Background: an optimization exercise with open tools, aiming at a short achievable clock period and few clock cycles. Do not read the settings as production practice.
Only simulation tests tie the RTL to the original design; equivalence was not proved.
Not every run is shown, and edits may drop behaviour that the tests do not exercise.
Power is estimated from default activity; no workload was simulated.

Figure 1. Finished layout with every layer on (run 1).
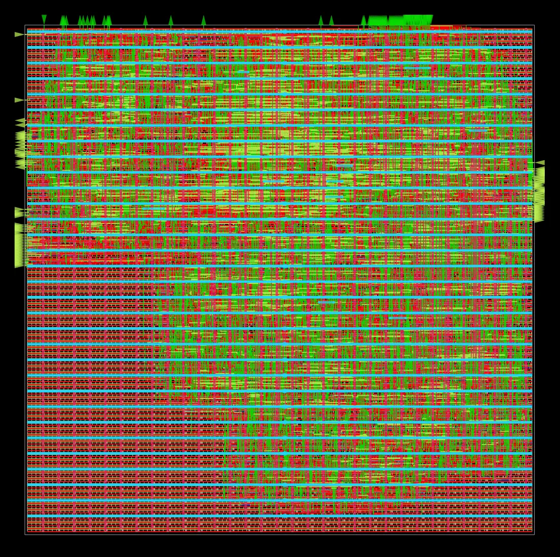
Figure 2. Sequential cells colored by netlist name (run 1).
Scale: 1 px per um. Other sequential cells in the stronger gray, the rest of the logic in the fainter gray.
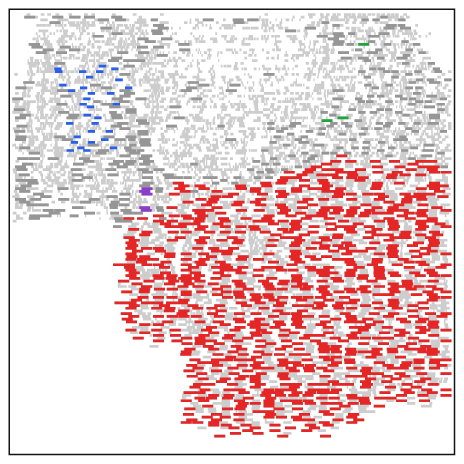
Figure 3. Placed cells, one color a class (run 1).
Scale: 1 px per um. Fill, decap, tap and diode cells in gray.
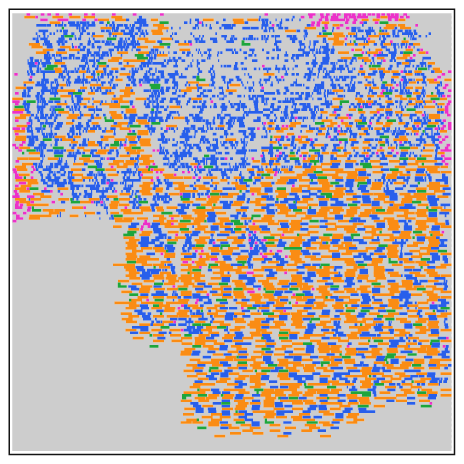
Figure 4. Routed metal, one color a layer (run 1).
Scale: 1 px per um. Only two layers are drawn.
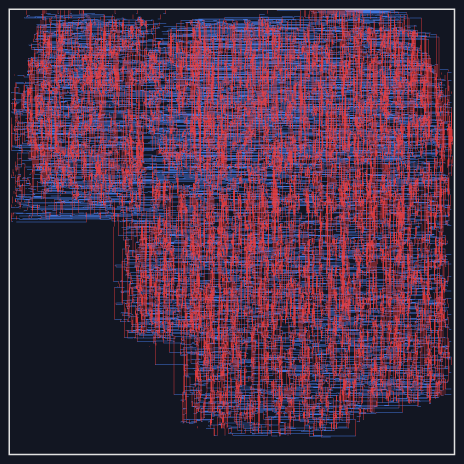
## design/flow/config.mk

```make
export PLATFORM = sky130hd
export DESIGN_NAME = fmrt_core
export DESIGN_NICKNAME = fmrt_core
export VERILOG_FILES = /design/flow/design.v
export SDC_FILE = /design/flow/constraint.sdc
export NUM_CORES = 4
export LEC_CHECK = 0
export CAP_MARGIN = 20
export CORE_MARGIN = 2
export CORE_UTILIZATION = 40
export PLACE_DENSITY = 0.6
export SLEW_MARGIN = 20
```

## design/flow/constraint.sdc

```tcl
create_clock -name core_clock -period 10.0 [get_ports {clk}]
set_input_delay 2.0000 -clock core_clock [delete_from_list [all_inputs] [get_ports {clk}]]
set_output_delay 2.0000 -clock core_clock [all_outputs]
set_load 0.01 [all_outputs]
```

## design/flow/design.v

```verilog
`timescale 1ns/1ps
module fmrt_core (
    input             clk,
    input             rst,
    output     [31:0] imem_addr,
    input      [31:0] imem_rdata,
    output     [31:0] dmem_addr,
    input      [31:0] dmem_rdata,
    output            dmem_we,
    output     [31:0] dmem_wdata
);
    localparam [31:0] RESET_PC = 32'h0000E100;
    reg  [31:0] pc_f;
    reg         fd_valid;
    reg  [31:0] fd_insn;
    reg  [31:0] fd_pc;
    reg         de_valid;
    reg  [31:0] de_a, de_b, de_sd;    
    reg  [31:0] de_c;                 
    reg  [31:0] de_alt;               
    reg         de_a_em, de_a_mw, de_b_em, de_b_mw, de_s_em, de_s_mw;
    reg  [4:0]  de_rd;
    reg         de_wr;
    reg         de_r_add, de_r_log, de_r_sft, de_r_slt, de_r_c;
    reg         de_sub;
    reg         de_l_and, de_l_or;    
    reg         de_s_left, de_s_arith;
    reg         de_slt_u;
    reg         de_br, de_pred, de_jalr;
    reg  [2:0]  de_f3;
    reg         de_ld, de_st, de_sw;
    reg         em_valid;
    reg  [31:0] em_res;
    reg  [31:0] em_sd;
    reg  [4:0]  em_rd;
    reg         em_wr;
    reg         em_ld;
    reg         em_sub_st;            
    reg  [2:0]  em_f3;
    reg         em_phase;             
    reg         m_we;
    reg         mw_valid;
    reg  [31:0] mw_res;
    reg  [4:0]  mw_rd;
    reg         mw_wr;
    reg  [31:0] rf [1:31];
    assign imem_addr  = pc_f;
    assign dmem_addr  = em_res;
    assign dmem_wdata = em_sd;
    assign dmem_we    = m_we;
    wire [31:0] ins   = fd_insn;
    wire [6:0]  opc   = ins[6:0];
    wire [2:0]  f3    = ins[14:12];
    wire [6:0]  f7    = ins[31:25];
    wire [4:0]  rs1   = ins[19:15];
    wire [4:0]  rs2   = ins[24:20];
    wire [4:0]  rd    = ins[11:7];
    wire op_lui   = (opc == 7'b0110111);
    wire op_auipc = (opc == 7'b0010111);
    wire op_jal   = (opc == 7'b1101111);
    wire op_jalr  = (opc == 7'b1100111);
    wire op_br    = (opc == 7'b1100011);
    wire op_ld    = (opc == 7'b0000011);
    wire op_st    = (opc == 7'b0100011);
    wire op_imm   = (opc == 7'b0010011);
    wire op_reg   = (opc == 7'b0110011);
    wire [31:0] imm_i = {{20{ins[31]}}, ins[31:20]};
    wire [31:0] imm_s = {{20{ins[31]}}, ins[31:25], ins[11:7]};
    wire [31:0] imm_b = {{20{ins[31]}}, ins[7], ins[30:25], ins[11:8], 1'b0};
    wire [31:0] imm_u = {ins[31:12], 12'b0};
    wire [31:0] imm_j = {{12{ins[31]}}, ins[19:12], ins[20], ins[30:21], 1'b0};
    wire [31:0] imm_jr = {{20{ins[31]}}, ins[31:21], 1'b0};
    wire [31:0] imm_sh = {27'b0, ins[24:20]};
    wire f7_zero = (f7 == 7'b0000000);
    wire f7_alt  = (f7 == 7'b0100000);
    wire ld_ok = (f3 == 3'b000) | (f3 == 3'b001) | (f3 == 3'b010) |
                 (f3 == 3'b100) | (f3 == 3'b101);
    wire st_ok = (f3 == 3'b000) | (f3 == 3'b001) | (f3 == 3'b010);
    wire d_wr = op_lui | op_auipc | op_jal | op_jalr |
                (op_ld & ld_ok) |
                (op_imm & ((f3 != 3'b101) | f7_zero | f7_alt)) |
                (op_reg & (((f3 != 3'b000) & (f3 != 3'b101)) | f7_zero | f7_alt));
    wire use1 = op_jalr | op_br | op_ld | op_st | op_imm | op_reg;
    wire use2 = op_br | op_st | op_reg;
    wire d_r_c   = op_lui | op_auipc | op_jal | op_jalr;
    wire d_r_slt = (op_imm | op_reg) & (f3[2:1] == 2'b01);
    wire d_r_sft = (op_imm | op_reg) & (f3[1:0] == 2'b01);
    wire d_r_log = (op_imm | op_reg) & f3[2] & (f3[1:0] != 2'b01);
    wire d_r_add = op_ld | op_st | ((op_imm | op_reg) & (f3 == 3'b000));
    wire d_sub   = op_reg & (f3 == 3'b000) & f7_alt;
    wire        use_imm = op_imm | op_ld | op_st | op_jalr;
    wire [31:0] d_imm   = op_st   ? imm_s  :
                          op_jalr ? imm_jr :
                          (op_imm & (f3 == 3'b101)) ? imm_sh : imm_i;
    wire [31:0] pc4    = fd_pc + 32'd4;
    wire [31:0] tgt_b  = fd_pc + imm_b;
    wire [31:0] tgt_j  = fd_pc + imm_j;
    wire [31:0] auipc  = fd_pc + imm_u;
    wire        pred   = ins[31] | (f3 == 3'b001);    
    wire w_we = mw_valid & mw_wr & ~rst;
    wire [31:0] rf1 = (rs1 == 5'd0) ? 32'd0 : rf[rs1];
    wire [31:0] rf2 = (rs2 == 5'd0) ? 32'd0 : rf[rs2];
    wire [31:0] r1  = (w_we & (mw_rd == rs1) & (rs1 != 5'd0)) ? mw_res : rf1;
    wire [31:0] r2  = (w_we & (mw_rd == rs2) & (rs2 != 5'd0)) ? mw_res : rf2;
    wire a_em = de_valid & de_wr & (de_rd == rs1) & (rs1 != 5'd0);
    wire a_mw = em_valid & ~em_phase & em_wr & (em_rd == rs1) & (rs1 != 5'd0);
    wire b_em = de_valid & de_wr & (de_rd == rs2) & (rs2 != 5'd0);
    wire b_mw = em_valid & ~em_phase & em_wr & (em_rd == rs2) & (rs2 != 5'd0);
    wire stall_d = fd_valid & de_valid & de_ld & de_wr & (de_rd != 5'd0) &
                   ((use1 & (de_rd == rs1)) | (use2 & (de_rd == rs2)));
    wire [31:0] ea = de_a_em ? em_res : de_a_mw ? mw_res : de_a;
    wire [31:0] eb = de_b_em ? em_res : de_b_mw ? mw_res : de_b;
    wire [31:0] es = de_s_em ? em_res : de_s_mw ? mw_res : de_sd;
    wire [31:0] sum    = ea + (de_sub ? ~eb : eb) + {31'b0, de_sub};
    wire [31:0] logic_r = de_l_and ? (ea & eb) : de_l_or ? (ea | eb) : (ea ^ eb);
    wire        big    = |eb[31:5];
    wire [4:0]  sh     = eb[4:0];
    wire [31:0] sll_r  = ea << sh;
    wire signed [32:0] sr_in = {de_s_arith & ea[31], ea};
    wire signed [32:0] sr_w  = sr_in >>> sh;
    wire [31:0] sr_r   = sr_w[31:0];
    wire [31:0] sft_r  = de_s_left ? (big ? 32'd0 : sll_r)
                                   : (big ? {32{de_s_arith & ea[31]}} : sr_r);
    wire        eq     = (ea == eb);
    wire        ltu    = (ea < eb);
    wire        lt     = (ea[31] != eb[31]) ? ea[31] : ltu;
    wire        slt_r  = de_slt_u ? ltu : lt;
    wire [31:0] e_res = ({32{de_r_add}} & sum) |
                        ({32{de_r_log}} & logic_r) |
                        ({32{de_r_sft}} & sft_r) |
                        ({32{de_r_slt}} & {31'b0, slt_r}) |
                        ({32{de_r_c}}   & de_c);
    wire cond   = de_f3[2] ? (de_f3[1] ? ltu : lt) : eq;
    wire taken  = (cond ^ de_f3[0]) & (de_f3[2] | ~de_f3[1]);
    wire stall_m = em_valid & em_sub_st & ~em_phase;
    wire redirect_e = de_valid & ~stall_m & (de_jalr | (de_br & (taken ^ de_pred)));
    wire [31:0] e_target = de_jalr ? sum : de_alt;
    wire redirect_d = fd_valid & ~stall_m & ~redirect_e & ~stall_d &
                      (op_jal | (op_br & pred));
    wire [31:0] d_target = op_jal ? tgt_j : tgt_b;
    wire [1:0]  off   = em_res[1:0];
    wire [31:0] rw    = dmem_rdata;
    wire [7:0]  lbyte = off[1] ? (off[0] ? rw[31:24] : rw[23:16])
                               : (off[0] ? rw[15:8]  : rw[7:0]);
    wire [15:0] lhalf = off[1] ? rw[31:16] : rw[15:0];
    wire [31:0] ldata = (em_f3[1:0] == 2'b00) ? {{24{lbyte[7] & ~em_f3[2]}}, lbyte} :
                        (em_f3[1:0] == 2'b01) ? {{16{lhalf[15] & ~em_f3[2]}}, lhalf} :
                        rw;
    wire [31:0] merged = em_f3[0] ?
                         (off[1] ? {em_sd[15:0], rw[15:0]} : {rw[31:16], em_sd[15:0]}) :
                         (off == 2'd0 ? {rw[31:8], em_sd[7:0]} :
                          off == 2'd1 ? {rw[31:16], em_sd[7:0], rw[7:0]} :
                          off == 2'd2 ? {rw[31:24], em_sd[7:0], rw[15:0]} :
                                        {em_sd[7:0], rw[23:0]});
    always @(posedge clk) begin
        if (rst)
            pc_f <= RESET_PC;
        else if (stall_m)
            pc_f <= pc_f;
        else if (redirect_e)
            pc_f <= e_target;
        else if (stall_d)
            pc_f <= pc_f;
        else if (redirect_d)
            pc_f <= d_target;
        else
            pc_f <= pc_f + 32'd4;
    end
    always @(posedge clk) begin
        if (rst)
            fd_valid <= 1'b0;
        else if (!stall_m) begin
            if (redirect_e | redirect_d)
                fd_valid <= 1'b0;
            else if (!stall_d)
                fd_valid <= 1'b1;
        end
        if (!stall_m && !stall_d) begin
            fd_insn <= imem_rdata;
            fd_pc   <= pc_f;
        end
    end
    always @(posedge clk) begin
        if (rst)
            de_valid <= 1'b0;
        else if (!stall_m)
            de_valid <= fd_valid & ~redirect_e & ~stall_d;
        if (stall_m) begin
            de_a <= ea; de_b <= eb; de_sd <= es;
            de_a_em <= 1'b0; de_a_mw <= 1'b0;
            de_b_em <= 1'b0; de_b_mw <= 1'b0;
            de_s_em <= 1'b0; de_s_mw <= 1'b0;
        end else begin
            de_a    <= r1;
            de_b    <= use_imm ? d_imm : r2;
            de_sd   <= r2;
            de_a_em <= a_em;
            de_a_mw <= a_mw;
            de_b_em <= b_em & ~use_imm;
            de_b_mw <= b_mw & ~use_imm;
            de_s_em <= b_em;
            de_s_mw <= b_mw;
            de_c    <= op_lui ? imm_u : op_auipc ? auipc : pc4;
            de_alt  <= pred ? pc4 : tgt_b;
            de_rd   <= rd;
            de_wr   <= d_wr;
            de_r_add <= d_r_add;
            de_r_log <= d_r_log;
            de_r_sft <= d_r_sft;
            de_r_slt <= d_r_slt;
            de_r_c   <= d_r_c;
            de_sub   <= d_sub;
            de_l_and <= (f3[1:0] == 2'b11);
            de_l_or  <= (f3[1:0] == 2'b10);
            de_s_left  <= ~f3[2];
            de_s_arith <= ins[30];
            de_slt_u   <= f3[0];
            de_br    <= op_br;
            de_pred  <= pred;
            de_jalr  <= op_jalr;
            de_f3    <= f3;
            de_ld    <= op_ld & ld_ok;
            de_st    <= op_st & st_ok;
            de_sw    <= op_st & (f3 == 3'b010);
        end
    end
    always @(posedge clk) begin
        if (rst) begin
            em_valid <= 1'b0;
            em_phase <= 1'b0;
            m_we     <= 1'b0;
        end else begin
            em_phase <= stall_m;
            if (stall_m) begin
                m_we <= 1'b1;
            end else begin
                em_valid <= de_valid;
                m_we     <= de_valid & de_sw;
            end
        end
        if (stall_m) begin
            em_sd <= merged;
        end else begin
            em_res    <= e_res;
            em_sd     <= es;
            em_rd     <= de_rd;
            em_wr     <= de_wr;
            em_ld     <= de_ld;
            em_sub_st <= de_st & ~de_sw;
            em_f3     <= de_f3;
        end
    end
    always @(posedge clk) begin
        if (rst)
            mw_valid <= 1'b0;
        else
            mw_valid <= em_valid & ~stall_m & ~em_phase;
        mw_res <= em_ld ? ldata : em_res;
        mw_rd  <= em_rd;
        mw_wr  <= em_wr;
    end
    always @(posedge clk) begin
        if (w_we && mw_rd != 5'd0)
            rf[mw_rd] <= mw_res;
    end
endmodule
```

## design/flow/run.sh

```bash
#!/bin/bash
# synth_recipe.tcl (not shown) runs the flow's synth.tcl, then flattens the netlist and writes it again
# the make line also repeats each setting of config.mk as NAME=value (left out here)
make -C /OpenROAD-flow-scripts/flow DESIGN_CONFIG=/design/flow/config.mk WORK_HOME=/design/flow/orfs CLKGATE_MAP_FILE= SYNTH_SCRIPT=/design/flow/synth_recipe.tcl finish
```

==> summary.md, run 1 <==
| Metric | Value |
|---|---|
| Skew-Pair Late Insertion Delay | `840 ps` |
| Dpl ws | `3910 ps` |
| Clock tree buffer depth | `3` |
| TritonCTS Buffers | `155` |
| Port-buffer cells | `162` |
| VDD IR max | `0.159 mV` |
| CP max stage cell | `dfxtp_2` |
| Share of cells above drive strength 1 | `around a fifth` |
| Setup tns final | `0 ps` |
| Most common cell after layout, fill and taps aside | `edfxtp_1` |
| HP Class | `register to register` |
| Tap cell count | `~2500` |
| FF-to-FF setup slack | `between 3000 and 4000 ps` |
| Synth Instances | `5867` |
| WP buf/inv | `1` |
| Met1 usage | `41.1%` |
| Critical Path Sink | `pc_f[9]$_SDFFE_PP0P_` |
| Endpoint, Worst Hold | `mw_wr$_DFF_P_` |
| Critical Path Start | `de_b_mw$_SDFF_PP0_` |
| R2r endpoint | `pc_f[9]$_SDFFE_PP0P_` |
| DP HPWL | `193000 um` |
| Final antenna-violating net count | `0` |
| H-tree lvl count | `4` |
| Post-DR vias/cell | `approximately 6.4` |
| CP delay by family, top | `simple AND/OR/NAND/NOR gates` |
| XOR/XNOR Fraction of Synth Area | `2.04%` |
| Largest net degree at the start of global routing | `120` |
| Placed cell count | `8288` |
| Synth Net Count | `6120` |
| Logic inverters | `137` |
| Metal2 WL | `122000 um` |
| Mean Syn Cell Area | `13.2 um^2` |
| Outcome | `no timing/DRC/antenna violations` |
| Compound-gate portion of the synthesized area | `10.7%` |
| Initial antenna violation count | `22` |
| CTS resizes | `0` |
| Worst R2R Path Depth | `15` |
| Max cap viols | `0` |
| DRC errors left | `0` |
| Net Switching | `4.28 mW` |
| Fin crit period | `6150 ps` |
| Clock Skews | `slightly below 60 ps` |
| Top sig layer | `met5` |
| Non-clock buffer total of the final layout | `337` |
| Worst stage delay on the critical path | `1000 ps` |
| Commonest non-fill, non-tap cells in the layout | `edfxtp_1, mux4_2, nand2_1, a21oi_1, nor2_1` |
| Clk power | `5.78 mW` |
| Top FF cell, synth | `edfxtp_1` |
| PD cells | `171 mW/mm^2` |
| Clk root buf | `clkbuf_16` |
| FF+latch count, synth | `roughly 1400` |
| Worst Max-Slew Pin Slew | `1300 ps` |
| Core ar. | `0.192 mm^2` |
| Combinational Power Share | `17.1%` |
| Postcts setup bufs | `0` |
| Multi-input logic area | `0.0351 mm^2` |
| Final setup fails | `0` |
| Fillcell total | `17066` |
| IO Pins | `163` |
| Critical path endpoint category | `register` |
| Min-delay src | `em_wr$_DFFE_PN_` |
| FFs & Latches | `1408` |
| Crit path depth | `15` |
| Global-route wire length before repair | `402000 um` |
| CTS tree | `done` |
| Worst path required time | `10680 ps` |
| Layout Utilization | `45.3%` |
| Post-CTS Hold Buffers | `0` |
| Max reg flops | `992` |
| Largest family of logic cells by synthesized area | `multiplexers` |
| RSZ-0062 raised after global routing | `false` |
| Fmax | `163 MHz` |
| Flop pwr share | `between 40% and 50%` |
| Ranking of synthesized cells by area | `edfxtp_1, mux4_2, dfxtp_1, mux2i_1, ha_1` |
| Crit path launch type | `register` |
| WHS | `about 360 ps` |
| CTS clk-pin slew, worst paths | `60 ps` |
| Largest cell class | `flip-flops and latches` |
| Post-synthesis mux area share | `22.2%` |
| GPL Wtd Cong | `roughly 1.0` |
| Diodes inserted | `2` |
| Nets | `6172` |
| Fraction of cell area in non-clock buffers | `3.43%` |
| R2r startpoint | `de_b_mw$_SDFF_PP0_` |
| Synth top cells by count | `edfxtp_1, mux4_2, nand2_1` |
| Top power group | `sequential cells` |
| CP Max Fanout | `40` |
| Share of the synthesized area in the top cell type | `46.7%` |
| Tot Pwr | `14.9 mW` |
| EDFF count, synth | `1204` |
| Fraction of area in multi-input gates | `between 40% and 50%` |
| Final Hold Viols | `0` |
| Internal | `~11 mW` |
| Die width | `about 440 um` |
| Row Count | `161` |
| Grt ovf | `0` |
| Slew HR | `roughly an eighth` |
| Fin crit share | `61.5%` |
| Sequential area share after synthesis | `52.0%` |
| Max-slew violations | `0` |
| Synth area leader | `edfxtp_1` |
| Sw Share | `28.7%` |
| Most used routing layer | `met1` |
| Asr flop ratio synth | `0%` |
| Lkg Pwr | `between 30 and 40 nW` |
| CP Class | `register to register` |
| Cell-by-cell trace of the critical path | `mux2_2, mux2i_1, ha_1, nor4_1, nand4_1, nor4b_2, o41ai_1, o2111ai_2, o2111ai_1, nor3b_2, a211oi_4, buf_4, nand2_1, o31ai_1, o22ai_1` |
| Worst setup margin | `slightly below 4000 ps` |
| Worst Hold Depth | `0` |
| Multi-Input Combinational | `3880` |
| Post-synth cell types | `approximately 100` |
| Clock power frac | `38.7%` |
| Most used standard cell by instance count after synthesis | `edfxtp_1` |
| Clk tree area frac | `5.83%` |
| CTS sink cnt | `approximately 1400` |
| Area grow syn2layout | `12.6%` |
| Synth Warn # | `1` |
| Initial cell density of the core | `40.2%` |
| WP data arrival | `6830 ps` |
| Met1 WL | `119000 um` |
| Vias in the first global route | `around 53000` |
| Synthesized area | `0.0774 mm^2` |
| Met3 WL | `29800 um` |
| Synth Area in Adders | `3.06%` |
| GR Layer Usage met2 | `41.0%` |
| First drt pass iteration count | `7` |
| Biggest register | `rf` |
| Iteration-0 DRC Markers | `slightly below 8000` |
| Simple-gate area share of the yosys netlist | `under 10%` |
| Comb group | `2.56 mW` |
| Clkbuf count | `205` |
| Grt met3 use | `around 6.6%` |
Testbench counts for the RTL of run 1, summed over its fixed seeds: cycles 49,947.
Notes on Figure 1 above:
design area: 0.0871 mm^2
Finished Layout Cells: 8570
wirelength, routed: 284000 um
die footprint: 0.197 mm^2
die height: 444 um

Notes on Figure 2 above:
[`em_f3`] green | sequential cells: 3
[`rf`] red | sequential cells: 992
[`pc_f`] blue | sequential cells: 32 | where: top left
[`em_rd`] purple | sequential cells: 5
P_seq: 6.59 mW
FF/Latch Area: 0.0403 mm^2
Seq area share: 46.2%

Notes on Figure 3 above:
[remaining buffers and delay cells] magenta | cells: 337
[combinational and other logic] blue | cells: 4017
[sequential cells] orange | cells: 1408
[clock drivers and dummy loads] green | cells: 280

Notes on Figure 4 above:
[metal 1] blue | wire length: 119 mm
[metal 2] red | wire length: 122 mm
GRT Total Usage: 28.4%
vias: 55210
drt wl/cell: 33.2 um

==> inputs of run 2 (changes only) <==
--- a/design/flow/config.mk
+++ b/design/flow/config.mk
@@ -6,7 +6,9 @@
 export NUM_CORES = 4
 export LEC_CHECK = 0
+export ABC_CLOCK_PERIOD_IN_PS = 3000
 export CAP_MARGIN = 20
 export CORE_MARGIN = 2
 export CORE_UTILIZATION = 40
 export PLACE_DENSITY = 0.6
+export SETUP_SLACK_MARGIN = 5
 export SLEW_MARGIN = 20
Figure 5. Routed metal, one color a layer (run 2).
Scale: 1 px per um. Only two layers are drawn.
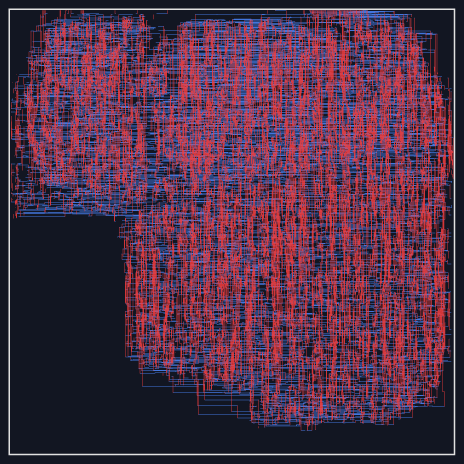
[metal 2] red | wire length: 124 mm
[metal 1] blue | wire length: 117 mm

==> run 2 against run 1 <==
Final cell count grew 0.53%; critical path type is now primary input to register; critical endpoint is now rf[12][13]$_DFFE_PP_; fmax grew 24%; global-route usage decreased by 0.20 points; still clean; routed wire length barely moved; largest cell class unchanged; core utilization rose by 0.29 points; clock skew is 0.68 ps higher.
==> summary.md, run 2 <==
| Metric | Value |
|---|---|
| Critical Path Start | `rst` |
| Fin crit period | `4960 ps (-1190 ps)` |
| Combinational Power Share | `17.4% (+0.3 points)` |
| Tot Pwr | `14.9 mW (about the same)` |
| Postcts setup bufs | `9 (+9)` |
| PD cells | `170 mW/mm^2 (-0.58%)` |
| P_seq | `6.59 mW (about the same)` |
| Worst path required time | `10450 ps (-230 ps)` |
| GRT Total Usage | `28.2% (-0.20 points)` |
| Largest cell class | `flip-flops and latches` |
| Worst setup margin | `5040 ps (+1190 ps)` |
| Synth top cells by count | `edfxtp_1, mux4_2, nand2_1` |
| Top sig layer | `met5` |
| Clock tree buffer depth | `3 (unchanged)` |
| Synth Area in Adders | `3.06% (unchanged)` |
| Biggest register | `rf` |
| Worst Max-Slew Pin Slew | `1200 ps (-97.0 ps)` |
| Ranking of synthesized cells by area | `edfxtp_1, mux4_2, dfxtp_1, mux2i_1, ha_1` |
| Commonest non-fill, non-tap cells in the layout | `edfxtp_1, mux4_2, nand2_1, a21oi_1, nor2_1` |
| Logic inverters | `137 (unchanged)` |
| Nets | `6206 (+0.55%)` |
| TritonCTS Buffers | `154 (-0.65%)` |
| Area grow syn2layout | `13.3%` |
| Asr flop ratio synth | `0% (unchanged)` |
| Vias in the first global route | `52818 (-0.19%)` |
| R2r startpoint | `de_b_mw$_SDFF_PP0_` |
| Multi-Input Combinational | `3882 (+0.052%)` |
| Net Switching | `4.34 mW (+1.3%)` |
| Setup tns final | `0 ps (unchanged)` |
| DRC errors left | `0 (unchanged)` |
| XOR/XNOR Fraction of Synth Area | `2.04% (unchanged)` |
| Outcome | `no timing/DRC/antenna violations` |
| Largest net degree at the start of global routing | `137 (+14%)` |
| H-tree lvl count | `4 (unchanged)` |
| Iteration-0 DRC Markers | `7654 (-3.8%)` |
| Final setup fails | `0 (unchanged)` |
| CP Class | `primary input to register` |
| WP buf/inv | `4 (+3)` |
| Max-slew violations | `0 (unchanged)` |
| Fillcell total | `16953 (-0.66%)` |
| Max reg flops | `992 (unchanged)` |
| Simple-gate area share of the yosys netlist | `6.99% (unchanged)` |
| Worst Hold Depth | `0 (unchanged)` |
| Initial antenna violation count | `21 (-4.5%)` |
| Port-buffer cells | `162 (unchanged)` |
| Compound-gate portion of the synthesized area | `10.7% (unchanged)` |
| Clkbuf count | `197 (-3.9%)` |
| Vias | `55659 (+0.81%)` |
| Die footprint | `0.197 mm^2 (unchanged)` |
| CTS resizes | `37 (+37)` |
| Grt ovf | `0 (unchanged)` |
| Worst stage delay on the critical path | `720 ps (-280 ps)` |
| VDD IR max | `0.234 mV (+47%)` |
| Top power group | `sequential cells` |
| FFs & Latches | `1408 (unchanged)` |
| Crit path depth | `7 (-8)` |
| Most used routing layer | `met2` |
| Most common cell after layout, fill and taps aside | `edfxtp_1` |
| GR Layer Usage met2 | `41.6% (+0.52 points)` |
| WHS | `394 ps (+31.6 ps)` |
| Largest family of logic cells by synthesized area | `multiplexers` |
| Post-CTS Hold Buffers | `0 (unchanged)` |
| Drt wl/cell | `33.0 um (-0.47%)` |
| Fraction of cell area in non-clock buffers | `3.78% (+0.36 points)` |
| Clk tree area frac | `5.76% (-0.071 points)` |
| Diodes inserted | `6 (+4)` |
| Met1 WL | `117000 um (-2.2%)` |
| Post-DR vias/cell | `6.46 (+0.29%)` |
| GPL Wtd Cong | `1.01 (-2.3%)` |
| Min-delay src | `em_wr$_DFFE_PN_` |
| FF/Latch Area | `0.0403 mm^2 (about the same)` |
| Synthesized area | `0.0774 mm^2 (unchanged)` |
| CTS sink cnt | `1408 (unchanged)` |
| Crit path launch type | `primary input` |
| Fraction of area in multi-input gates | `40.3% (about the same)` |
| Critical path endpoint category | `register` |
| Metal2 WL | `124000 um (+1.9%)` |
| CP max stage cell | `nor2_4` |
| Sw Share | `29.0% (+0.36 points)` |
| Seq area share | `45.9% (-0.29 points)` |
| Clock power frac | `38.4% (-0.3 points)` |
| Clk root buf | `clkbuf_16` |
| Design area | `0.0877 mm^2 (+0.64%)` |
| Die height | `444 um (unchanged)` |
| Skew-Pair Late Insertion Delay | `830 ps (about the same)` |
| WP data arrival | `5410 ps (-1420 ps)` |
| Max cap viols | `0 (unchanged)` |
| Initial cell density of the core | `40.2% (unchanged)` |
| Worst R2R Path Depth | `15 (unchanged)` |
| Post-synth cell types | `102 (unchanged)` |
| CTS clk-pin slew, worst paths | `60 ps (about the same)` |
| Placed cell count | `8292 (+0.048%)` |
| Share of cells above drive strength 1 | `20.1% (+1.1 points)` |
| Synth Warn # | `1 (unchanged)` |
| Die width | `444 um (unchanged)` |
| Final Hold Viols | `0 (unchanged)` |
| Cell-by-cell trace of the critical path | `clkdlybuf4s50_1, buf_4, inv_1, and3_2, nand3_1, nor2_4, buf_4` |
| Fin crit share | `49.6% (-12 points)` |
| Tap cell count | `2526 (unchanged)` |
| Share of the synthesized area in the top cell type | `46.7% (unchanged)` |
| CTS tree | `done` |
| Synth area leader | `edfxtp_1` |
| Met3 WL | `31100 um (+4.3%)` |
| Sequential area share after synthesis | `52.0% (unchanged)` |
| Mean Syn Cell Area | `13.2 um^2 (unchanged)` |
| Grt met3 use | `6.34% (-0.27 points)` |
| Clk power | `5.74 mW (-0.7%)` |
| Met1 usage | `40.4% (-0.71 points)` |
| Post-synthesis mux area share | `22.2% (unchanged)` |
| Internal | `10.6 mW (-0.45%)` |
| Synth Net Count | `6120 (unchanged)` |
| FF-to-FF setup slack | `5100 ps (+1250 ps)` |
Figure 6. Finished layout with every layer on (run 2).
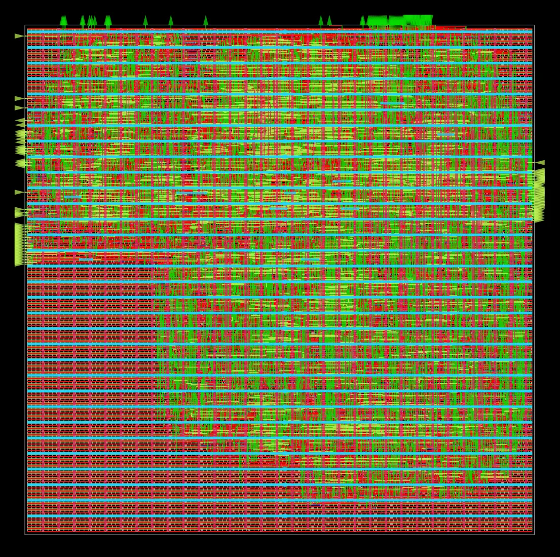
wirelength, routed: 284000 um
Layout Utilization: 45.6%
Finished Layout Cells: 8615
Row Count: 161

==> inputs of run 3 (changes only) <==
--- a/design/flow/design.v
+++ b/design/flow/design.v
@@ -27,5 +27,7 @@
     reg         de_s_left, de_s_arith;
     reg         de_slt_u;
-    reg         de_br, de_pred, de_jalr;
+    reg         de_br, de_pred;
+    reg  [31:0] jb;                   
+    reg         jb_ok;
     reg  [2:0]  de_f3;
     reg         de_ld, de_st, de_sw;
@@ -38,6 +40,8 @@
     reg         em_sub_st;            
     reg  [2:0]  em_f3;
-    reg         em_phase;             
-    reg         m_we;
+    reg         em_mem;               
+    reg         m_we;                 
+    reg  [31:0] ma_q, wd_q;
+    reg         wpend;                
     reg         mw_valid;
     reg  [31:0] mw_res;
@@ -46,6 +50,6 @@
     reg  [31:0] rf [1:31];
     assign imem_addr  = pc_f;
-    assign dmem_addr  = em_res;
-    assign dmem_wdata = em_sd;
+    assign dmem_addr  = ma_q;
+    assign dmem_wdata = wd_q;
     assign dmem_we    = m_we;
     wire [31:0] ins   = fd_insn;
@@ -104,9 +108,17 @@
     wire [31:0] r2  = (w_we & (mw_rd == rs2) & (rs2 != 5'd0)) ? mw_res : rf2;
     wire a_em = de_valid & de_wr & (de_rd == rs1) & (rs1 != 5'd0);
-    wire a_mw = em_valid & ~em_phase & em_wr & (em_rd == rs1) & (rs1 != 5'd0);
+    wire a_mw = em_valid & em_wr & (em_rd == rs1) & (rs1 != 5'd0);
     wire b_em = de_valid & de_wr & (de_rd == rs2) & (rs2 != 5'd0);
-    wire b_mw = em_valid & ~em_phase & em_wr & (em_rd == rs2) & (rs2 != 5'd0);
-    wire stall_d = fd_valid & de_valid & de_ld & de_wr & (de_rd != 5'd0) &
-                   ((use1 & (de_rd == rs1)) | (use2 & (de_rd == rs2)));
+    wire b_mw = em_valid & em_wr & (em_rd == rs2) & (rs2 != 5'd0);
+    wire ld_use = fd_valid & de_valid & de_ld & de_wr & (de_rd != 5'd0) &
+                  ((use1 & (de_rd == rs1)) | (use2 & (de_rd == rs2)));
+    wire j_e_c = de_valid & de_wr & de_r_c & (de_rd == rs1) & (rs1 != 5'd0);
+    wire j_pend = (de_valid & de_wr & (de_rd == rs1) & (rs1 != 5'd0)) |
+                  (em_valid & em_wr & (em_rd == rs1) & (rs1 != 5'd0)) |
+                  (mw_valid & mw_wr & (mw_rd == rs1) & (rs1 != 5'd0));
+    wire j_ready = j_e_c | (jb_ok & ~j_pend);
+    wire [31:0] j_base = j_e_c ? de_c : jb;
+    wire [31:0] tgt_jr = j_base + imm_jr;
+    wire stall_d = ld_use | (fd_valid & op_jalr & ~j_ready);
     wire [31:0] ea = de_a_em ? em_res : de_a_mw ? mw_res : de_a;
     wire [31:0] eb = de_b_em ? em_res : de_b_mw ? mw_res : de_b;
@@ -133,10 +145,12 @@
     wire cond   = de_f3[2] ? (de_f3[1] ? ltu : lt) : eq;
     wire taken  = (cond ^ de_f3[0]) & (de_f3[2] | ~de_f3[1]);
-    wire stall_m = em_valid & em_sub_st & ~em_phase;
-    wire redirect_e = de_valid & ~stall_m & (de_jalr | (de_br & (taken ^ de_pred)));
-    wire [31:0] e_target = de_jalr ? sum : de_alt;
+    wire stall_m = wpend & em_valid & em_mem;
+    wire sub_rd  = em_valid & em_sub_st & ~wpend;
+    wire em_st_w = em_valid & em_mem & ~em_ld & ~em_sub_st;    
+    wire redirect_e = de_valid & ~stall_m & de_br & (taken ^ de_pred);
+    wire [31:0] e_target = de_alt;
     wire redirect_d = fd_valid & ~stall_m & ~redirect_e & ~stall_d &
-                      (op_jal | (op_br & pred));
-    wire [31:0] d_target = op_jal ? tgt_j : tgt_b;
+                      (op_jal | op_jalr | (op_br & pred));
+    wire [31:0] d_target = op_jal ? tgt_j : op_jalr ? tgt_jr : tgt_b;
     wire [1:0]  off   = em_res[1:0];
     wire [31:0] rw    = dmem_rdata;
@@ -218,5 +232,4 @@
             de_br    <= op_br;
             de_pred  <= pred;
-            de_jalr  <= op_jalr;
             de_f3    <= f3;
             de_ld    <= op_ld & ld_ok;
@@ -226,20 +239,16 @@
     end
     always @(posedge clk) begin
-        if (rst) begin
+        if (rst)
+            jb_ok <= 1'b0;
+        else
+            jb_ok <= fd_valid & op_jalr & ~j_pend & ~redirect_e & (stall_m | stall_d);
+        jb <= rf1;
+    end
+    always @(posedge clk) begin
+        if (rst)
             em_valid <= 1'b0;
-            em_phase <= 1'b0;
-            m_we     <= 1'b0;
-        end else begin
-            em_phase <= stall_m;
-            if (stall_m) begin
-                m_we <= 1'b1;
-            end else begin
-                em_valid <= de_valid;
-                m_we     <= de_valid & de_sw;
-            end
-        end
-        if (stall_m) begin
-            em_sd <= merged;
-        end else begin
+        else if (!stall_m)
+            em_valid <= de_valid;
+        if (!stall_m) begin
             em_res    <= e_res;
             em_sd     <= es;
@@ -247,4 +256,5 @@
             em_wr     <= de_wr;
             em_ld     <= de_ld;
+            em_mem    <= de_ld | de_st;
             em_sub_st <= de_st & ~de_sw;
             em_f3     <= de_f3;
@@ -252,8 +262,27 @@
     end
     always @(posedge clk) begin
+        if (rst) begin
+            m_we  <= 1'b0;
+            wpend <= 1'b0;
+        end else begin
+            wpend <= sub_rd;
+            m_we  <= sub_rd | (stall_m ? em_st_w : (de_valid & de_sw));
+        end
+        if (sub_rd) begin
+            ma_q <= ma_q;
+            wd_q <= merged;
+        end else if (stall_m) begin
+            ma_q <= em_res;
+            wd_q <= em_sd;
+        end else begin
+            ma_q <= e_res;
+            wd_q <= es;
+        end
+    end
+    always @(posedge clk) begin
         if (rst)
             mw_valid <= 1'b0;
         else
-            mw_valid <= em_valid & ~stall_m & ~em_phase;
+            mw_valid <= em_valid & ~stall_m;
         mw_res <= em_ld ? ldata : em_res;
         mw_rd  <= em_rd;
==> design/flow/flow/run.sh (new file) <==
#!/bin/bash
set -euo pipefail
MARGIN=${MARGIN:-7}
sed -e "s/SETUP_SLACK_MARGIN=[0-9.]*/SETUP_SLACK_MARGIN=${MARGIN}/" standard.sh > standard_margin.sh
grep -q "SETUP_SLACK_MARGIN=${MARGIN}" standard_margin.sh
bash standard_margin.sh > flow_make.log 2>&1
==> design/flow/standard.sh (new file) <==
#!/bin/bash
# synth_recipe.tcl (not shown) runs the flow's synth.tcl, then flattens the netlist and writes it again
# the make line also repeats each setting of config.mk as NAME=value (left out here)
make -C /OpenROAD-flow-scripts/flow DESIGN_CONFIG=/design/flow/config.mk WORK_HOME=/design/flow/orfs CLKGATE_MAP_FILE= SYNTH_SCRIPT=/design/flow/synth_recipe.tcl "${@:-finish}"
removed: design/flow/run.sh
Figure 7. Sequential cells colored by netlist name (run 3).
Scale: 1 px per um. Other sequential cells in the stronger gray, the rest of the logic in the fainter gray.
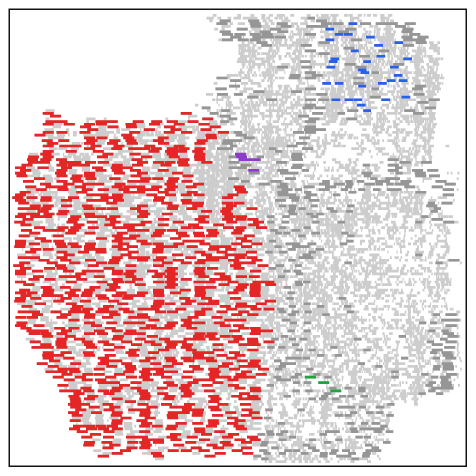
P_seq: 7.02 mW
FF/Latch Area: 0.0423 mm^2
Seq area share: 40.4%
Layout Utilization: 51.7%

==> run 3 against run 2 <==
Global-route usage is 2.7 points higher; die area is 5.4% higher; power is 12% higher; non-clock buffer count is 541 higher; setup slack better by 310 ps; clock power is 7.5% higher; first-iteration DRC count is 26% higher; final cell count is 15% higher; critical path type is now register to register.
==> summary.md, run 3 <==
| Metric | Value |
|---|---|
| FFs & Latches | `1505 (+6.9%)` |
| Clkbuf count | `208 (+5.6%)` |
| Synthesized area | `0.0816 mm^2 (+5.5%)` |
| Largest net degree at the start of global routing | `157 (+15%)` |
| FF+latch count, synth | `1505` |
| Synth area leader | `edfxtp_1` |
| Multi-Input Combinational | `4346 (+12%)` |
| Simple-gate area share of the yosys netlist | `7.96% (+0.96 points)` |
| Asr flop ratio synth | `0% (unchanged)` |
| Ranking of synthesized cells by area | `edfxtp_1, mux4_2, dfxtp_1, mux2i_1, ha_1` |
| Setup tns final | `0 ps (unchanged)` |
| Fin crit period | `4650 ps (-306 ps)` |
| Met1 usage | `40.7% (+0.32 points)` |
| FF-to-FF setup slack | `5350 ps (+250 ps)` |
| CTS tree | `done` |
| Grt met3 use | `6.52% (+0.18 points)` |
| Fraction of area in multi-input gates | `40.2% (-0.11 points)` |
| Post-DR vias/cell | `6.50 (+0.60%)` |
| Min-delay src | `em_wr$_DFFE_PN_` |
| DRC errors left | `0 (unchanged)` |
| Port-buffer cells | `162 (unchanged)` |
| Synth Net Count | `6725 (+9.9%)` |
| Net Switching | `4.89 mW (+13%)` |
| Worst R2R Path Depth | `18 (+3)` |
| Vias in the first global route | `60653 (+15%)` |
| Nets | `7354 (+18%)` |
| Worst setup margin | `5350 ps (+306 ps)` |
| Most common cell after layout, fill and taps aside | `edfxtp_1` |
| CTS sink cnt | `1505 (+6.9%)` |
| Fillcell total | `16710 (-1.4%)` |
| PD cells | `159 mW/mm^2 (-6.6%)` |
| Final Hold Viols | `0 (unchanged)` |
| H-tree lvl count | `4 (unchanged)` |
| Synth Area in Adders | `3.39% (+0.33 points)` |
| Sequential area share after synthesis | `51.5% (-0.50 points)` |
| Clock power frac | `37.0% (-1.4 points)` |
| Die height | `456 um (+2.7%)` |
| Post-synth cell types | `90 (-12%)` |
| CTS clk-pin slew, worst paths | `60 ps (about the same)` |
| Tot Pwr | `16.7 mW (+12%)` |
| Share of cells above drive strength 1 | `34.6% (+14 points)` |
| GR Layer Usage met2 | `47.5% (+6.0 points)` |
| Biggest register | `rf` |
| CTS resizes | `1204 (+3200%)` |
| Share of the synthesized area in the top cell type | `43.7% (-3.0 points)` |
| Worst path required time | `10780 ps (+330 ps)` |
| Most used routing layer | `met2` |
| Clk power | `6.17 mW (+7.5%)` |
| Metal2 WL | `152000 um (+22%)` |
| Largest family of logic cells by synthesized area | `multiplexers` |
| Top power group | `sequential cells` |
| Commonest non-fill, non-tap cells in the layout | `edfxtp_1, mux4_2, nand2_1, nor2_1, buf_4` |
| Clk tree area frac | `5.16% (-0.60 points)` |
| Outcome | `no timing/DRC/antenna violations` |
| Final setup fails | `0 (unchanged)` |
| Mean Syn Cell Area | `12.7 um^2 (-3.9%)` |
| R2r startpoint | `de_b_mw$_SDFF_PP0_` |
| GPL Wtd Cong | `0.966 (-4.0%)` |
| WP data arrival | `5430 ps (+20 ps)` |
| Met3 WL | `36000 um (+16%)` |
| Post-synthesis mux area share | `21.5% (-0.76 points)` |
| Worst Max-Slew Pin Slew | `1030 ps (-171 ps)` |
| Final antenna-violating net count | `0` |
| Grt ovf | `0 (unchanged)` |
| Fraction of cell area in non-clock buffers | `10.5% (+6.7 points)` |
| TritonCTS Buffers | `165 (+7.1%)` |
| Postcts setup bufs | `369 (+360)` |
| Clk root buf | `clkbuf_16` |
| GRT Total Usage | `30.9% (+2.7 points)` |
| Post-CTS Hold Buffers | `0 (unchanged)` |
| WHS | `401 ps (+7.89 ps)` |
| WP buf/inv | `5 (+1)` |
| Compound-gate portion of the synthesized area | `10.6% (-0.014 points)` |
| Cell-by-cell trace of the critical path | `buf_12, buf_16, mux2_4, mux2i_4, ha_4, nor4_4, nand3_2, or4b_4, a211o_1, a31oi_4, buf_12, mux2_4, buf_12, o211ai_4, buf_4, mux2i_1, o22ai_1, o21ai_1` |
| Initial antenna violation count | `16 (-24%)` |
| Crit path depth | `18 (+11)` |
| XOR/XNOR Fraction of Synth Area | `2.20% (+0.16 points)` |
| Combinational Power Share | `20.9% (+3.5 points)` |
| Fin crit share | `46.5% (-3.1 points)` |
| Tap cell count | `2672 (+5.8%)` |
| Crit path launch type | `register` |
| Iteration-0 DRC Markers | `9629 (+26%)` |
| Worst Hold Depth | `0 (unchanged)` |
| Logic inverters | `141 (+2.9%)` |
| VDD IR max | `0.183 mV (-22%)` |
| Skew-Pair Late Insertion Delay | `850 ps (+20 ps)` |
| Die width | `456 um (+2.7%)` |
| Max-slew violations | `0 (unchanged)` |
| Max reg flops | `992 (unchanged)` |
| Vias | `64252 (+15%)` |
| Top sig layer | `met5` |
| Synth Warn # | `1 (unchanged)` |
| CP Class | `register to register` |
| Drt wl/cell | `34.4 um (+4.2%)` |
| Sw Share | `29.4% (+0.33 points)` |
| Initial cell density of the core | `40.3% (+0.067 points)` |
| Area grow syn2layout | `28.4%` |
| Critical Path Start | `de_b_mw$_SDFF_PP0_` |
| Largest cell class | `flip-flops and latches` |
Testbench counts for the RTL of run 3, summed over its fixed seeds: cycles 47,562.
Figure 8. Finished layout with every layer on (run 3).
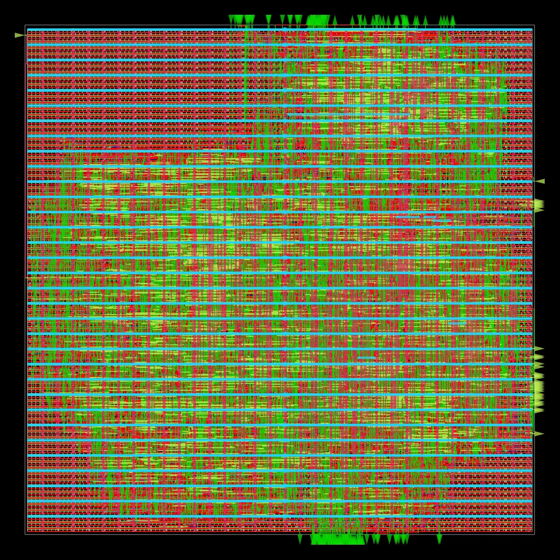
Row Count: 165
die footprint: 0.208 mm^2
wirelength, routed: 340000 um
design area: 0.105 mm^2
Finished Layout Cells: 9886

==> inputs of run 4 (changes only) <==
--- a/design/flow/design.v
+++ b/design/flow/design.v
@@ -15,4 +15,5 @@
     reg  [31:0] fd_insn;
     reg  [31:0] fd_pc;
+    reg         fd_bt;                
     reg         de_valid;
     reg  [31:0] de_a, de_b, de_sd;    
@@ -28,4 +29,5 @@
     reg         de_slt_u;
     reg         de_br, de_pred;
+    reg  [31:0] de_pc;
     reg  [31:0] jb;                   
     reg         jb_ok;
@@ -101,5 +103,6 @@
     wire [31:0] tgt_j  = fd_pc + imm_j;
     wire [31:0] auipc  = fd_pc + imm_u;
-    wire        pred   = ins[31] | (f3 == 3'b001);    
+    wire        spred  = ins[31] | (f3 == 3'b001);    
+    wire        pred   = fd_bt | spred;
     wire w_we = mw_valid & mw_wr & ~rst;
     wire [31:0] rf1 = (rs1 == 5'd0) ? 32'd0 : rf[rs1];
@@ -151,6 +154,54 @@
     wire [31:0] e_target = de_alt;
     wire redirect_d = fd_valid & ~stall_m & ~redirect_e & ~stall_d &
-                      (op_jal | op_jalr | (op_br & pred));
-    wire [31:0] d_target = op_jal ? tgt_j : op_jalr ? tgt_jr : tgt_b;
+                      (fd_bt ? ~(op_jal | op_br) : (op_jal | op_jalr | (op_br & spred)));
+    wire [31:0] d_target = fd_bt ? pc4 : op_jal ? tgt_j : op_jalr ? tgt_jr : tgt_b;
+    localparam NB = 8;
+    reg  [NB-1:0] bv;
+    reg  [31:0]   btag [0:NB-1];
+    reg  [31:0]   btgt [0:NB-1];
+    reg  [2:0]    bptr;
+    reg           upd_v, upd_inv;
+    reg  [31:0]   upd_pc, upd_tgt;
+    reg  [NB-1:0] bhv;
+    reg  [31:0]   btgt_sel;
+    integer       bk;
+    always @(*) begin
+        btgt_sel = 32'd0;
+        for (bk = 0; bk < NB; bk = bk + 1) begin
+            bhv[bk]  = bv[bk] & (btag[bk] == pc_f);
+            btgt_sel = btgt_sel | ({32{bhv[bk]}} & btgt[bk]);
+        end
+    end
+    wire bhit = |bhv;
+    wire e_alloc = redirect_e & taken;       
+    wire e_inval = redirect_e & ~taken;      
+    wire d_alloc = redirect_d & ~fd_bt & (op_jal | op_br);
+    always @(posedge clk) begin
+        if (rst)
+            upd_v <= 1'b0;
+        else
+            upd_v <= e_alloc | e_inval | d_alloc;
+        upd_inv <= e_inval;
+        upd_pc  <= redirect_e ? de_pc : fd_pc;
+        upd_tgt <= redirect_e ? de_alt : d_target;
+    end
+    always @(posedge clk) begin
+        if (rst) begin
+            bv   <= {NB{1'b0}};
+            bptr <= 3'd0;
+        end else if (upd_v) begin
+            if (upd_inv) begin
+                for (bk = 0; bk < NB; bk = bk + 1)
+                    if (btag[bk] == upd_pc) bv[bk] <= 1'b0;
+            end else begin
+                bv[bptr]   <= 1'b1;
+                bptr       <= bptr + 3'd1;
+            end
+        end
+        if (upd_v && !upd_inv) begin
+            btag[bptr] <= upd_pc;
+            btgt[bptr] <= upd_tgt;
+        end
+    end
     wire [1:0]  off   = em_res[1:0];
     wire [31:0] rw    = dmem_rdata;
@@ -179,5 +230,5 @@
             pc_f <= d_target;
         else
-            pc_f <= pc_f + 32'd4;
+            pc_f <= bhit ? btgt_sel : pc_f + 32'd4;
     end
     always @(posedge clk) begin
@@ -193,4 +244,5 @@
             fd_insn <= imem_rdata;
             fd_pc   <= pc_f;
+            fd_bt   <= bhit;
         end
     end
@@ -232,4 +284,5 @@
             de_br    <= op_br;
             de_pred  <= pred;
+            de_pc    <= fd_pc;
             de_f3    <= f3;
             de_ld    <= op_ld & ld_ok;
==> design/flow/run.sh (new file) <==
#!/bin/bash
# synth_recipe.tcl (not shown) runs the flow's synth.tcl, then flattens the netlist and writes it again
# the make line also repeats each setting of config.mk as NAME=value (left out here)
make -C /OpenROAD-flow-scripts/flow DESIGN_CONFIG=/design/flow/config.mk WORK_HOME=/design/flow/orfs CLKGATE_MAP_FILE= SYNTH_SCRIPT=/design/flow/synth_recipe.tcl finish
removed: design/flow/flow/run.sh
removed: design/flow/standard.sh
Figure 9. Placed cells, one color a class (run 4).
Scale: 1 px per um. Fill, decap, tap and diode cells in gray.
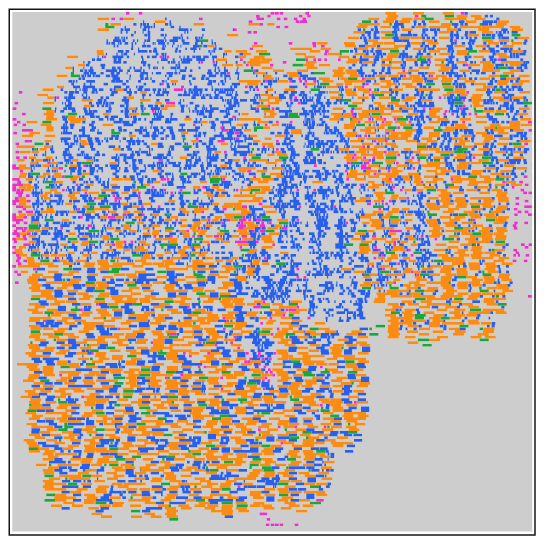
Core ar.: 0.270 mm^2
Layout Utilization: 45.7%
Row Count: 191
design area: 0.123 mm^2
Seq area share: 48.6%

==> run 4 against run 3 <==
Still clean on timing, DRC and antenna; final cell count rose by 23%; power rose by 28%; core utilization fell by 6.0 points; via count rose by 19%; critical path depth fell by 1; sequential share of layout area rose by 8.2 points; setup slack got worse by 330 ps; die area rose by 32%; worst hold slack got worse by 49 ps; register-to-register slack got worse by 330 ps; critical endpoint is now pc_f[25]$_SDFFE_PP0P_.
==> summary.md, run 4 <==
| Metric | Value |
|---|---|
| GR Layer Usage met2 | `44.5% (-3.1 points)` |
| Top power group | `sequential cells` |
| Crit path launch type | `register` |
| Clock tree buffer depth | `4` |
| TritonCTS Buffers | `231 (+40%)` |
| Grt ovf | `0 (unchanged)` |
| Die footprint | `0.275 mm^2 (+32%)` |
| Synth Warn # | `1 (unchanged)` |
| Worst stage delay on the critical path | `roughly 600 ps` |
| Biggest register | `rf` |
| Crit path depth | `17 (-1)` |
| Clkbuf count | `286 (+38%)` |
| Met1 WL | `160000 um` |
| Metal2 WL | `184000 um (+21%)` |
| Largest cell class | `flip-flops and latches` |
| WP buf/inv | `3 (-2)` |
| Final Hold Viols | `0 (unchanged)` |
| Top FF cell, synth | `edfxtp_1` |
| Non-clock buffer total of the final layout | `474` |
| Placed cell count | `11711` |
| FF/Latch Area | `0.0600 mm^2 (+42%)` |
| Multi-input logic area | `about 0.047 mm^2` |
| Fin crit period | `4980 ps (+332 ps)` |
| Ranking of synthesized cells by area | `edfxtp_1, mux4_2, dfxtp_1, xor2_1, mux2i_1` |
| FF+latch count, synth | `2126 (+41%)` |
| Diodes inserted | `9` |
| Postcts setup bufs | `26 (-93%)` |
| Outcome | `no timing/DRC/antenna violations` |
| Port-buffer cells | `162 (unchanged)` |
| RSZ-0062 raised after global routing | `true` |
| Synth top cells by count | `edfxtp_1, nand2_1, mux4_2` |
| Share of cells above drive strength 1 | `17.9% (-17 points)` |
| Clock Skews | `144 ps` |
| Critical path endpoint category | `register` |
| GPL Wtd Cong | `0.974 (+0.88%)` |
| Global-route wire length before repair | `between 500000 and 600000 um` |
| Multi-Input Combinational | `5452 (+25%)` |
| HP Class | `register to register` |
| EDFF count, synth | `1732` |
| Largest family of logic cells by synthesized area | `multiplexers` |
| Tap cell count | `3570 (+34%)` |
| Critical Path Sink | `pc_f[25]$_SDFFE_PP0P_` |
| Setup tns final | `0 ps (unchanged)` |
| Cell-by-cell trace of the critical path | `buf_12, mux2i_1, o21a_2, ha_1, or4_1, or4_4, nor2_2, o21a_1, o41a_1, o31ai_2, a311oi_4, buf_6, nor2_4, buf_12, and2_2, a2111o_1, a21oi_1` |
| CP delay by family, top | `compound AO/OA/AOI/OAI gates` |
| Sequential area share after synthesis | `55.3% (+3.8 points)` |
| Synthesized area | `0.108 mm^2 (+33%)` |
| Clk power | `8.60 mW (+39%)` |
| Clock power frac | `40.2% (+3.2 points)` |
| Asr flop ratio synth | `0% (unchanged)` |
| Final setup fails | `0 (unchanged)` |
| PD cells | `174 mW/mm^2 (+9.0%)` |
| WP data arrival | `5730 ps (+300 ps)` |
| Critical Path Start | `de_a_mw$_SDFF_PP0_` |
| Final antenna-violating net count | `0 (unchanged)` |
| CTS resizes | `84 (-93%)` |
| Flop pwr share | `46.5%` |
| Top sig layer | `met5` |
| Clk root buf | `clkbuf_16` |
| Worst Max-Slew Pin Slew | `1180 ps (+155 ps)` |
| DRC errors left | `0 (unchanged)` |
| Vias in the first global route | `73654 (+21%)` |
| Skew-Pair Late Insertion Delay | `950 ps (+100 ps)` |
| Initial cell density of the core | `40.1% (-0.19 points)` |
| CTS clk-pin slew, worst paths | `60 ps (about the same)` |
| FFs & Latches | `2126 (+41%)` |
| Fraction of cell area in non-clock buffers | `3.47% (-7.0 points)` |
| Largest net degree at the start of global routing | `133 (-15%)` |
| CTS tree | `done` |
| Area grow syn2layout | `13.9%` |
| XOR/XNOR Fraction of Synth Area | `5.87% (+3.7 points)` |
| Fin crit share | `49.8% (+3.3 points)` |
| Max reg flops | `992 (unchanged)` |
| Critical Path Most Common Cell | `buf_12` |
| FF-to-FF setup slack | `5020 ps (-330 ps)` |
| Initial antenna violation count | `19 (+3)` |
| Grt met3 use | `4.66% (-1.9 points)` |
| Synth area leader | `edfxtp_1` |
| CP Max Fanout | `32` |
| Die width | `524 um (+15%)` |
| Dpl ws | `3160 ps` |
| Logic inverters | `149 (+5.7%)` |
| CP max stage cell | `or4_1` |
| P_seq | `9.95 mW (+42%)` |
| First drt pass iteration count | `8` |
| Sw Share | `26.6% (-2.7 points)` |
| Most common cell after layout, fill and taps aside | `edfxtp_1` |
| Compound-gate portion of the synthesized area | `9.23% (-1.4 points)` |
| Lkg Pwr | `about 44 nW` |
| Met1 usage | `38.6% (-2.2 points)` |
| Die height | `524 um (+15%)` |
| Worst setup margin | `5020 ps (-332 ps)` |
| Nets | `8721 (+19%)` |
| Synth Instances | `8295` |
| Commonest non-fill, non-tap cells in the layout | `edfxtp_1, nand2_1, mux4_2, nor2_1, xor2_1` |
| Simple-gate area share of the yosys netlist | `7.88% (-0.079 points)` |
| Tot Pwr | `21.4 mW (+28%)` |
| Internal | `15.7 mW` |
| Worst path required time | `10740 ps (-40 ps)` |
| Biggest regs | `rf: 992 flops, btag: 256 flops, btgt: 256 flops` |
| CTS sink cnt | `2126 (+41%)` |
| VDD IR max | `0.132 mV (-28%)` |
| Mean Syn Cell Area | `13.1 um^2 (+3.1%)` |
| Met3 WL | `35900 um (-0.43%)` |
| Combinational Power Share | `13.3% (-7.6 points)` |
| Iteration-0 DRC Markers | `9957 (+3.4%)` |
| R2r endpoint | `pc_f[25]$_SDFFE_PP0P_` |
| DP HPWL | `260000 um` |
| Placed cell area | `0.115 mm^2` |
| Post-CTS Hold Buffers | `0 (unchanged)` |
| Worst Hold Depth | `0 (unchanged)` |
| Comb group | `~2.9 mW` |
| Post-DR vias/cell | `6.28 (-3.3%)` |
| Share of the synthesized area in the top cell type | `48.0% (+4.3 points)` |
| Synth Net Count | `8582 (+28%)` |
| IO Pins | `163` |
| Max cap viols | `0` |
| R2r startpoint | `de_a_mw$_SDFF_PP0_` |
| Synth Area in Adders | `2.59% (-0.80 points)` |
| Clk tree area frac | `6.03% (+0.87 points)` |
| Finished Layout Cells | `12199 (+23%)` |
| CP Class | `register to register` |
| Net Switching | `5.70 mW (+17%)` |
| Post-synthesis mux area share | `16.6% (-4.9 points)` |
| Post-synth cell types | `86 (-4.4%)` |
| Min-delay src | `em_wr$_DFFE_PN_` |
| H-tree lvl count | `4 (unchanged)` |
| Slew HR | `19.0%` |
| Fmax | `201 MHz` |
| Most used standard cell by instance count after synthesis | `edfxtp_1` |
| Most used routing layer | `met2` |
| Fraction of area in multi-input gates | `37.8% (-2.4 points)` |
| WHS | `353 ps (-48.8 ps)` |
| Fillcell total | `23954 (+43%)` |
| Max-slew violations | `0 (unchanged)` |
| Endpoint, Worst Hold | `mw_wr$_DFF_P_` |
| Worst R2R Path Depth | `17 (-1)` |
Testbench counts for the RTL of run 4, summed over its fixed seeds: cycles 44,528.
Figure 10. Routed metal, one color a layer (run 4).
Scale: 1 px per um. Only two layers are drawn.
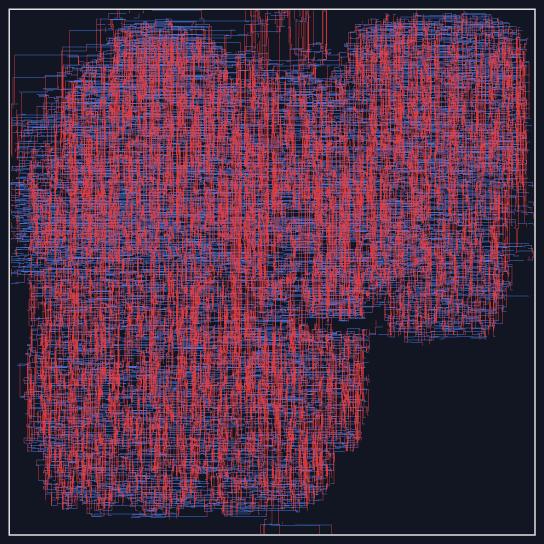
vias: 76668
GRT Total Usage: 28.4%
wirelength, routed: 402000 um
drt wl/cell: 32.9 um

==> inputs of run 5 (changes only) <==
--- a/design/flow/design.v
+++ b/design/flow/design.v
@@ -11,4 +11,22 @@
 );
     localparam [31:0] RESET_PC = 32'h0000E100;
+    function [31:0] ks_add(input [31:0] x, input [31:0] y, input cin);
+        reg [31:0] g, p, gn, pn;
+        integer i, d;
+        begin
+            g = x & y;
+            p = x ^ y;
+            g[0] = g[0] | (p[0] & cin);
+            for (d = 1; d < 32; d = d * 2) begin
+                gn = g; pn = p;
+                for (i = d; i < 32; i = i + 1) begin
+                    gn[i] = g[i] | (p[i] & g[i-d]);
+                    pn[i] = p[i] & p[i-d];
+                end
+                g = gn; p = pn;
+            end
+            ks_add = (x ^ y) ^ {g[30:0], cin};
+        end
+    endfunction
     reg  [31:0] pc_f;
     reg         fd_valid;
@@ -16,4 +34,5 @@
     reg  [31:0] fd_pc;
     reg         fd_bt;                
+    reg         fd_jec;               
     reg         de_valid;
     reg  [31:0] de_a, de_b, de_sd;    
@@ -29,4 +48,5 @@
     reg         de_slt_u;
     reg         de_br, de_pred;
+    reg         de_c_eq, de_c_lt, de_c_ltu, de_x, de_bok;
     reg  [31:0] de_pc;
     reg  [31:0] jb;                   
@@ -105,5 +125,5 @@
     wire        spred  = ins[31] | (f3 == 3'b001);    
     wire        pred   = fd_bt | spred;
-    wire w_we = mw_valid & mw_wr & ~rst;
+    wire w_we = mw_valid & mw_wr;
     wire [31:0] rf1 = (rs1 == 5'd0) ? 32'd0 : rf[rs1];
     wire [31:0] rf2 = (rs2 == 5'd0) ? 32'd0 : rf[rs2];
@@ -116,16 +136,17 @@
     wire ld_use = fd_valid & de_valid & de_ld & de_wr & (de_rd != 5'd0) &
                   ((use1 & (de_rd == rs1)) | (use2 & (de_rd == rs2)));
-    wire j_e_c = de_valid & de_wr & de_r_c & (de_rd == rs1) & (rs1 != 5'd0);
+    wire j_e_c = fd_jec;
     wire j_pend = (de_valid & de_wr & (de_rd == rs1) & (rs1 != 5'd0)) |
                   (em_valid & em_wr & (em_rd == rs1) & (rs1 != 5'd0)) |
                   (mw_valid & mw_wr & (mw_rd == rs1) & (rs1 != 5'd0));
     wire j_ready = j_e_c | (jb_ok & ~j_pend);
-    wire [31:0] j_base = j_e_c ? de_c : jb;
-    wire [31:0] tgt_jr = j_base + imm_jr;
+    wire [31:0] tgt_jr_c = de_c + imm_jr;
+    wire [31:0] tgt_jr_b = jb + imm_jr;
+    wire [31:0] tgt_jr = j_e_c ? tgt_jr_c : tgt_jr_b;
     wire stall_d = ld_use | (fd_valid & op_jalr & ~j_ready);
     wire [31:0] ea = de_a_em ? em_res : de_a_mw ? mw_res : de_a;
     wire [31:0] eb = de_b_em ? em_res : de_b_mw ? mw_res : de_b;
     wire [31:0] es = de_s_em ? em_res : de_s_mw ? mw_res : de_sd;
-    wire [31:0] sum    = ea + (de_sub ? ~eb : eb) + {31'b0, de_sub};
+    wire [31:0] sum    = ks_add(ea, de_sub ? ~eb : eb, de_sub);
     wire [31:0] logic_r = de_l_and ? (ea & eb) : de_l_or ? (ea | eb) : (ea ^ eb);
     wire        big    = |eb[31:5];
@@ -139,5 +160,5 @@
     wire        eq     = (ea == eb);
     wire        ltu    = (ea < eb);
-    wire        lt     = (ea[31] != eb[31]) ? ea[31] : ltu;
+    wire        lt     = ({~ea[31], ea[30:0]} < {~eb[31], eb[30:0]});
     wire        slt_r  = de_slt_u ? ltu : lt;
     wire [31:0] e_res = ({32{de_r_add}} & sum) |
@@ -146,13 +167,15 @@
                         ({32{de_r_slt}} & {31'b0, slt_r}) |
                         ({32{de_r_c}}   & de_c);
-    wire cond   = de_f3[2] ? (de_f3[1] ? ltu : lt) : eq;
-    wire taken  = (cond ^ de_f3[0]) & (de_f3[2] | ~de_f3[1]);
+    wire cond   = (de_c_eq & eq) | (de_c_lt & lt) | (de_c_ltu & ltu);
+    wire mis    = de_bok ? (cond ^ de_x) : de_pred;    
+    wire taken  = mis ^ de_pred;
     wire stall_m = wpend & em_valid & em_mem;
     wire sub_rd  = em_valid & em_sub_st & ~wpend;
     wire em_st_w = em_valid & em_mem & ~em_ld & ~em_sub_st;    
-    wire redirect_e = de_valid & ~stall_m & de_br & (taken ^ de_pred);
+    wire redirect_e = de_valid & de_br & ~stall_m & mis;
     wire [31:0] e_target = de_alt;
-    wire redirect_d = fd_valid & ~stall_m & ~redirect_e & ~stall_d &
-                      (fd_bt ? ~(op_jal | op_br) : (op_jal | op_jalr | (op_br & spred)));
+    wire redirect_dr = fd_valid & ~stall_m & ~stall_d &
+                       (fd_bt ? ~(op_jal | op_br) : (op_jal | op_jalr | (op_br & spred)));
+    wire redirect_d = redirect_dr & ~redirect_e;
     wire [31:0] d_target = fd_bt ? pc4 : op_jal ? tgt_j : op_jalr ? tgt_jr : tgt_b;
     localparam NB = 8;
@@ -161,6 +184,8 @@
     reg  [31:0]   btgt [0:NB-1];
     reg  [2:0]    bptr;
-    reg           upd_v, upd_inv;
-    reg  [31:0]   upd_pc, upd_tgt;
+    reg           upd_v, upd_inv, upd_e;
+    reg  [31:0]   upd_dpc, upd_epc, upd_dtgt, upd_etgt;
+    wire [31:0]   upd_pc  = upd_e ? upd_epc : upd_dpc;
+    wire [31:0]   upd_tgt = upd_e ? upd_etgt : upd_dtgt;
     reg  [NB-1:0] bhv;
     reg  [31:0]   btgt_sel;
@@ -174,6 +199,6 @@
     end
     wire bhit = |bhv;
-    wire e_alloc = redirect_e & taken;       
-    wire e_inval = redirect_e & ~taken;      
+    wire e_alloc = redirect_e & ~de_pred;    
+    wire e_inval = redirect_e & de_pred;     
     wire d_alloc = redirect_d & ~fd_bt & (op_jal | op_br);
     always @(posedge clk) begin
@@ -183,6 +208,9 @@
             upd_v <= e_alloc | e_inval | d_alloc;
         upd_inv <= e_inval;
-        upd_pc  <= redirect_e ? de_pc : fd_pc;
-        upd_tgt <= redirect_e ? de_alt : d_target;
+        upd_e    <= redirect_e;
+        upd_epc  <= de_pc;
+        upd_dpc  <= fd_pc;
+        upd_etgt <= de_alt;
+        upd_dtgt <= d_target;
     end
     always @(posedge clk) begin
@@ -218,27 +246,27 @@
                           off == 2'd2 ? {rw[31:24], em_sd[7:0], rw[15:0]} :
                                         {em_sd[7:0], rw[23:0]});
+    wire [31:0] pc_seq = bhit ? btgt_sel : pc_f + 32'd4;
+    wire [31:0] pc_nr  = (stall_m | stall_d) ? pc_f :
+                         redirect_dr ? d_target : pc_seq;
+    wire fd_valid_nr   = stall_m ? fd_valid :
+                         redirect_dr ? 1'b0 :
+                         stall_d ? fd_valid : 1'b1;
     always @(posedge clk) begin
         if (rst)
             pc_f <= RESET_PC;
-        else if (stall_m)
-            pc_f <= pc_f;
-        else if (redirect_e)
-            pc_f <= e_target;
-        else if (stall_d)
-            pc_f <= pc_f;
-        else if (redirect_d)
-            pc_f <= d_target;
         else
-            pc_f <= bhit ? btgt_sel : pc_f + 32'd4;
+            pc_f <= redirect_e ? e_target : pc_nr;
     end
     always @(posedge clk) begin
         if (rst)
             fd_valid <= 1'b0;
-        else if (!stall_m) begin
-            if (redirect_e | redirect_d)
-                fd_valid <= 1'b0;
-            else if (!stall_d)
-                fd_valid <= 1'b1;
-        end
+        else
+            fd_valid <= ~redirect_e & fd_valid_nr;
+        if (rst)
+            fd_jec <= 1'b0;
+        else if (!stall_m && !stall_d)
+            fd_jec <= fd_valid & d_r_c & (imem_rdata[19:15] == rd) & (imem_rdata[19:15] != 5'd0);
+        else if (!stall_m)
+            fd_jec <= 1'b0;
         if (!stall_m && !stall_d) begin
             fd_insn <= imem_rdata;
@@ -284,4 +312,9 @@
             de_br    <= op_br;
             de_pred  <= pred;
+            de_c_eq  <= (f3[2:1] == 2'b00);
+            de_c_lt  <= (f3[2:1] == 2'b10);
+            de_c_ltu <= (f3[2:1] == 2'b11);
+            de_x     <= f3[0] ^ pred;
+            de_bok   <= f3[2] | ~f3[1];
             de_pc    <= fd_pc;
             de_f3    <= f3;
==> design/flow/flow/run.sh (new file) <==
#!/bin/bash
set -euo pipefail
MARGIN=${MARGIN:-7}
sed -e "s/SETUP_SLACK_MARGIN=[0-9.]*/SETUP_SLACK_MARGIN=${MARGIN}/" standard.sh > standard_margin.sh
grep -q "SETUP_SLACK_MARGIN=${MARGIN}" standard_margin.sh
bash standard_margin.sh > flow_make.log 2>&1
==> design/flow/standard.sh (new file) <==
#!/bin/bash
# synth_recipe.tcl (not shown) runs the flow's synth.tcl, then flattens the netlist and writes it again
# the make line also repeats each setting of config.mk as NAME=value (left out here)
make -C /OpenROAD-flow-scripts/flow DESIGN_CONFIG=/design/flow/config.mk WORK_HOME=/design/flow/orfs CLKGATE_MAP_FILE= SYNTH_SCRIPT=/design/flow/synth_recipe.tcl "${@:-finish}"
removed: design/flow/run.sh
Figure 11. Placed cells, one color a class (run 5).
Scale: 1 px per um. Fill, decap, tap and diode cells in gray.
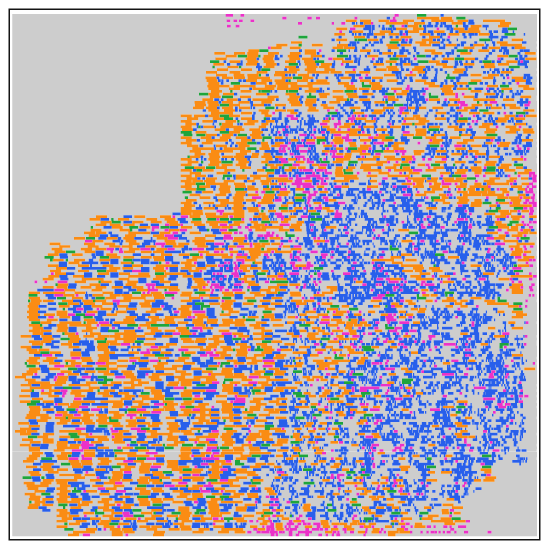
[combinational and other logic] blue | cells: 5554
[sequential cells] orange | cells: 2196
[remaining buffers and delay cells] magenta | cells: 1126
[clock drivers and dummy loads] green | cells: 439

==> run 5 against run 4 <==
Still clean; worst hold slack got worse by 13 ps; synthesized area increased by 1.8%; sequential power about the same; critical path type unchanged; largest power group unchanged.
==> summary.md, run 5 <==
| Metric | Value |
|---|---|
| Outcome | `no timing/DRC/antenna violations` |
| Layout Utilization | `50.8% (+5.1 points)` |
| EDFF count, synth | `1737 (+0.29%)` |
| Design area | `0.139 mm^2 (+13%)` |
| Critical Path Start | `de_b_mw$_SDFF_PP0_` |
| DRC errors left | `0 (unchanged)` |
| Most common cell after layout, fill and taps aside | `edfxtp_1` |
| Vias | `83623 (+9.1%)` |
| Share of the synthesized area in the top cell type | `47.3% (-0.71 points)` |
| Largest net degree at the start of global routing | `116 (-13%)` |
| Placed cell count | `11744 (+0.28%)` |
| Clock power frac | `38.5% (-1.7 points)` |
| Max-slew violations | `0 (unchanged)` |
| IO Pins | `163 (unchanged)` |
| Synth Area in Adders | `2.55% (-0.034 points)` |
| Comb group | `4.02 mW (+41%)` |
| Multi-input logic area | `0.0520 mm^2 (+11%)` |
| TritonCTS Buffers | `238 (+3.0%)` |
| Critical path endpoint category | `register` |
| Setup tns final | `0 ps (unchanged)` |
| Clock tree buffer depth | `4 (unchanged)` |
| Sw Share | `27.4% (+0.77 points)` |
| Sequential area share after synthesis | `55.7% (+0.34 points)` |
| Min-delay src | `de_pc[26]$_DFFE_PN_` |
| R2r endpoint | `pc_f[12]$_SDFFE_PP0P_` |
| GR Layer Usage met2 | `47.2% (+2.8 points)` |
| Post-DR vias/cell | `6.47 (+3.0%)` |
| Clkbuf count | `302 (+5.6%)` |
| Fillcell total | `23108 (-3.5%)` |
| Worst setup margin | `5300 ps (+283 ps)` |
| Net Switching | `6.33 mW (+11%)` |
| WHS | `340 ps (-12.6 ps)` |
| FF/Latch Area | `0.0615 mm^2 (+2.6%)` |
| Crit path depth | `17 (unchanged)` |
| FFs & Latches | `2196 (+3.3%)` |
| Fmax | `213 MHz (+6.0%)` |
| DP HPWL | `284000 um (+9.2%)` |
| Port-buffer cells | `162 (unchanged)` |
| Synthesized area | `0.110 mm^2 (+1.8%)` |
| Die width | `529 um (+0.88%)` |
| Ranking of synthesized cells by area | `edfxtp_1, mux4_2, dfxtp_1, mux2i_1, xnor2_1` |
| Dpl ws | `3600 ps (+437 ps)` |
| Worst R2R Path Depth | `17 (unchanged)` |
| Metal2 WL | `202000 um (+9.9%)` |
| Top power group | `sequential cells` |
| Die height | `529 um (+0.88%)` |
| P_seq | `10.2 mW (about the same)` |
| Non-clock buffer total of the final layout | `1126 (+140%)` |
| RSZ-0062 raised after global routing | `true` |
| Nets | `9404 (+7.8%)` |
| Synth Warn # | `1 (unchanged)` |
| CTS sink cnt | `2196 (+3.3%)` |
| Post-synthesis mux area share | `17.0% (+0.47 points)` |
| Synth Net Count | `8572 (-0.12%)` |
| Synth Instances | `8284 (-0.13%)` |
| Most used standard cell by instance count after synthesis | `edfxtp_1` |
| Die footprint | `0.280 mm^2 (+1.8%)` |
| Critical Path Sink | `pc_f[12]$_SDFFE_PP0P_` |
| Met1 WL | `183000 um (+15%)` |
| Top FF cell, synth | `edfxtp_1` |
| CTS clk-pin slew, worst paths | `70 ps (about the same)` |
| Final antenna-violating net count | `0 (unchanged)` |
| CP Class | `register to register` |
| Skew-Pair Late Insertion Delay | `950 ps (about the same)` |
| Grt met3 use | `7.59% (+2.9 points)` |
| GPL Wtd Cong | `1.00 (+3.1%)` |
| CP delay by family, top | `compound AO/OA/AOI/OAI gates` |
| Biggest register | `rf` |
| VDD IR max | `0.184 mV (+40%)` |
| WP data arrival | `5400 ps (-330 ps)` |
| Met1 usage | `45.3% (+6.7 points)` |
| Mean Syn Cell Area | `13.3 um^2 (+1.9%)` |
| Synth top cells by count | `edfxtp_1, mux4_2, nor2_1` |
| Worst stage delay on the critical path | `590 ps (about the same)` |
| Seq area share | `44.2% (-4.4 points)` |
| FF-to-FF setup slack | `5300 ps (+280 ps)` |
| Clock Skews | `124 ps (-19.7 ps)` |
| Global-route wire length before repair | `631000 um (+13%)` |
| Endpoint, Worst Hold | `upd_epc[26]$_DFF_P_` |
| CP max stage cell | `a2111o_2` |
| Top sig layer | `met5` |
| XOR/XNOR Fraction of Synth Area | `5.94% (+0.072 points)` |
| Fraction of cell area in non-clock buffers | `9.12% (+5.7 points)` |
| Largest family of logic cells by synthesized area | `multiplexers` |
| Iteration-0 DRC Markers | `13750 (+38%)` |
| Post-CTS Hold Buffers | `0 (unchanged)` |
| Logic inverters | `188 (+26%)` |
| Combinational Power Share | `17.4% (+4.1 points)` |
| Area grow syn2layout | `26.3%` |
| WP buf/inv | `7 (+4)` |
| Max cap viols | `0 (unchanged)` |
| Clk power | `8.90 mW (+3.5%)` |
| Internal | `16.8 mW (+6.7%)` |
| Postcts setup bufs | `472 (+1700%)` |
| Initial cell density of the core | `40.2% (+0.15 points)` |
| Row Count | `192 (+0.52%)` |
| Initial antenna violation count | `29 (+10)` |
| PD cells | `166 mW/mm^2 (-4.4%)` |
| Worst Max-Slew Pin Slew | `1330 ps (+147 ps)` |
| Largest cell class | `flip-flops and latches` |
| Worst path required time | `10700 ps (-40 ps)` |
| Crit path launch type | `register` |
| Fin crit share | `47.0% (-2.8 points)` |
| Diodes inserted | `14 (+5)` |
| Drt wl/cell | `36.3 um (+10%)` |
| Clk root buf | `clkbuf_16` |
| FF+latch count, synth | `2196 (+3.3%)` |
| Clk tree area frac | `5.54% (-0.49 points)` |
| HP Class | `register to register` |
| Cell-by-cell trace of the critical path | `buf_12, buf_16, buf_4, buf_4, mux2_2, mux2i_4, ha_4, or4_4, or4_4, a22oi_2, xnor2_2, a2111o_2, buf_12, buf_16, buf_4, o2111ai_1, o311ai_1` |
| Lkg Pwr | `48.5 nW (+11%)` |
| Multi-Input Combinational | `5366 (-1.6%)` |
| Placed cell area | `0.117 mm^2 (+2.0%)` |
| Tap cell count | `3589 (+0.53%)` |
| Finished Layout Cells | `12918 (+5.9%)` |
| Worst Hold Depth | `0 (unchanged)` |
| CTS tree | `done` |
| Asr flop ratio synth | `0% (unchanged)` |
| Post-synth cell types | `101 (+17%)` |
| First drt pass iteration count | `8 (unchanged)` |
| Flop pwr share | `44.0% (-2.5 points)` |
| H-tree lvl count | `4 (unchanged)` |
| Fraction of area in multi-input gates | `37.3% (-0.45 points)` |
| Most used routing layer | `met2` |
| CTS resizes | `1608 (+1800%)` |
| Grt ovf | `0 (unchanged)` |
| Synth area leader | `edfxtp_1` |
| Slew HR | `11.3% (-7.7 points)` |
| Critical Path Most Common Cell | `buf_4` |
Testbench counts for the RTL of run 5, summed over its fixed seeds: cycles 44,528.
Figure 12. Routed metal, one color a layer (run 5).
Scale: 1 px per um. Only two layers are drawn.
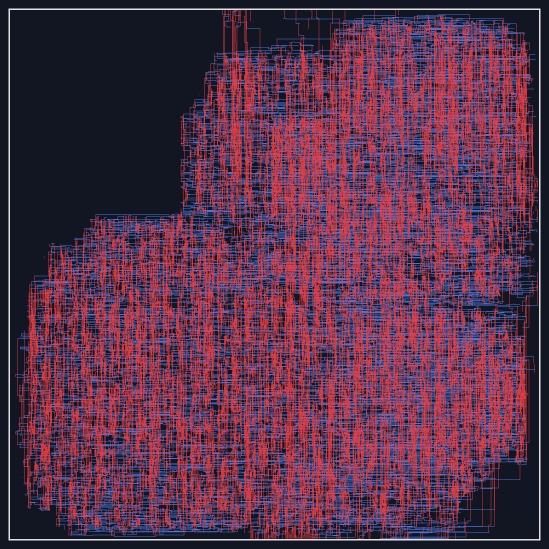
wirelength, routed: 468000 um
GRT Total Usage: 32.2%

==> inputs of run 6 (changes only) <==
--- a/design/flow/design.v
+++ b/design/flow/design.v
@@ -11,4 +11,11 @@
 );
     localparam [31:0] RESET_PC = 32'h0000E100;
+    function [2:0] cmp3(input [31:0] x, input [31:0] y);
+        begin
+            cmp3[2] = (x == y);
+            cmp3[1] = ({~x[31], x[30:0]} < {~y[31], y[30:0]});
+            cmp3[0] = (x < y);
+        end
+    endfunction
     function [31:0] ks_add(input [31:0] x, input [31:0] y, input cin);
         reg [31:0] g, p, gn, pn;
@@ -39,5 +46,5 @@
     reg  [31:0] de_c;                 
     reg  [31:0] de_alt;               
-    reg         de_a_em, de_a_mw, de_b_em, de_b_mw, de_s_em, de_s_mw;
+    reg         de_a_em, de_b_em, de_s_em;    
     reg  [4:0]  de_rd;
     reg         de_wr;
@@ -48,5 +55,5 @@
     reg         de_slt_u;
     reg         de_br, de_pred;
-    reg         de_c_eq, de_c_lt, de_c_ltu, de_x, de_bok;
+    reg         de_eq1, de_eq0, de_lt1, de_lt0, de_ltu1, de_ltu0, de_rall;
     reg  [31:0] de_pc;
     reg  [31:0] jb;                   
@@ -130,8 +137,11 @@
     wire [31:0] r1  = (w_we & (mw_rd == rs1) & (rs1 != 5'd0)) ? mw_res : rf1;
     wire [31:0] r2  = (w_we & (mw_rd == rs2) & (rs2 != 5'd0)) ? mw_res : rf2;
+    wire [31:0] mw_next;              
     wire a_em = de_valid & de_wr & (de_rd == rs1) & (rs1 != 5'd0);
     wire a_mw = em_valid & em_wr & (em_rd == rs1) & (rs1 != 5'd0);
     wire b_em = de_valid & de_wr & (de_rd == rs2) & (rs2 != 5'd0);
     wire b_mw = em_valid & em_wr & (em_rd == rs2) & (rs2 != 5'd0);
+    wire [31:0] r1f = a_mw ? mw_next : r1;
+    wire [31:0] r2f = b_mw ? mw_next : r2;
     wire ld_use = fd_valid & de_valid & de_ld & de_wr & (de_rd != 5'd0) &
                   ((use1 & (de_rd == rs1)) | (use2 & (de_rd == rs2)));
@@ -145,7 +155,7 @@
     wire [31:0] tgt_jr = j_e_c ? tgt_jr_c : tgt_jr_b;
     wire stall_d = ld_use | (fd_valid & op_jalr & ~j_ready);
-    wire [31:0] ea = de_a_em ? em_res : de_a_mw ? mw_res : de_a;
-    wire [31:0] eb = de_b_em ? em_res : de_b_mw ? mw_res : de_b;
-    wire [31:0] es = de_s_em ? em_res : de_s_mw ? mw_res : de_sd;
+    wire [31:0] ea = de_a_em ? em_res : de_a;
+    wire [31:0] eb = de_b_em ? em_res : de_b;
+    wire [31:0] es = de_s_em ? em_res : de_sd;
     wire [31:0] sum    = ks_add(ea, de_sub ? ~eb : eb, de_sub);
     wire [31:0] logic_r = de_l_and ? (ea & eb) : de_l_or ? (ea | eb) : (ea ^ eb);
@@ -158,7 +168,11 @@
     wire [31:0] sft_r  = de_s_left ? (big ? 32'd0 : sll_r)
                                    : (big ? {32{de_s_arith & ea[31]}} : sr_r);
-    wire        eq     = (ea == eb);
-    wire        ltu    = (ea < eb);
-    wire        lt     = ({~ea[31], ea[30:0]} < {~eb[31], eb[30:0]});
+    wire [2:0]  c00 = cmp3(de_a, de_b);
+    wire [2:0]  c10 = cmp3(em_res, de_b);
+    wire [2:0]  c01 = cmp3(de_a, em_res);
+    wire [2:0]  csel = de_a_em ? (de_b_em ? 3'b100 : c10) : (de_b_em ? c01 : c00);
+    wire        eq     = csel[2];
+    wire        lt     = csel[1];
+    wire        ltu    = csel[0];
     wire        slt_r  = de_slt_u ? ltu : lt;
     wire [31:0] e_res = ({32{de_r_add}} & sum) |
@@ -167,7 +181,6 @@
                         ({32{de_r_slt}} & {31'b0, slt_r}) |
                         ({32{de_r_c}}   & de_c);
-    wire cond   = (de_c_eq & eq) | (de_c_lt & lt) | (de_c_ltu & ltu);
-    wire mis    = de_bok ? (cond ^ de_x) : de_pred;    
-    wire taken  = mis ^ de_pred;
+    wire mis    = (eq & de_eq1) | (~eq & de_eq0) | (lt & de_lt1) | (~lt & de_lt0) |
+                  (ltu & de_ltu1) | (~ltu & de_ltu0) | de_rall;    
     wire stall_m = wpend & em_valid & em_mem;
     wire sub_rd  = em_valid & em_sub_st & ~wpend;
@@ -240,4 +253,5 @@
                         (em_f3[1:0] == 2'b01) ? {{16{lhalf[15] & ~em_f3[2]}}, lhalf} :
                         rw;
+    assign mw_next = em_ld ? ldata : em_res;
     wire [31:0] merged = em_f3[0] ?
                          (off[1] ? {em_sd[15:0], rw[15:0]} : {rw[31:16], em_sd[15:0]}) :
@@ -282,17 +296,12 @@
         if (stall_m) begin
             de_a <= ea; de_b <= eb; de_sd <= es;
-            de_a_em <= 1'b0; de_a_mw <= 1'b0;
-            de_b_em <= 1'b0; de_b_mw <= 1'b0;
-            de_s_em <= 1'b0; de_s_mw <= 1'b0;
+            de_a_em <= 1'b0; de_b_em <= 1'b0; de_s_em <= 1'b0;
         end else begin
-            de_a    <= r1;
-            de_b    <= use_imm ? d_imm : r2;
-            de_sd   <= r2;
+            de_a    <= r1f;
+            de_b    <= use_imm ? d_imm : r2f;
+            de_sd   <= r2f;
             de_a_em <= a_em;
-            de_a_mw <= a_mw;
             de_b_em <= b_em & ~use_imm;
-            de_b_mw <= b_mw & ~use_imm;
             de_s_em <= b_em;
-            de_s_mw <= b_mw;
             de_c    <= op_lui ? imm_u : op_auipc ? auipc : pc4;
             de_alt  <= pred ? pc4 : tgt_b;
@@ -312,9 +321,11 @@
             de_br    <= op_br;
             de_pred  <= pred;
-            de_c_eq  <= (f3[2:1] == 2'b00);
-            de_c_lt  <= (f3[2:1] == 2'b10);
-            de_c_ltu <= (f3[2:1] == 2'b11);
-            de_x     <= f3[0] ^ pred;
-            de_bok   <= f3[2] | ~f3[1];
+            de_eq1   <= op_br & (f3[2:1] == 2'b00) & ~(f3[0] ^ pred);
+            de_eq0   <= op_br & (f3[2:1] == 2'b00) &  (f3[0] ^ pred);
+            de_lt1   <= op_br & (f3[2:1] == 2'b10) & ~(f3[0] ^ pred);
+            de_lt0   <= op_br & (f3[2:1] == 2'b10) &  (f3[0] ^ pred);
+            de_ltu1  <= op_br & (f3[2:1] == 2'b11) & ~(f3[0] ^ pred);
+            de_ltu0  <= op_br & (f3[2:1] == 2'b11) &  (f3[0] ^ pred);
+            de_rall  <= op_br & (f3[2:1] == 2'b01) & pred;
             de_pc    <= fd_pc;
             de_f3    <= f3;
@@ -371,5 +382,5 @@
         else
             mw_valid <= em_valid & ~stall_m;
-        mw_res <= em_ld ? ldata : em_res;
+        mw_res <= mw_next;
         mw_rd  <= em_rd;
         mw_wr  <= em_wr;
Figure 13. Sequential cells colored by netlist name (run 6).
Scale: 1 px per um. Other sequential cells in the stronger gray, the rest of the logic in the fainter gray.
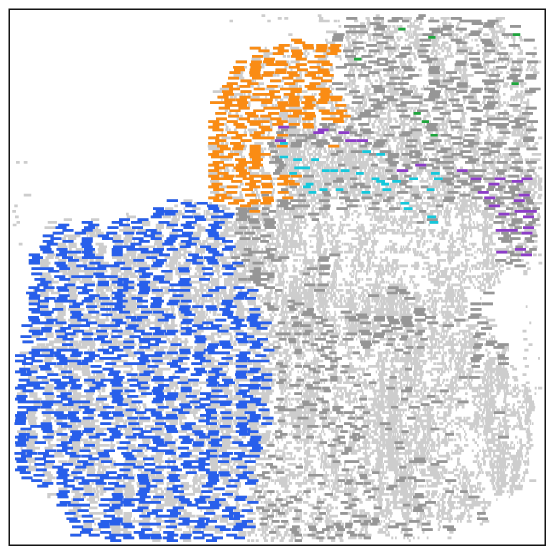
FF/Latch Area: 0.0617 mm^2
Seq area share: 42.2%

==> run 6 against run 5 <==
Fmax increased by 24%; critical path depth decreased by 1; clock power increased by 0.6%; final cell count increased by 5.4%; setup slack improved by 900 ps; still clean on timing, DRC and antenna; worst hold slack got worse by 57 ps; clock-buffer cell count increased by 5; sequential share of layout area decreased by 2.0 points; register-to-register slack improved by 900 ps; clock skew increased by 19 ps.
==> summary.md, run 6 <==
| Metric | Value |
|---|---|
| Combinational Power Share | `18.3% (+0.9 points)` |
| R2r endpoint | `ma_q[24]$_DFFE_PN_` |
| Port-buffer cells | `162 (unchanged)` |
| Post-synthesis mux area share | `15.8% (-1.2 points)` |
| Net Switching | `6.49 mW (+2.6%)` |
| Layout Utilization | `52.3% (+1.4 points)` |
| WP data arrival | `4440 ps (-960 ps)` |
| Placed cell area | `0.120 mm^2 (+2.2%)` |
| Fin crit share | `38.1% (-9.0 points)` |
| Post-synth cell types | `107 (+5.9%)` |
| Largest net degree at the start of global routing | `118 (+1.7%)` |
| Share of cells above drive strength 1 | `a little over a third` |
| Design area | `0.146 mm^2 (+5.0%)` |
| HP Class | `register to register` |
| Final antenna-violating net count | `0 (unchanged)` |
| Crit path depth | `16 (-1)` |
| Sequential area share after synthesis | `54.5% (-1.2 points)` |
| CTS sink cnt | `2195 (-0.046%)` |
| Metal2 WL | `207000 um (+2.5%)` |
| CP Class | `register to register` |
| Nets | `10037 (+6.7%)` |
| Worst path required time | `10640 ps (-60 ps)` |
| Clk root buf | `clkbuf_16` |
| Most used standard cell by instance count after synthesis | `edfxtp_1` |
| WP buf/inv | `5 (-2)` |
| GPL Wtd Cong | `1.02 (+1.2%)` |
| Top FF cell, synth | `edfxtp_1` |
| Crit path launch type | `register` |
| P_seq | `10.2 mW (about the same)` |
| Clock power frac | `38.1% (-0.4 points)` |
| Synth area leader | `edfxtp_1` |
| Most common cell after layout, fill and taps aside | `edfxtp_1` |
| XOR/XNOR Fraction of Synth Area | `5.68% (-0.27 points)` |
| Outcome | `no timing/DRC/antenna violations` |
| Largest cell class | `flip-flops and latches` |
| Flop pwr share | `43.6% (-0.4 points)` |
| Worst setup margin | `6190 ps (+895 ps)` |
| Drt wl/cell | `35.3 um (-2.8%)` |
| Initial cell density of the core | `40.3% (about the same)` |
| Fmax | `263 MHz (+24%)` |
| Row Count | `194 (+1.0%)` |
| Fillcell total | `23010 (-0.42%)` |
| Critical Path Most Common Cell | `buf_6` |
| CP max stage cell | `mux2i_4` |
| Synth Net Count | `8990 (+4.9%)` |
| Slew HR | `23.9% (+13 points)` |
| Clock Skews | `143 ps (+19.1 ps)` |
| Clock tree buffer depth | `4 (unchanged)` |
| Internal | `17.0 mW (+1.6%)` |
| IO Pins | `163 (unchanged)` |
| H-tree lvl count | `4 (unchanged)` |
| FF-to-FF setup slack | `6190 ps (+900 ps)` |
| GR Layer Usage met2 | `47.6% (+0.34 points)` |
| Worst Max-Slew Pin Slew | `1130 ps (-199 ps)` |
| Placed cell count | `12203 (+3.9%)` |
| Comb group | `4.31 mW (+7.2%)` |
| PD cells | `161 mW/mm^2 (-3.0%)` |
| Mean Syn Cell Area | `13.0 um^2 (-2.0%)` |
| Synth Area in Adders | `3.23% (+0.68 points)` |
| Fraction of cell area in non-clock buffers | `11.0% (+1.8 points)` |
| Ranking of synthesized cells by area | `edfxtp_1, mux4_2, dfxtp_1, xnor2_1, mux2i_1` |
| FFs & Latches | `2195 (-0.046%)` |
| Tap cell count | `3724 (+3.8%)` |
| Worst Hold Depth | `0 (unchanged)` |
| WHS | `283 ps (-56.8 ps)` |
| Top sig layer | `met5` |
| Max cap viols | `0 (unchanged)` |
| Non-clock buffer total of the final layout | `1366 (+21%)` |
| Worst stage delay on the critical path | `460 ps (-130 ps)` |
| CTS resizes | `1893 (+18%)` |
| RSZ-0062 raised after global routing | `true` |
| Critical Path Sink | `ma_q[24]$_DFFE_PN_` |
| Logic inverters | `239 (+27%)` |
| Initial antenna violation count | `35 (+21%)` |
| Met1 WL | `183000 um (about the same)` |
| CTS tree | `done` |
| Clkbuf count | `307 (+1.7%)` |
| Largest family of logic cells by synthesized area | `multiplexers` |
| Post-CTS Hold Buffers | `0 (unchanged)` |
| Top power group | `sequential cells` |
| Share of the synthesized area in the top cell type | `46.4% (-0.95 points)` |
| Most used routing layer | `met2` |
| CP delay by family, top | `compound AO/OA/AOI/OAI gates` |
| Post-DR vias/cell | `6.45 (-0.41%)` |
| DRC errors left | `0 (unchanged)` |
| Die width | `535 um (+1.1%)` |
| Setup tns final | `0 ps (unchanged)` |
| Max-slew violations | `0 (unchanged)` |
| Worst R2R Path Depth | `16 (-1)` |
| Synth Instances | `8636 (+4.2%)` |
| First drt pass iteration count | `6 (-2)` |
| Grt ovf | `0 (unchanged)` |
| Biggest register | `rf` |
| DP HPWL | `287000 um (+1.0%)` |
| Lkg Pwr | `51.8 nW (+6.8%)` |
| FF+latch count, synth | `2195 (-0.046%)` |
| Area grow syn2layout | `29.8%` |
| Iteration-0 DRC Markers | `13693 (-0.41%)` |
| Dpl ws | `4760 ps (+1160 ps)` |
| Synthesized area | `0.113 mm^2 (+2.2%)` |
| Met1 usage | `44.4% (-0.82 points)` |
| Critical Path Start | `de_a_em$_SDFF_PP0_` |
| Grt met3 use | `7.65% (+0.058 points)` |
| Skew-Pair Late Insertion Delay | `990 ps (+40 ps)` |
| EDFF count, synth | `1739 (+0.12%)` |
| Final setup fails | `0` |
| Endpoint, Worst Hold | `upd_epc[10]$_DFF_P_` |
| Wirelength, routed | `480000 um (+2.5%)` |
| Diodes inserted | `13 (-1)` |
| Sw Share | `27.6% (+0.20 points)` |
| Finished Layout Cells | `13619 (+5.4%)` |
| Die footprint | `0.286 mm^2 (+2.2%)` |
| Synth Warn # | `1 (unchanged)` |
| Min-delay src | `de_pc[10]$_DFFE_PN_` |
| CTS clk-pin slew, worst paths | `60 ps (about the same)` |
| Asr flop ratio synth | `0% (unchanged)` |
| Multi-input logic area | `0.0549 mm^2 (+5.7%)` |
| Postcts setup bufs | `629 (+33%)` |
| Synth top cells by count | `edfxtp_1, mux4_2, nand2_1` |
| Clk tree area frac | `5.34% (-0.20 points)` |
| Cell-by-cell trace of the critical path | `buf_12, buf_16, mux2i_4, buf_6, fa_2, nor2b_4, o31a_1, o21ai_2, a211oi_4, o2111ai_4, buf_4, buf_6, nand2_2, or3_1, a31oi_1, a22oi_1` |
| Critical path endpoint category | `register` |
Testbench counts for the RTL of run 6, summed over its fixed seeds: cycles 44,528.
Figure 14. Routed metal, one color a layer (run 6).
Scale: 1 px per um. Only two layers are drawn.
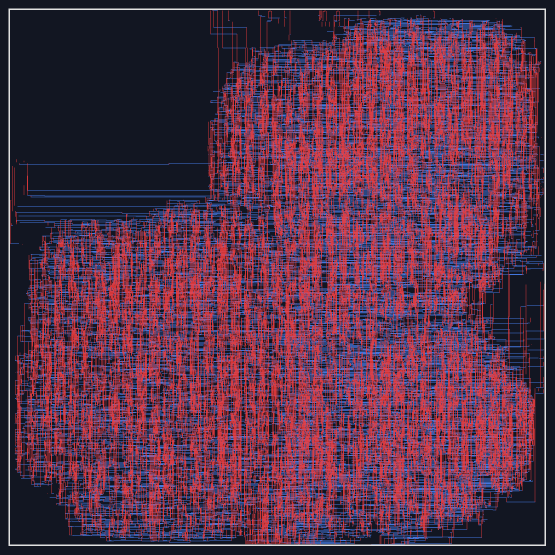
[metal 1] blue | wire length: 183 mm
[metal 2] red | wire length: 207 mm
vias: 87803
GRT Total Usage: 32.1%

==> inputs of run 7 (changes only) <==
--- a/design/flow/design.v
+++ b/design/flow/design.v
@@ -41,4 +41,5 @@
     reg  [31:0] fd_pc;
     reg         fd_bt;                
+    reg  [31:0] fd_ptgt;              
     reg         fd_jec;               
     reg         de_valid;
@@ -57,4 +58,6 @@
     reg         de_eq1, de_eq0, de_lt1, de_lt0, de_ltu1, de_ltu0, de_rall;
     reg  [31:0] de_pc;
+    reg         de_jchk;              
+    reg  [31:0] de_jp;                
     reg  [31:0] jb;                   
     reg         jb_ok;
@@ -186,8 +189,9 @@
     wire sub_rd  = em_valid & em_sub_st & ~wpend;
     wire em_st_w = em_valid & em_mem & ~em_ld & ~em_sub_st;    
-    wire redirect_e = de_valid & de_br & ~stall_m & mis;
+    wire jmis = (de_alt != de_jp);
+    wire redirect_e = de_valid & ~stall_m & ((de_br & mis) | (de_jchk & jmis));
     wire [31:0] e_target = de_alt;
     wire redirect_dr = fd_valid & ~stall_m & ~stall_d &
-                       (fd_bt ? ~(op_jal | op_br) : (op_jal | op_jalr | (op_br & spred)));
+                       (fd_bt ? ~(op_jal | op_br | op_jalr) : (op_jal | op_jalr | (op_br & spred)));
     wire redirect_d = redirect_dr & ~redirect_e;
     wire [31:0] d_target = fd_bt ? pc4 : op_jal ? tgt_j : op_jalr ? tgt_jr : tgt_b;
@@ -214,5 +218,5 @@
     wire e_alloc = redirect_e & ~de_pred;    
     wire e_inval = redirect_e & de_pred;     
-    wire d_alloc = redirect_d & ~fd_bt & (op_jal | op_br);
+    wire d_alloc = redirect_d & ~fd_bt & (op_jal | op_br | op_jalr);
     always @(posedge clk) begin
         if (rst)
@@ -287,4 +291,5 @@
             fd_pc   <= pc_f;
             fd_bt   <= bhit;
+            fd_ptgt <= btgt_sel;
         end
     end
@@ -305,5 +310,7 @@
             de_s_em <= b_em;
             de_c    <= op_lui ? imm_u : op_auipc ? auipc : pc4;
-            de_alt  <= pred ? pc4 : tgt_b;
+            de_alt  <= op_jalr ? tgt_jr : pred ? pc4 : tgt_b;
+            de_jchk <= op_jalr & fd_bt;
+            de_jp   <= fd_ptgt;
             de_rd   <= rd;
             de_wr   <= d_wr;
@@ -366,14 +373,14 @@
             m_we  <= sub_rd | (stall_m ? em_st_w : (de_valid & de_sw));
         end
-        if (sub_rd) begin
-            ma_q <= ma_q;
-            wd_q <= merged;
-        end else if (stall_m) begin
+        if (sub_rd | stall_m)
             ma_q <= em_res;
+        else
+            ma_q <= sum;              
+        if (sub_rd)
+            wd_q <= merged;
+        else if (stall_m)
             wd_q <= em_sd;
-        end else begin
-            ma_q <= e_res;
+        else
             wd_q <= es;
-        end
     end
     always @(posedge clk) begin
Figure 15. Finished layout with every layer on (run 7).
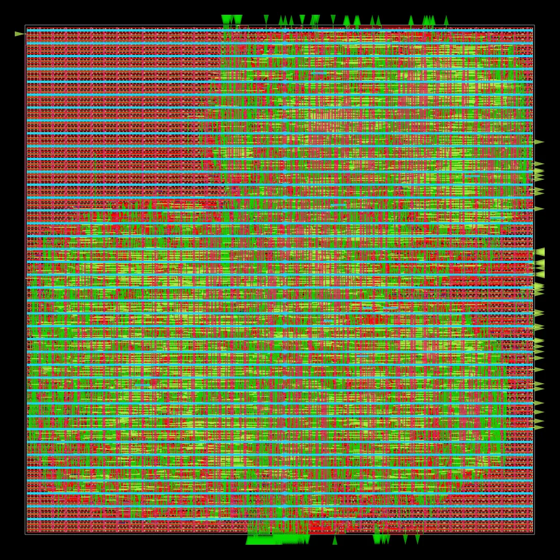
design area: 0.149 mm^2
die footprint: 0.290 mm^2
wirelength, routed: 488000 um
Finished Layout Cells: 13752
Row Count: 196

==> run 7 against run 6 <==
Still clean on timing, DRC and antenna; routed wire length grew 1.7%; synthesized cell count up 1.4%; synthesized area is 1.6% higher; combinational power rose by 9.3%; sequential power increased by 4%; die area grew 1.6%; worst hold slack gained 56 ps; setup slack got worse by 220 ps; design area grew 1.6%; largest cell class unchanged; highest routed layer unchanged.
==> summary.md, run 7 <==
| Metric | Value |
|---|---|
| Post-synth cell types | `94 (-12%)` |
| Postcts setup bufs | `604 (-4.0%)` |
| CTS clk-pin slew, worst paths | `60 ps (about the same)` |
| HP Class | `register to register` |
| IO Pins | `163 (unchanged)` |
| GPL Wtd Cong | `0.994 (-2.2%)` |
| Clock tree buffer depth | `4 (unchanged)` |
| Fmax | `248 MHz (-5.5%)` |
| Synth top cells by count | `edfxtp_1, mux4_2, nand2_1` |
| Synth Net Count | `9113 (+1.4%)` |
| Flop pwr share | `43.2% (-0.4 points)` |
| Biggest register | `rf` |
| CP Class | `register to register` |
| DRC errors left | `0 (unchanged)` |
| Multi-Input Combinational | `approximately 5700` |
| CTS sink cnt | `2262 (+3.1%)` |
| Vias | `88743 (+1.1%)` |
| CP delay by family, top | `compound AO/OA/AOI/OAI gates` |
| Drt wl/cell | `35.5 um (+0.68%)` |
| FFs & Latches | `2262 (+3.1%)` |
| Vias in the first global route | `between 80000 and 90000` |
| Share of the synthesized area in the top cell type | `47.4% (+1.0 points)` |
| Clk root buf | `clkbuf_16` |
| R2r startpoint | `em_res[3]$_DFFE_PN_` |
| Synth Area in Adders | `3.18% (-0.051 points)` |
| Logic inverters | `257 (+7.5%)` |
| Net Switching | `6.98 mW (+7.5%)` |
| Comb group | `4.71 mW (+9.3%)` |
| Met1 usage | `43.4% (-1.0 points)` |
| Tot Pwr | `24.6 mW` |
| Non-clock buffer total of the final layout | `1308 (-4.2%)` |
| Sw Share | `28.4% (+0.75 points)` |
| Metal2 WL | `213000 um (+2.8%)` |
| Final setup fails | `0 (unchanged)` |
| Fraction of area in multi-input gates | `37.5%` |
| Initial cell density of the core | `40.2% (-0.12 points)` |
| VDD IR max | `roughly 0.20 mV` |
| Worst stage delay on the critical path | `490 ps (+30 ps)` |
| Worst R2R Path Depth | `17 (+1)` |
| Most used routing layer | `met2` |
| Largest net degree at the start of global routing | `207 (+75%)` |
| CP Max Fanout | `6` |
| Commonest non-fill, non-tap cells in the layout | `edfxtp_1, buf_4, mux4_2, nand2_1, xnor2_1` |
| Top FF cell, synth | `edfxtp_1` |
| First drt pass iteration count | `8 (+2)` |
| Final antenna-violating net count | `0 (unchanged)` |
| Skew-Pair Late Insertion Delay | `980 ps (about the same)` |
| Die width | `539 um (+0.79%)` |
| CTS tree | `done` |
| Compound-gate portion of the synthesized area | `9.91%` |
| Global-route wire length before repair | `662000 um` |
| Fin crit share | `40.3% (+2.2 points)` |
| Sequential area share after synthesis | `55.4% (+0.89 points)` |
| Final Hold Viols | `0` |
| Fillcell total | `23502 (+2.1%)` |
| Synth Instances | `8759 (+1.4%)` |
| Biggest regs | `rf: 992 flops, btag: 256 flops, btgt: 256 flops` |
| Crit path depth | `17 (+1)` |
| Worst setup margin | `5970 ps (-222 ps)` |
| Lkg Pwr | `53.8 nW (+3.8%)` |
| Cell-by-cell trace of the critical path | `buf_4, mux2i_1, buf_4, inv_1, ha_2, o21a_1, o21ai_4, a211oi_4, o2111ai_4, a211oi_4, o221ai_4, buf_6, a21oi_2, buf_4, xor2_2, nand2_1, o211ai_1` |
| TritonCTS Buffers | `between 200 and 250` |
| Initial antenna violation count | `29 (-17%)` |
| Most common cell after layout, fill and taps aside | `edfxtp_1` |
| FF+latch count, synth | `2262 (+3.1%)` |
| FF/Latch Area | `0.0636 mm^2 (+3.1%)` |
| Met1 WL | `185000 um (+1.0%)` |
| Synthesized area | `0.114 mm^2 (+1.6%)` |
| Outcome | `no timing/DRC/antenna violations` |
| Internal | `17.6 mW (+3.6%)` |
| Grt met3 use | `6.91% (-0.74 points)` |
| WP data arrival | `4720 ps (+280 ps)` |
| GR Layer Usage met2 | `48.3% (+0.69 points)` |
| Asr flop ratio synth | `0% (unchanged)` |
| Slew HR | `18.8% (-5.2 points)` |
| FF-to-FF setup slack | `5970 ps (-220 ps)` |
| WHS | `339 ps (+55.8 ps)` |
| WP buf/inv | `5 (unchanged)` |
| PD cells | `166 mW/mm^2 (+3.0%)` |
| Top power group | `sequential cells` |
| Post-synthesis mux area share | `15.5% (-0.30 points)` |
| Clk power | `9.27 mW` |
| Setup tns final | `0 ps (unchanged)` |
| Crit path launch type | `register` |
| Largest cell class | `flip-flops and latches` |
| Simple-gate area share of the yosys netlist | `7.33%` |
| Critical path endpoint category | `register` |
| P_seq | `10.6 mW (+4%)` |
| Share of cells above drive strength 1 | `34.9% (-0.15 points)` |
| Clkbuf count | `305 (-0.65%)` |
| Iteration-0 DRC Markers | `13203 (-3.6%)` |
| Post-CTS Hold Buffers | `0 (unchanged)` |
| Port-buffer cells | `162 (unchanged)` |
| Endpoint, Worst Hold | `upd_epc[1]$_DFF_P_` |
| Worst path required time | `10690 ps (+50 ps)` |
| Dpl ws | `4460 ps (-298 ps)` |
| Placed cell area | `0.122 mm^2 (+1.7%)` |
| R2r endpoint | `em_res[26]$_DFFE_PN_` |
| H-tree lvl count | `4 (unchanged)` |
| Ranking of synthesized cells by area | `edfxtp_1, mux4_2, dfxtp_1, xnor2_1, mux2i_1` |
| Nets | `10120 (+0.83%)` |
| Critical Path Sink | `em_res[26]$_DFFE_PN_` |
| Mean Syn Cell Area | `13.1 um^2 (+0.17%)` |
| GRT Total Usage | `32.2% (+0.083 points)` |
| Worst Hold Depth | `0 (unchanged)` |
| Grt ovf | `0 (unchanged)` |
| Max cap viols | `0 (unchanged)` |
| Clock power frac | `37.7% (-0.4 points)` |
| Fin crit period | `around 4000 ps` |
| Post-DR vias/cell | `6.45 (about the same)` |
| Most used standard cell by instance count after synthesis | `edfxtp_1` |
| CTS resizes | `2053 (+8.5%)` |
| Tap cell count | `3762 (+1.0%)` |
| Largest family of logic cells by synthesized area | `multiplexers` |
| DP HPWL | `283000 um (-1.3%)` |
| Min-delay src | `de_pc[1]$_DFFE_PN_` |
| Multi-input logic area | `0.0557 mm^2 (+1.4%)` |
| Max reg flops | `roughly 990` |
| Max-slew violations | `0 (unchanged)` |
| Critical Path Start | `em_res[3]$_DFFE_PN_` |
| Top sig layer | `met5` |
| Worst Max-Slew Pin Slew | `1220 ps (+88.0 ps)` |
| Met3 WL | `55900 um` |
| Critical Path Most Common Cell | `buf_4` |
| Combinational Power Share | `19.1% (+0.8 points)` |
| Clock Skews | `116 ps (-27.0 ps)` |
| RSZ-0062 raised after global routing | `true` |
| Synth area leader | `edfxtp_1` |
| Fraction of cell area in non-clock buffers | `10.3% (-0.64 points)` |
| CP max stage cell | `edfxtp_1` |
| Area grow syn2layout | `29.8% (about the same)` |
| Placed cell count | `12365 (+1.3%)` |
| Diodes inserted | `13 (unchanged)` |
| Die height | `539 um` |
| XOR/XNOR Fraction of Synth Area | `5.91% (+0.23 points)` |
| Clk tree area frac | `5.44% (+0.095 points)` |
| EDFF count, synth | `1805 (+3.8%)` |
| Synth Warn # | `1 (unchanged)` |
Testbench counts for the RTL of run 7, summed over its fixed seeds: cycles 44,139.
Figure 16. Placed cells, one color a class (run 7).
Scale: 1 px per um. Fill, decap, tap and diode cells in gray.
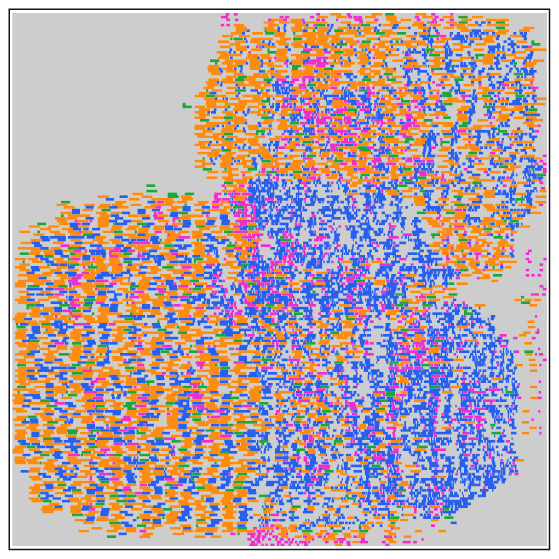
[combinational and other logic] blue | cells: 5953
[remaining buffers and delay cells] magenta | cells: 1308
[sequential cells] orange | cells: 2262
[clock drivers and dummy loads] green | cells: 454
Seq area share: 42.8%
Layout Utilization: 52.1%
Core ar.: 0.285 mm^2

==> inputs of run 8 (changes only) <==
--- a/design/flow/config.mk
+++ b/design/flow/config.mk
@@ -9,6 +9,6 @@
 export CAP_MARGIN = 20
 export CORE_MARGIN = 2
-export CORE_UTILIZATION = 40
-export PLACE_DENSITY = 0.6
+export CORE_UTILIZATION = 55
+export PLACE_DENSITY = 0.7
 export SETUP_SLACK_MARGIN = 5
 export SLEW_MARGIN = 20
Figure 17. Placed cells, one color a class (run 8).
Scale: 1 px per um. Fill, decap, tap and diode cells in gray.
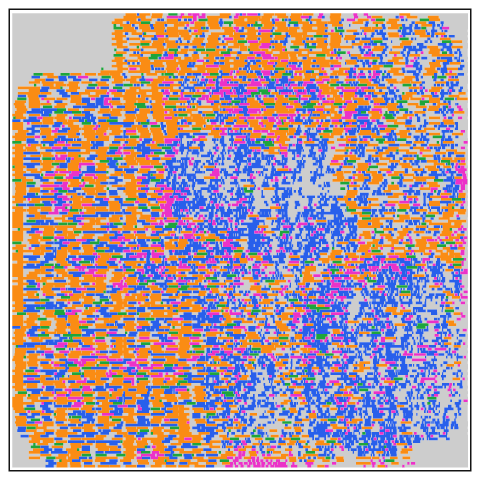
[remaining buffers and delay cells] magenta | cells: 1386
[sequential cells] orange | cells: 2262
[combinational and other logic] blue | cells: 5955
[clock drivers and dummy loads] green | cells: 433

==> run 8 against run 7 <==
Still clean; core utilization up 19 points; sequential share of layout area grew 0.18 points; setup slack improved by 36 ps; register-to-register slack better by 40 ps; combinational power decreased by 1%; fmax rose by 0.91%; synthesized area unchanged; clock skew increased by 1.8 ps; worst hold slack worse by 1.3 ps; largest power group unchanged.
==> summary.md, run 8 <==
| Metric | Value |
|---|---|
| Die width | `460 um (-15%)` |
| Initial antenna violation count | `34 (+17%)` |
| Layout Utilization | `71.5% (+19 points)` |
| Min-delay src | `de_pc[27]$_DFFE_PN_` |
| FFs & Latches | `2262 (unchanged)` |
| Vias in the first global route | `87075 (+3.9%)` |
| Worst path required time | `10650 ps (-40 ps)` |
| Metal2 WL | `218000 um (+2.3%)` |
| Post-CTS Hold Buffers | `0 (unchanged)` |
| Dpl ws | `4020 ps (-445 ps)` |
| Tap cell count | `2704 (-28%)` |
| Comb group | `4.64 mW (-1%)` |
| Clk root buf | `clkbuf_16` |
| Sequential area share after synthesis | `55.4% (unchanged)` |
| Crit path launch type | `register` |
| Critical Path Start | `de_a_em$_SDFF_PP0_` |
| Final antenna-violating net count | `0 (unchanged)` |
| Net Switching | `6.90 mW (-1.1%)` |
| Synth Net Count | `9113 (unchanged)` |
| P_seq | `10.6 mW (about the same)` |
| Non-clock buffer total of the final layout | `1386 (+6.0%)` |
| IO Pins | `163 (unchanged)` |
| CTS resizes | `1949 (-5.1%)` |
| Multi-input logic area | `0.0554 mm^2 (-0.53%)` |
| Ranking of synthesized cells by area | `edfxtp_1, mux4_2, dfxtp_1, xnor2_1, mux2i_1` |
| VDD IR max | `0.225 mV (+13%)` |
| Final Hold Viols | `0 (unchanged)` |
| Top power group | `sequential cells` |
| R2r startpoint | `de_a_em$_SDFF_PP0_` |
| HP Class | `register to register` |
| Asr flop ratio synth | `0% (unchanged)` |
| Biggest register | `rf` |
| XOR/XNOR Fraction of Synth Area | `5.91% (unchanged)` |
| Outcome | `no timing/DRC/antenna violations` |
| Synth Warn # | `1 (unchanged)` |
| WP buf/inv | `2 (-3)` |
| Synthesized area | `0.114 mm^2 (unchanged)` |
| Clock tree buffer depth | `3 (-1)` |
| Synth Area in Adders | `3.18% (unchanged)` |
| Endpoint, Worst Hold | `upd_epc[27]$_DFF_P_` |
| Worst Max-Slew Pin Slew | `1220 ps (+5.26 ps)` |
| Core ar. | `0.207 mm^2 (-27%)` |
| Skew-Pair Late Insertion Delay | `990 ps (about the same)` |
| Finished Layout Cells | `12767 (-7.2%)` |
| Synth top cells by count | `edfxtp_1, mux4_2, nand2_1` |
| Flop pwr share | `43.9% (+0.7 points)` |
| Worst R2R Path Depth | `17 (unchanged)` |
| Worst stage delay on the critical path | `390 ps (-100 ps)` |
| CTS clk-pin slew, worst paths | `70 ps (about the same)` |
| Multi-Input Combinational | `5694 (-0.035%)` |
| Largest cell class | `flip-flops and latches` |
| Fraction of area in multi-input gates | `37.5% (about the same)` |
| Postcts setup bufs | `627 (+3.8%)` |
| Final setup fails | `0 (unchanged)` |
| Diodes inserted | `27 (+14)` |
| DRC errors left | `0 (unchanged)` |
| Most used standard cell by instance count after synthesis | `edfxtp_1` |
| FF-to-FF setup slack | `6010 ps (+40 ps)` |
| WP data arrival | `4640 ps (-80 ps)` |
| TritonCTS Buffers | `230 (-4.6%)` |
| CP Class | `register to register` |
| Clk tree area frac | `5.17% (-0.27 points)` |
| Most common cell after layout, fill and taps aside | `edfxtp_1` |
| Clk power | `8.90 mW (-4.0%)` |
| CP delay by family, top | `compound AO/OA/AOI/OAI gates` |
| Die footprint | `0.212 mm^2 (-27%)` |
| Fillcell total | `13181 (-44%)` |
| Met3 WL | `78000 um (+39%)` |
| Row Count | `167 (-15%)` |
| Vias | `93093 (+4.9%)` |
| First drt pass iteration count | `10 (+2)` |
| Grt met3 use | `15.1% (+8.2 points)` |
| Port-buffer cells | `162 (unchanged)` |
| CTS sink cnt | `2262 (unchanged)` |
| PD cells | `163 mW/mm^2 (-1.4%)` |
| Nets | `10189 (+0.68%)` |
| Compound-gate portion of the synthesized area | `9.91% (unchanged)` |
| R2r endpoint | `em_res[28]$_DFFE_PN_` |
| H-tree lvl count | `4 (unchanged)` |
| Top FF cell, synth | `edfxtp_1` |
| Fmax | `250 MHz (+0.91%)` |
| Post-synth cell types | `94 (unchanged)` |
| Clkbuf count | `293 (-3.9%)` |
| Global-route wire length before repair | `672000 um (+1.5%)` |
| Grt ovf | `0 (unchanged)` |
| Clock Skews | `118 ps (+1.76 ps)` |
| EDFF count, synth | `1805 (unchanged)` |
| Placed cell area | `0.120 mm^2 (-1.1%)` |
| Setup tns final | `0 ps (unchanged)` |
| WHS | `338 ps (-1.32 ps)` |
| Design area | `0.148 mm^2 (-0.45%)` |
| Max reg flops | `992 (unchanged)` |
| DP HPWL | `275000 um (-2.8%)` |
| Seq area share | `43.0% (+0.18 points)` |
| Lkg Pwr | `54.3 nW (+0.96%)` |
| FF+latch count, synth | `2262 (unchanged)` |
| Largest family of logic cells by synthesized area | `multiplexers` |
| RSZ-0062 raised after global routing | `true` |
| Sw Share | `28.6% (+0.20 points)` |
| CTS tree | `done` |
| Crit path depth | `17 (unchanged)` |
| CP max stage cell | `dfxtp_4` |
| Logic inverters | `261 (+1.6%)` |
| Internal | `17.3 mW (-2.1%)` |
| Critical Path Sink | `em_res[28]$_DFFE_PN_` |
| GPL Wtd Cong | `1.03 (+3.4%)` |
| Share of cells above drive strength 1 | `34.6% (-0.31 points)` |
| Area grow syn2layout | `29.2%` |
| Clock power frac | `36.8% (-0.9 points)` |
| CP Max Fanout | `6 (unchanged)` |
| Combinational Power Share | `19.2% (about the same)` |
| Slew HR | `18.3% (-0.46 points)` |
| Fin crit share | `39.9% (-0.36 points)` |
| Critical Path Most Common Cell | `a211oi_2` |
| Met1 usage | `57.2% (+14 points)` |
| Fin crit period | `3990 ps (-36.5 ps)` |
| Biggest regs | `rf: 992 flops, btag: 256 flops, btgt: 256 flops` |
| Top sig layer | `met5` |
| Worst Hold Depth | `0 (unchanged)` |
| Tot Pwr | `24.2 mW (-1.8%)` |
| Post-synthesis mux area share | `15.5% (unchanged)` |
| Die height | `460 um (-15%)` |
| Simple-gate area share of the yosys netlist | `7.33% (unchanged)` |
| Share of the synthesized area in the top cell type | `47.4% (unchanged)` |
| Most used routing layer | `met2` |
| Commonest non-fill, non-tap cells in the layout | `edfxtp_1, buf_4, mux4_2, nand2_1, xnor2_1` |
| Max cap viols | `0 (unchanged)` |
| Synth Instances | `8759 (unchanged)` |
| Critical path endpoint category | `register` |
| Max-slew violations | `0 (unchanged)` |
| Met1 WL | `164000 um (-11%)` |
| Worst setup margin | `6010 ps (+36.5 ps)` |
| Cell-by-cell trace of the critical path | `buf_16, nand3b_1, a21oi_2, nor3_4, fa_2, nor2b_1, o21a_1, o21ai_2, a211oi_2, o2111ai_2, a211oi_2, buf_4, o221ai_4, a211oi_4, nor2_2, xnor2_2, a221o_1` |
| GR Layer Usage met2 | `67.0% (+19 points)` |
| Largest net degree at the start of global routing | `103 (-50%)` |
| Iteration-0 DRC Markers | `16279 (+23%)` |
| Initial cell density of the core | `55.3% (+15 points)` |
| Mean Syn Cell Area | `13.1 um^2 (unchanged)` |
| Fraction of cell area in non-clock buffers | `11.2% (+0.90 points)` |
| Synth area leader | `edfxtp_1` |
| Post-DR vias/cell | `7.29 (+13%)` |
| Placed cell count | `11310 (-8.5%)` |
| FF/Latch Area | `0.0636 mm^2 (about the same)` |
Figure 18. Routed metal, one color a layer (run 8).
Scale: 1 px per um. Only two layers are drawn.
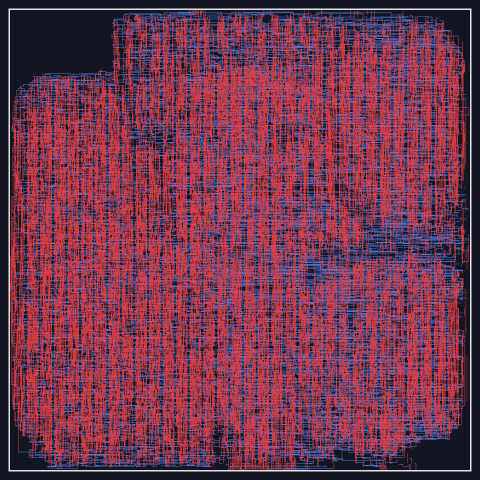
[metal 1] blue | wire length: 164 mm
[metal 2] red | wire length: 218 mm
drt wl/cell: 39.7 um
GRT Total Usage: 45.6%
wirelength, routed: 507000 um

Figure 19. Finished layout with every layer on (run 8).
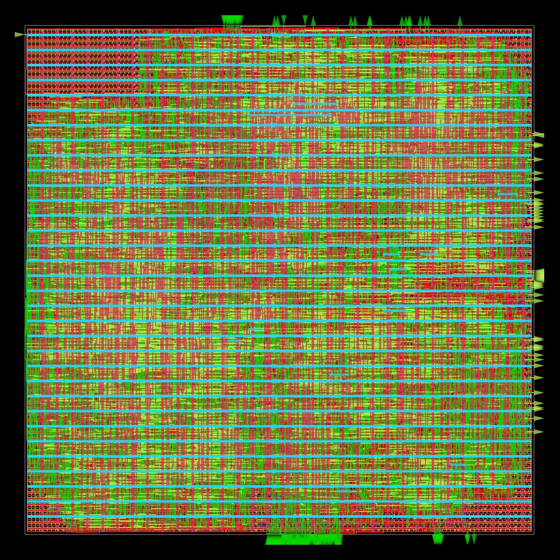

==> inputs of run 9 (changes only) <==
--- a/design/flow/design.v
+++ b/design/flow/design.v
@@ -45,4 +45,5 @@
     reg         de_valid;
     reg  [31:0] de_a, de_b, de_sd;    
+    reg  [31:0] de_bx;                
     reg  [31:0] de_c;                 
     reg  [31:0] de_alt;               
@@ -66,4 +67,5 @@
     reg         em_valid;
     reg  [31:0] em_res;
+    reg  [31:0] em_addr;              
     reg  [31:0] em_sd;
     reg  [4:0]  em_rd;
@@ -76,4 +78,6 @@
     reg  [31:0] ma_q, wd_q;
     reg         wpend;                
+    reg         wbus;                 
+    reg  [31:0] wb_addr, wb_data;
     reg         mw_valid;
     reg  [31:0] mw_res;
@@ -161,5 +165,6 @@
     wire [31:0] eb = de_b_em ? em_res : de_b;
     wire [31:0] es = de_s_em ? em_res : de_sd;
-    wire [31:0] sum    = ks_add(ea, de_sub ? ~eb : eb, de_sub);
+    wire [31:0] eb_add = de_b_em ? (em_res ^ {32{de_sub}}) : de_bx;
+    wire [31:0] sum    = ks_add(ea, eb_add, de_sub);
     wire [31:0] logic_r = de_l_and ? (ea & eb) : de_l_or ? (ea | eb) : (ea ^ eb);
     wire        big    = |eb[31:5];
@@ -179,14 +184,21 @@
     wire        ltu    = csel[0];
     wire        slt_r  = de_slt_u ? ltu : lt;
-    wire [31:0] e_res = ({32{de_r_add}} & sum) |
-                        ({32{de_r_log}} & logic_r) |
+    wire [31:0] e_oth = ({32{de_r_log}} & logic_r) |
                         ({32{de_r_sft}} & sft_r) |
                         ({32{de_r_slt}} & {31'b0, slt_r}) |
                         ({32{de_r_c}}   & de_c);
+    wire [31:0] e_res = de_r_add ? sum : e_oth;    
     wire mis    = (eq & de_eq1) | (~eq & de_eq0) | (lt & de_lt1) | (~lt & de_lt0) |
                   (ltu & de_ltu1) | (~ltu & de_ltu0) | de_rall;    
-    wire stall_m = wpend & em_valid & em_mem;
+    wire wb_same = (em_res[31:2] == wb_addr[31:2]);
+    wire stall_m = wpend & em_valid & em_mem & (wbus | ~em_ld | wb_same);
     wire sub_rd  = em_valid & em_sub_st & ~wpend;
     wire em_st_w = em_valid & em_mem & ~em_ld & ~em_sub_st;    
+    wire pend_next = sub_rd | (wpend & ~wbus);
+    wire nx_ld     = stall_m ? (em_valid & em_ld) : (de_valid & de_ld);
+    wire wbus_next = pend_next & (~nx_ld | stall_m);
+    wire [31:0] wb_addr_next = sub_rd ? em_res : wb_addr;
+    wire        ma_sum = ~wbus_next & ~stall_m;
+    wire [31:0] ma_oth = wbus_next ? wb_addr_next : em_res;
     wire jmis = (de_alt != de_jp);
     wire redirect_e = de_valid & ~stall_m & ((de_br & mis) | (de_jchk & jmis));
@@ -264,4 +276,5 @@
                           off == 2'd2 ? {rw[31:24], em_sd[7:0], rw[15:0]} :
                                         {em_sd[7:0], rw[23:0]});
+    wire [31:0] wb_data_next = sub_rd ? merged : wb_data;
     wire [31:0] pc_seq = bhit ? btgt_sel : pc_f + 32'd4;
     wire [31:0] pc_nr  = (stall_m | stall_d) ? pc_f :
@@ -301,8 +314,10 @@
         if (stall_m) begin
             de_a <= ea; de_b <= eb; de_sd <= es;
+            de_bx <= eb ^ {32{de_sub}};
             de_a_em <= 1'b0; de_b_em <= 1'b0; de_s_em <= 1'b0;
         end else begin
             de_a    <= r1f;
             de_b    <= use_imm ? d_imm : r2f;
+            de_bx   <= d_sub ? ~r2f : (use_imm ? d_imm : r2f);
             de_sd   <= r2f;
             de_a_em <= a_em;
@@ -354,6 +369,7 @@
         else if (!stall_m)
             em_valid <= de_valid;
+        em_res  <= (de_r_add & ~stall_m) ? sum : (stall_m ? em_addr : e_oth);    
+        em_addr <= stall_m ? em_res : sum;
         if (!stall_m) begin
-            em_res    <= e_res;
             em_sd     <= es;
             em_rd     <= de_rd;
@@ -369,14 +385,17 @@
             m_we  <= 1'b0;
             wpend <= 1'b0;
+            wbus  <= 1'b0;
         end else begin
-            wpend <= sub_rd;
-            m_we  <= sub_rd | (stall_m ? em_st_w : (de_valid & de_sw));
+            wpend <= pend_next;
+            wbus  <= wbus_next;
+            m_we  <= wbus_next | (~pend_next & (stall_m ? em_st_w : (de_valid & de_sw)));
         end
-        if (sub_rd | stall_m)
-            ma_q <= em_res;
-        else
-            ma_q <= sum;              
-        if (sub_rd)
-            wd_q <= merged;
+        if (sub_rd) begin
+            wb_addr <= em_res;
+            wb_data <= merged;
+        end
+        ma_q <= ma_sum ? sum : ma_oth;    
+        if (wbus_next)
+            wd_q <= wb_data_next;
         else if (stall_m)
             wd_q <= em_sd;
--- a/design/flow/config.mk
+++ b/design/flow/config.mk
@@ -9,6 +9,6 @@
 export CAP_MARGIN = 20
 export CORE_MARGIN = 2
-export CORE_UTILIZATION = 55
-export PLACE_DENSITY = 0.7
+export CORE_UTILIZATION = 40
+export PLACE_DENSITY = 0.6
 export SETUP_SLACK_MARGIN = 5
 export SLEW_MARGIN = 20
Figure 20. Finished layout with every layer on (run 9).
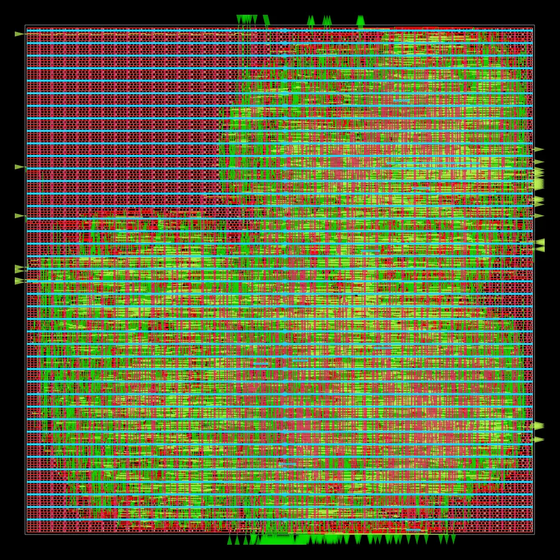
design area: 0.163 mm^2
Row Count: 201

Figure 21. Sequential cells colored by netlist name (run 9).
Scale: 1 px per um. Other sequential cells in the stronger gray, the rest of the logic in the fainter gray.
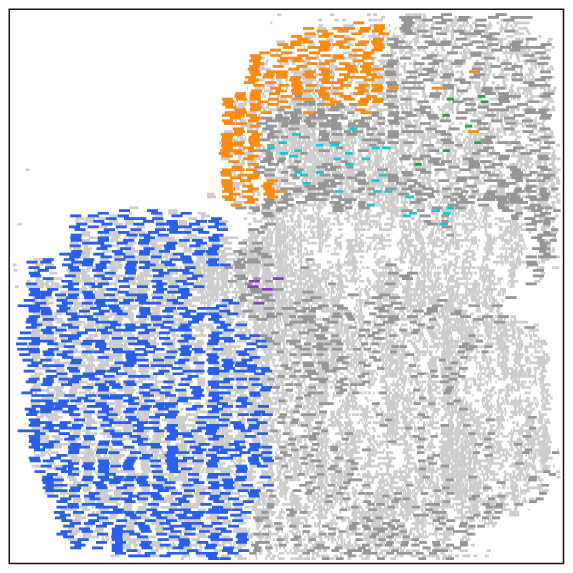
[`rf`] blue | sequential cells: 992
[`btgt`] orange | sequential cells: 256 | where: top middle
[`bv`] green | sequential cells: 8 | where: top right
[`em_rd`] purple | sequential cells: 5 | where: middle
[`pc_f`] cyan | sequential cells: 32
FF/Latch Area: 0.0660 mm^2
Seq area share: 40.5%
P_seq: 11.3 mW
Layout Utilization: 54.4%

==> run 9 against run 8 <==
Still clean on timing, DRC and antenna; via count increased by 5.6%; first-iteration DRC count fell by 5.7%; design area is 10% higher; sequential share of layout area down 2.5 points; fmax grew 3.2%; clock-buffer cell count rose by 60; global-route usage fell by 11 points; worst hold slack got worse by 51 ps; core utilization shrank 17 points; non-clock buffer count up 268.
==> summary.md, run 9 <==
| Metric | Value |
|---|---|
| Outcome | `no timing/DRC/antenna violations` |
| CP Class | `register to register` |
| Largest cell class | `flip-flops and latches` |
| Max-slew violations | `0 (unchanged)` |
| Top sig layer | `met5` |
| Most used standard cell by instance count after synthesis | `edfxtp_1` |
| Vias in the first global route | `92367 (+6.1%)` |
| Drt wl/cell | `36.8 um (-7.3%)` |
| Share of the synthesized area in the top cell type | `44.2% (-3.2 points)` |
| Port-buffer cells | `162 (unchanged)` |
| HP Class | `register to register` |
| FF-to-FF setup slack | `6130 ps (+120 ps)` |
| Critical path endpoint category | `register` |
| Area grow syn2layout | `35.3%` |
| WP data arrival | `4740 ps (+100 ps)` |
| Vias | `98263 (+5.6%)` |
| Synth Warn # | `1 (unchanged)` |
| Worst Hold Depth | `0 (unchanged)` |
| Worst Max-Slew Pin Slew | `1300 ps (+73.9 ps)` |
| Most used routing layer | `met2` |
| Diodes inserted | `25 (-7.4%)` |
| Post-synth cell types | `97 (+3.2%)` |
| Min-delay src | `de_pc[5]$_DFFE_PN_` |
| Top FF cell, synth | `edfxtp_1` |
| Endpoint, Worst Hold | `upd_epc[5]$_DFF_P_` |
| Largest net degree at the start of global routing | `109 (+5.8%)` |
| Met1 usage | `45.2% (-12 points)` |
| FF+latch count, synth | `2391 (+5.7%)` |
| Grt met3 use | `9.78% (-5.3 points)` |
| Clk power | `10.2 mW (+15%)` |
| Final setup fails | `0 (unchanged)` |
| CP max stage cell | `nor4_1` |
| Most common cell after layout, fill and taps aside | `edfxtp_1` |
| CTS tree | `done` |
| Asr flop ratio synth | `0% (unchanged)` |
| Die width | `553 um (+20%)` |
| GRT Total Usage | `34.3% (-11 points)` |
Testbench counts for the RTL of run 9, summed over its fixed seeds: cycles 43,911.

==> gallery <==
Finished layout with every layer on.
panel A
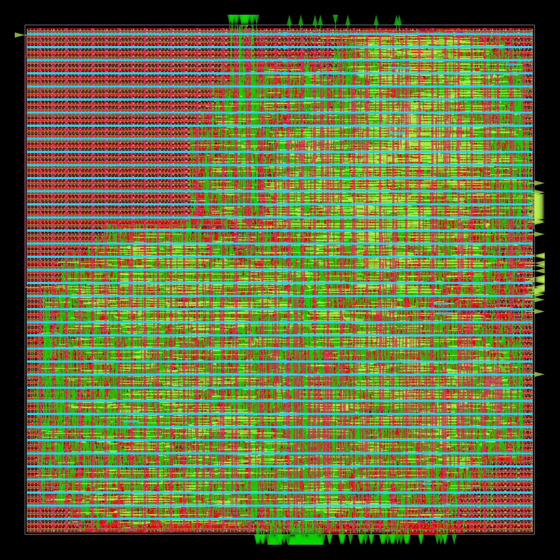
panel B
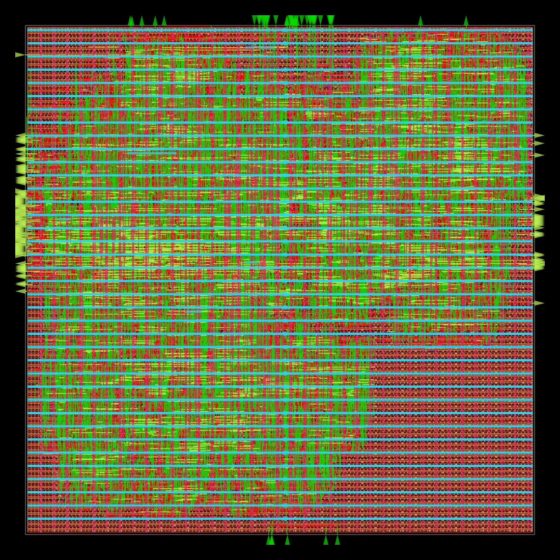
The one with the most wire is panel A.
For run 4, see panel B.
For run 5, see panel A.


==> layout pictures side by side <==
Routed metal, one color a layer.
Scale: 1 px per um. Only two layers are drawn.
image #1
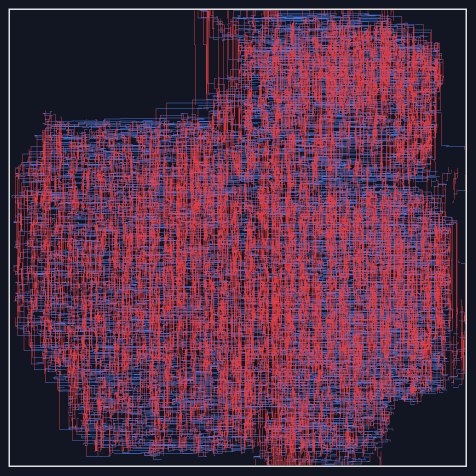
image #2
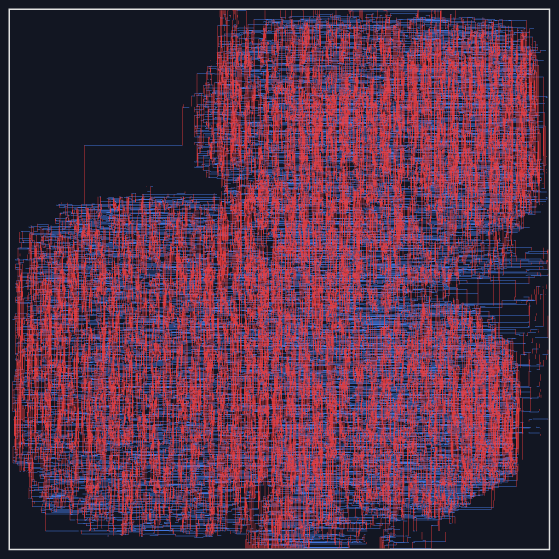
Image #1 is run 3.
Image #2 is run 7.
- largest die: image #2
- most wire: image #2

Key to image #1:
[metal 1] blue | wire length: 127 mm
[metal 2] red | wire length: 152 mm

==> what the ideal ports hide <==
How much do the figures lean on ideal ports? The routed layouts below were timed once more, with nothing changed but the port constraints.
Step 1, drivers: a clkbuf_16 drives clk and a buf_2 each remaining input, both assumed.
Step 2 moves the port delays by t, midway between the first and last clock arrival at a register: inputs arrive t later, outputs are due t later. That takes back most of the time a late clock gives input paths.
Three values: ideal ports, drivers, drivers and shift; two values: the first two.
run	t, ns	setup WS [ns]	hold WS [ns]	cell pins on the clock port's net
run 1	0.907	3.848 / 3.848 / 3.848	0.362 / 0.362 / 0.362	1
run 2	0.901	5.041 / 5.096 / 4.218	0.394 / 0.394 / 0.394	1
run 3	0.907	5.348 / 5.348 / 5.348	0.401 / 0.401 / 0.401	1
run 4	0.980	5.016 / 5.016 / 4.243	0.353 / 0.353 / 0.353	1
run 5	0.986	5.298 / 5.298 / 5.298	0.340 / 0.340 / 0.340	1
run 6	1.000	6.194 / 6.194 / 5.700	0.283 / 0.283 / 0.283	1
run 7	1.020	5.971 / 5.971 / 5.756	0.339 / 0.339 / 0.339	1
run 8	1.029	6.008 / 6.008 / 5.799	0.338 / 0.338 / 0.338	1
run 9	0.999	6.132 / 6.132 / 5.757	0.287 / 0.287 / 0.287	1
After both steps every run listed still meets setup and hold. The setup slack of run 2, which loses most, moves by +0.055 ns with the drivers and by -0.823 ns with both steps.
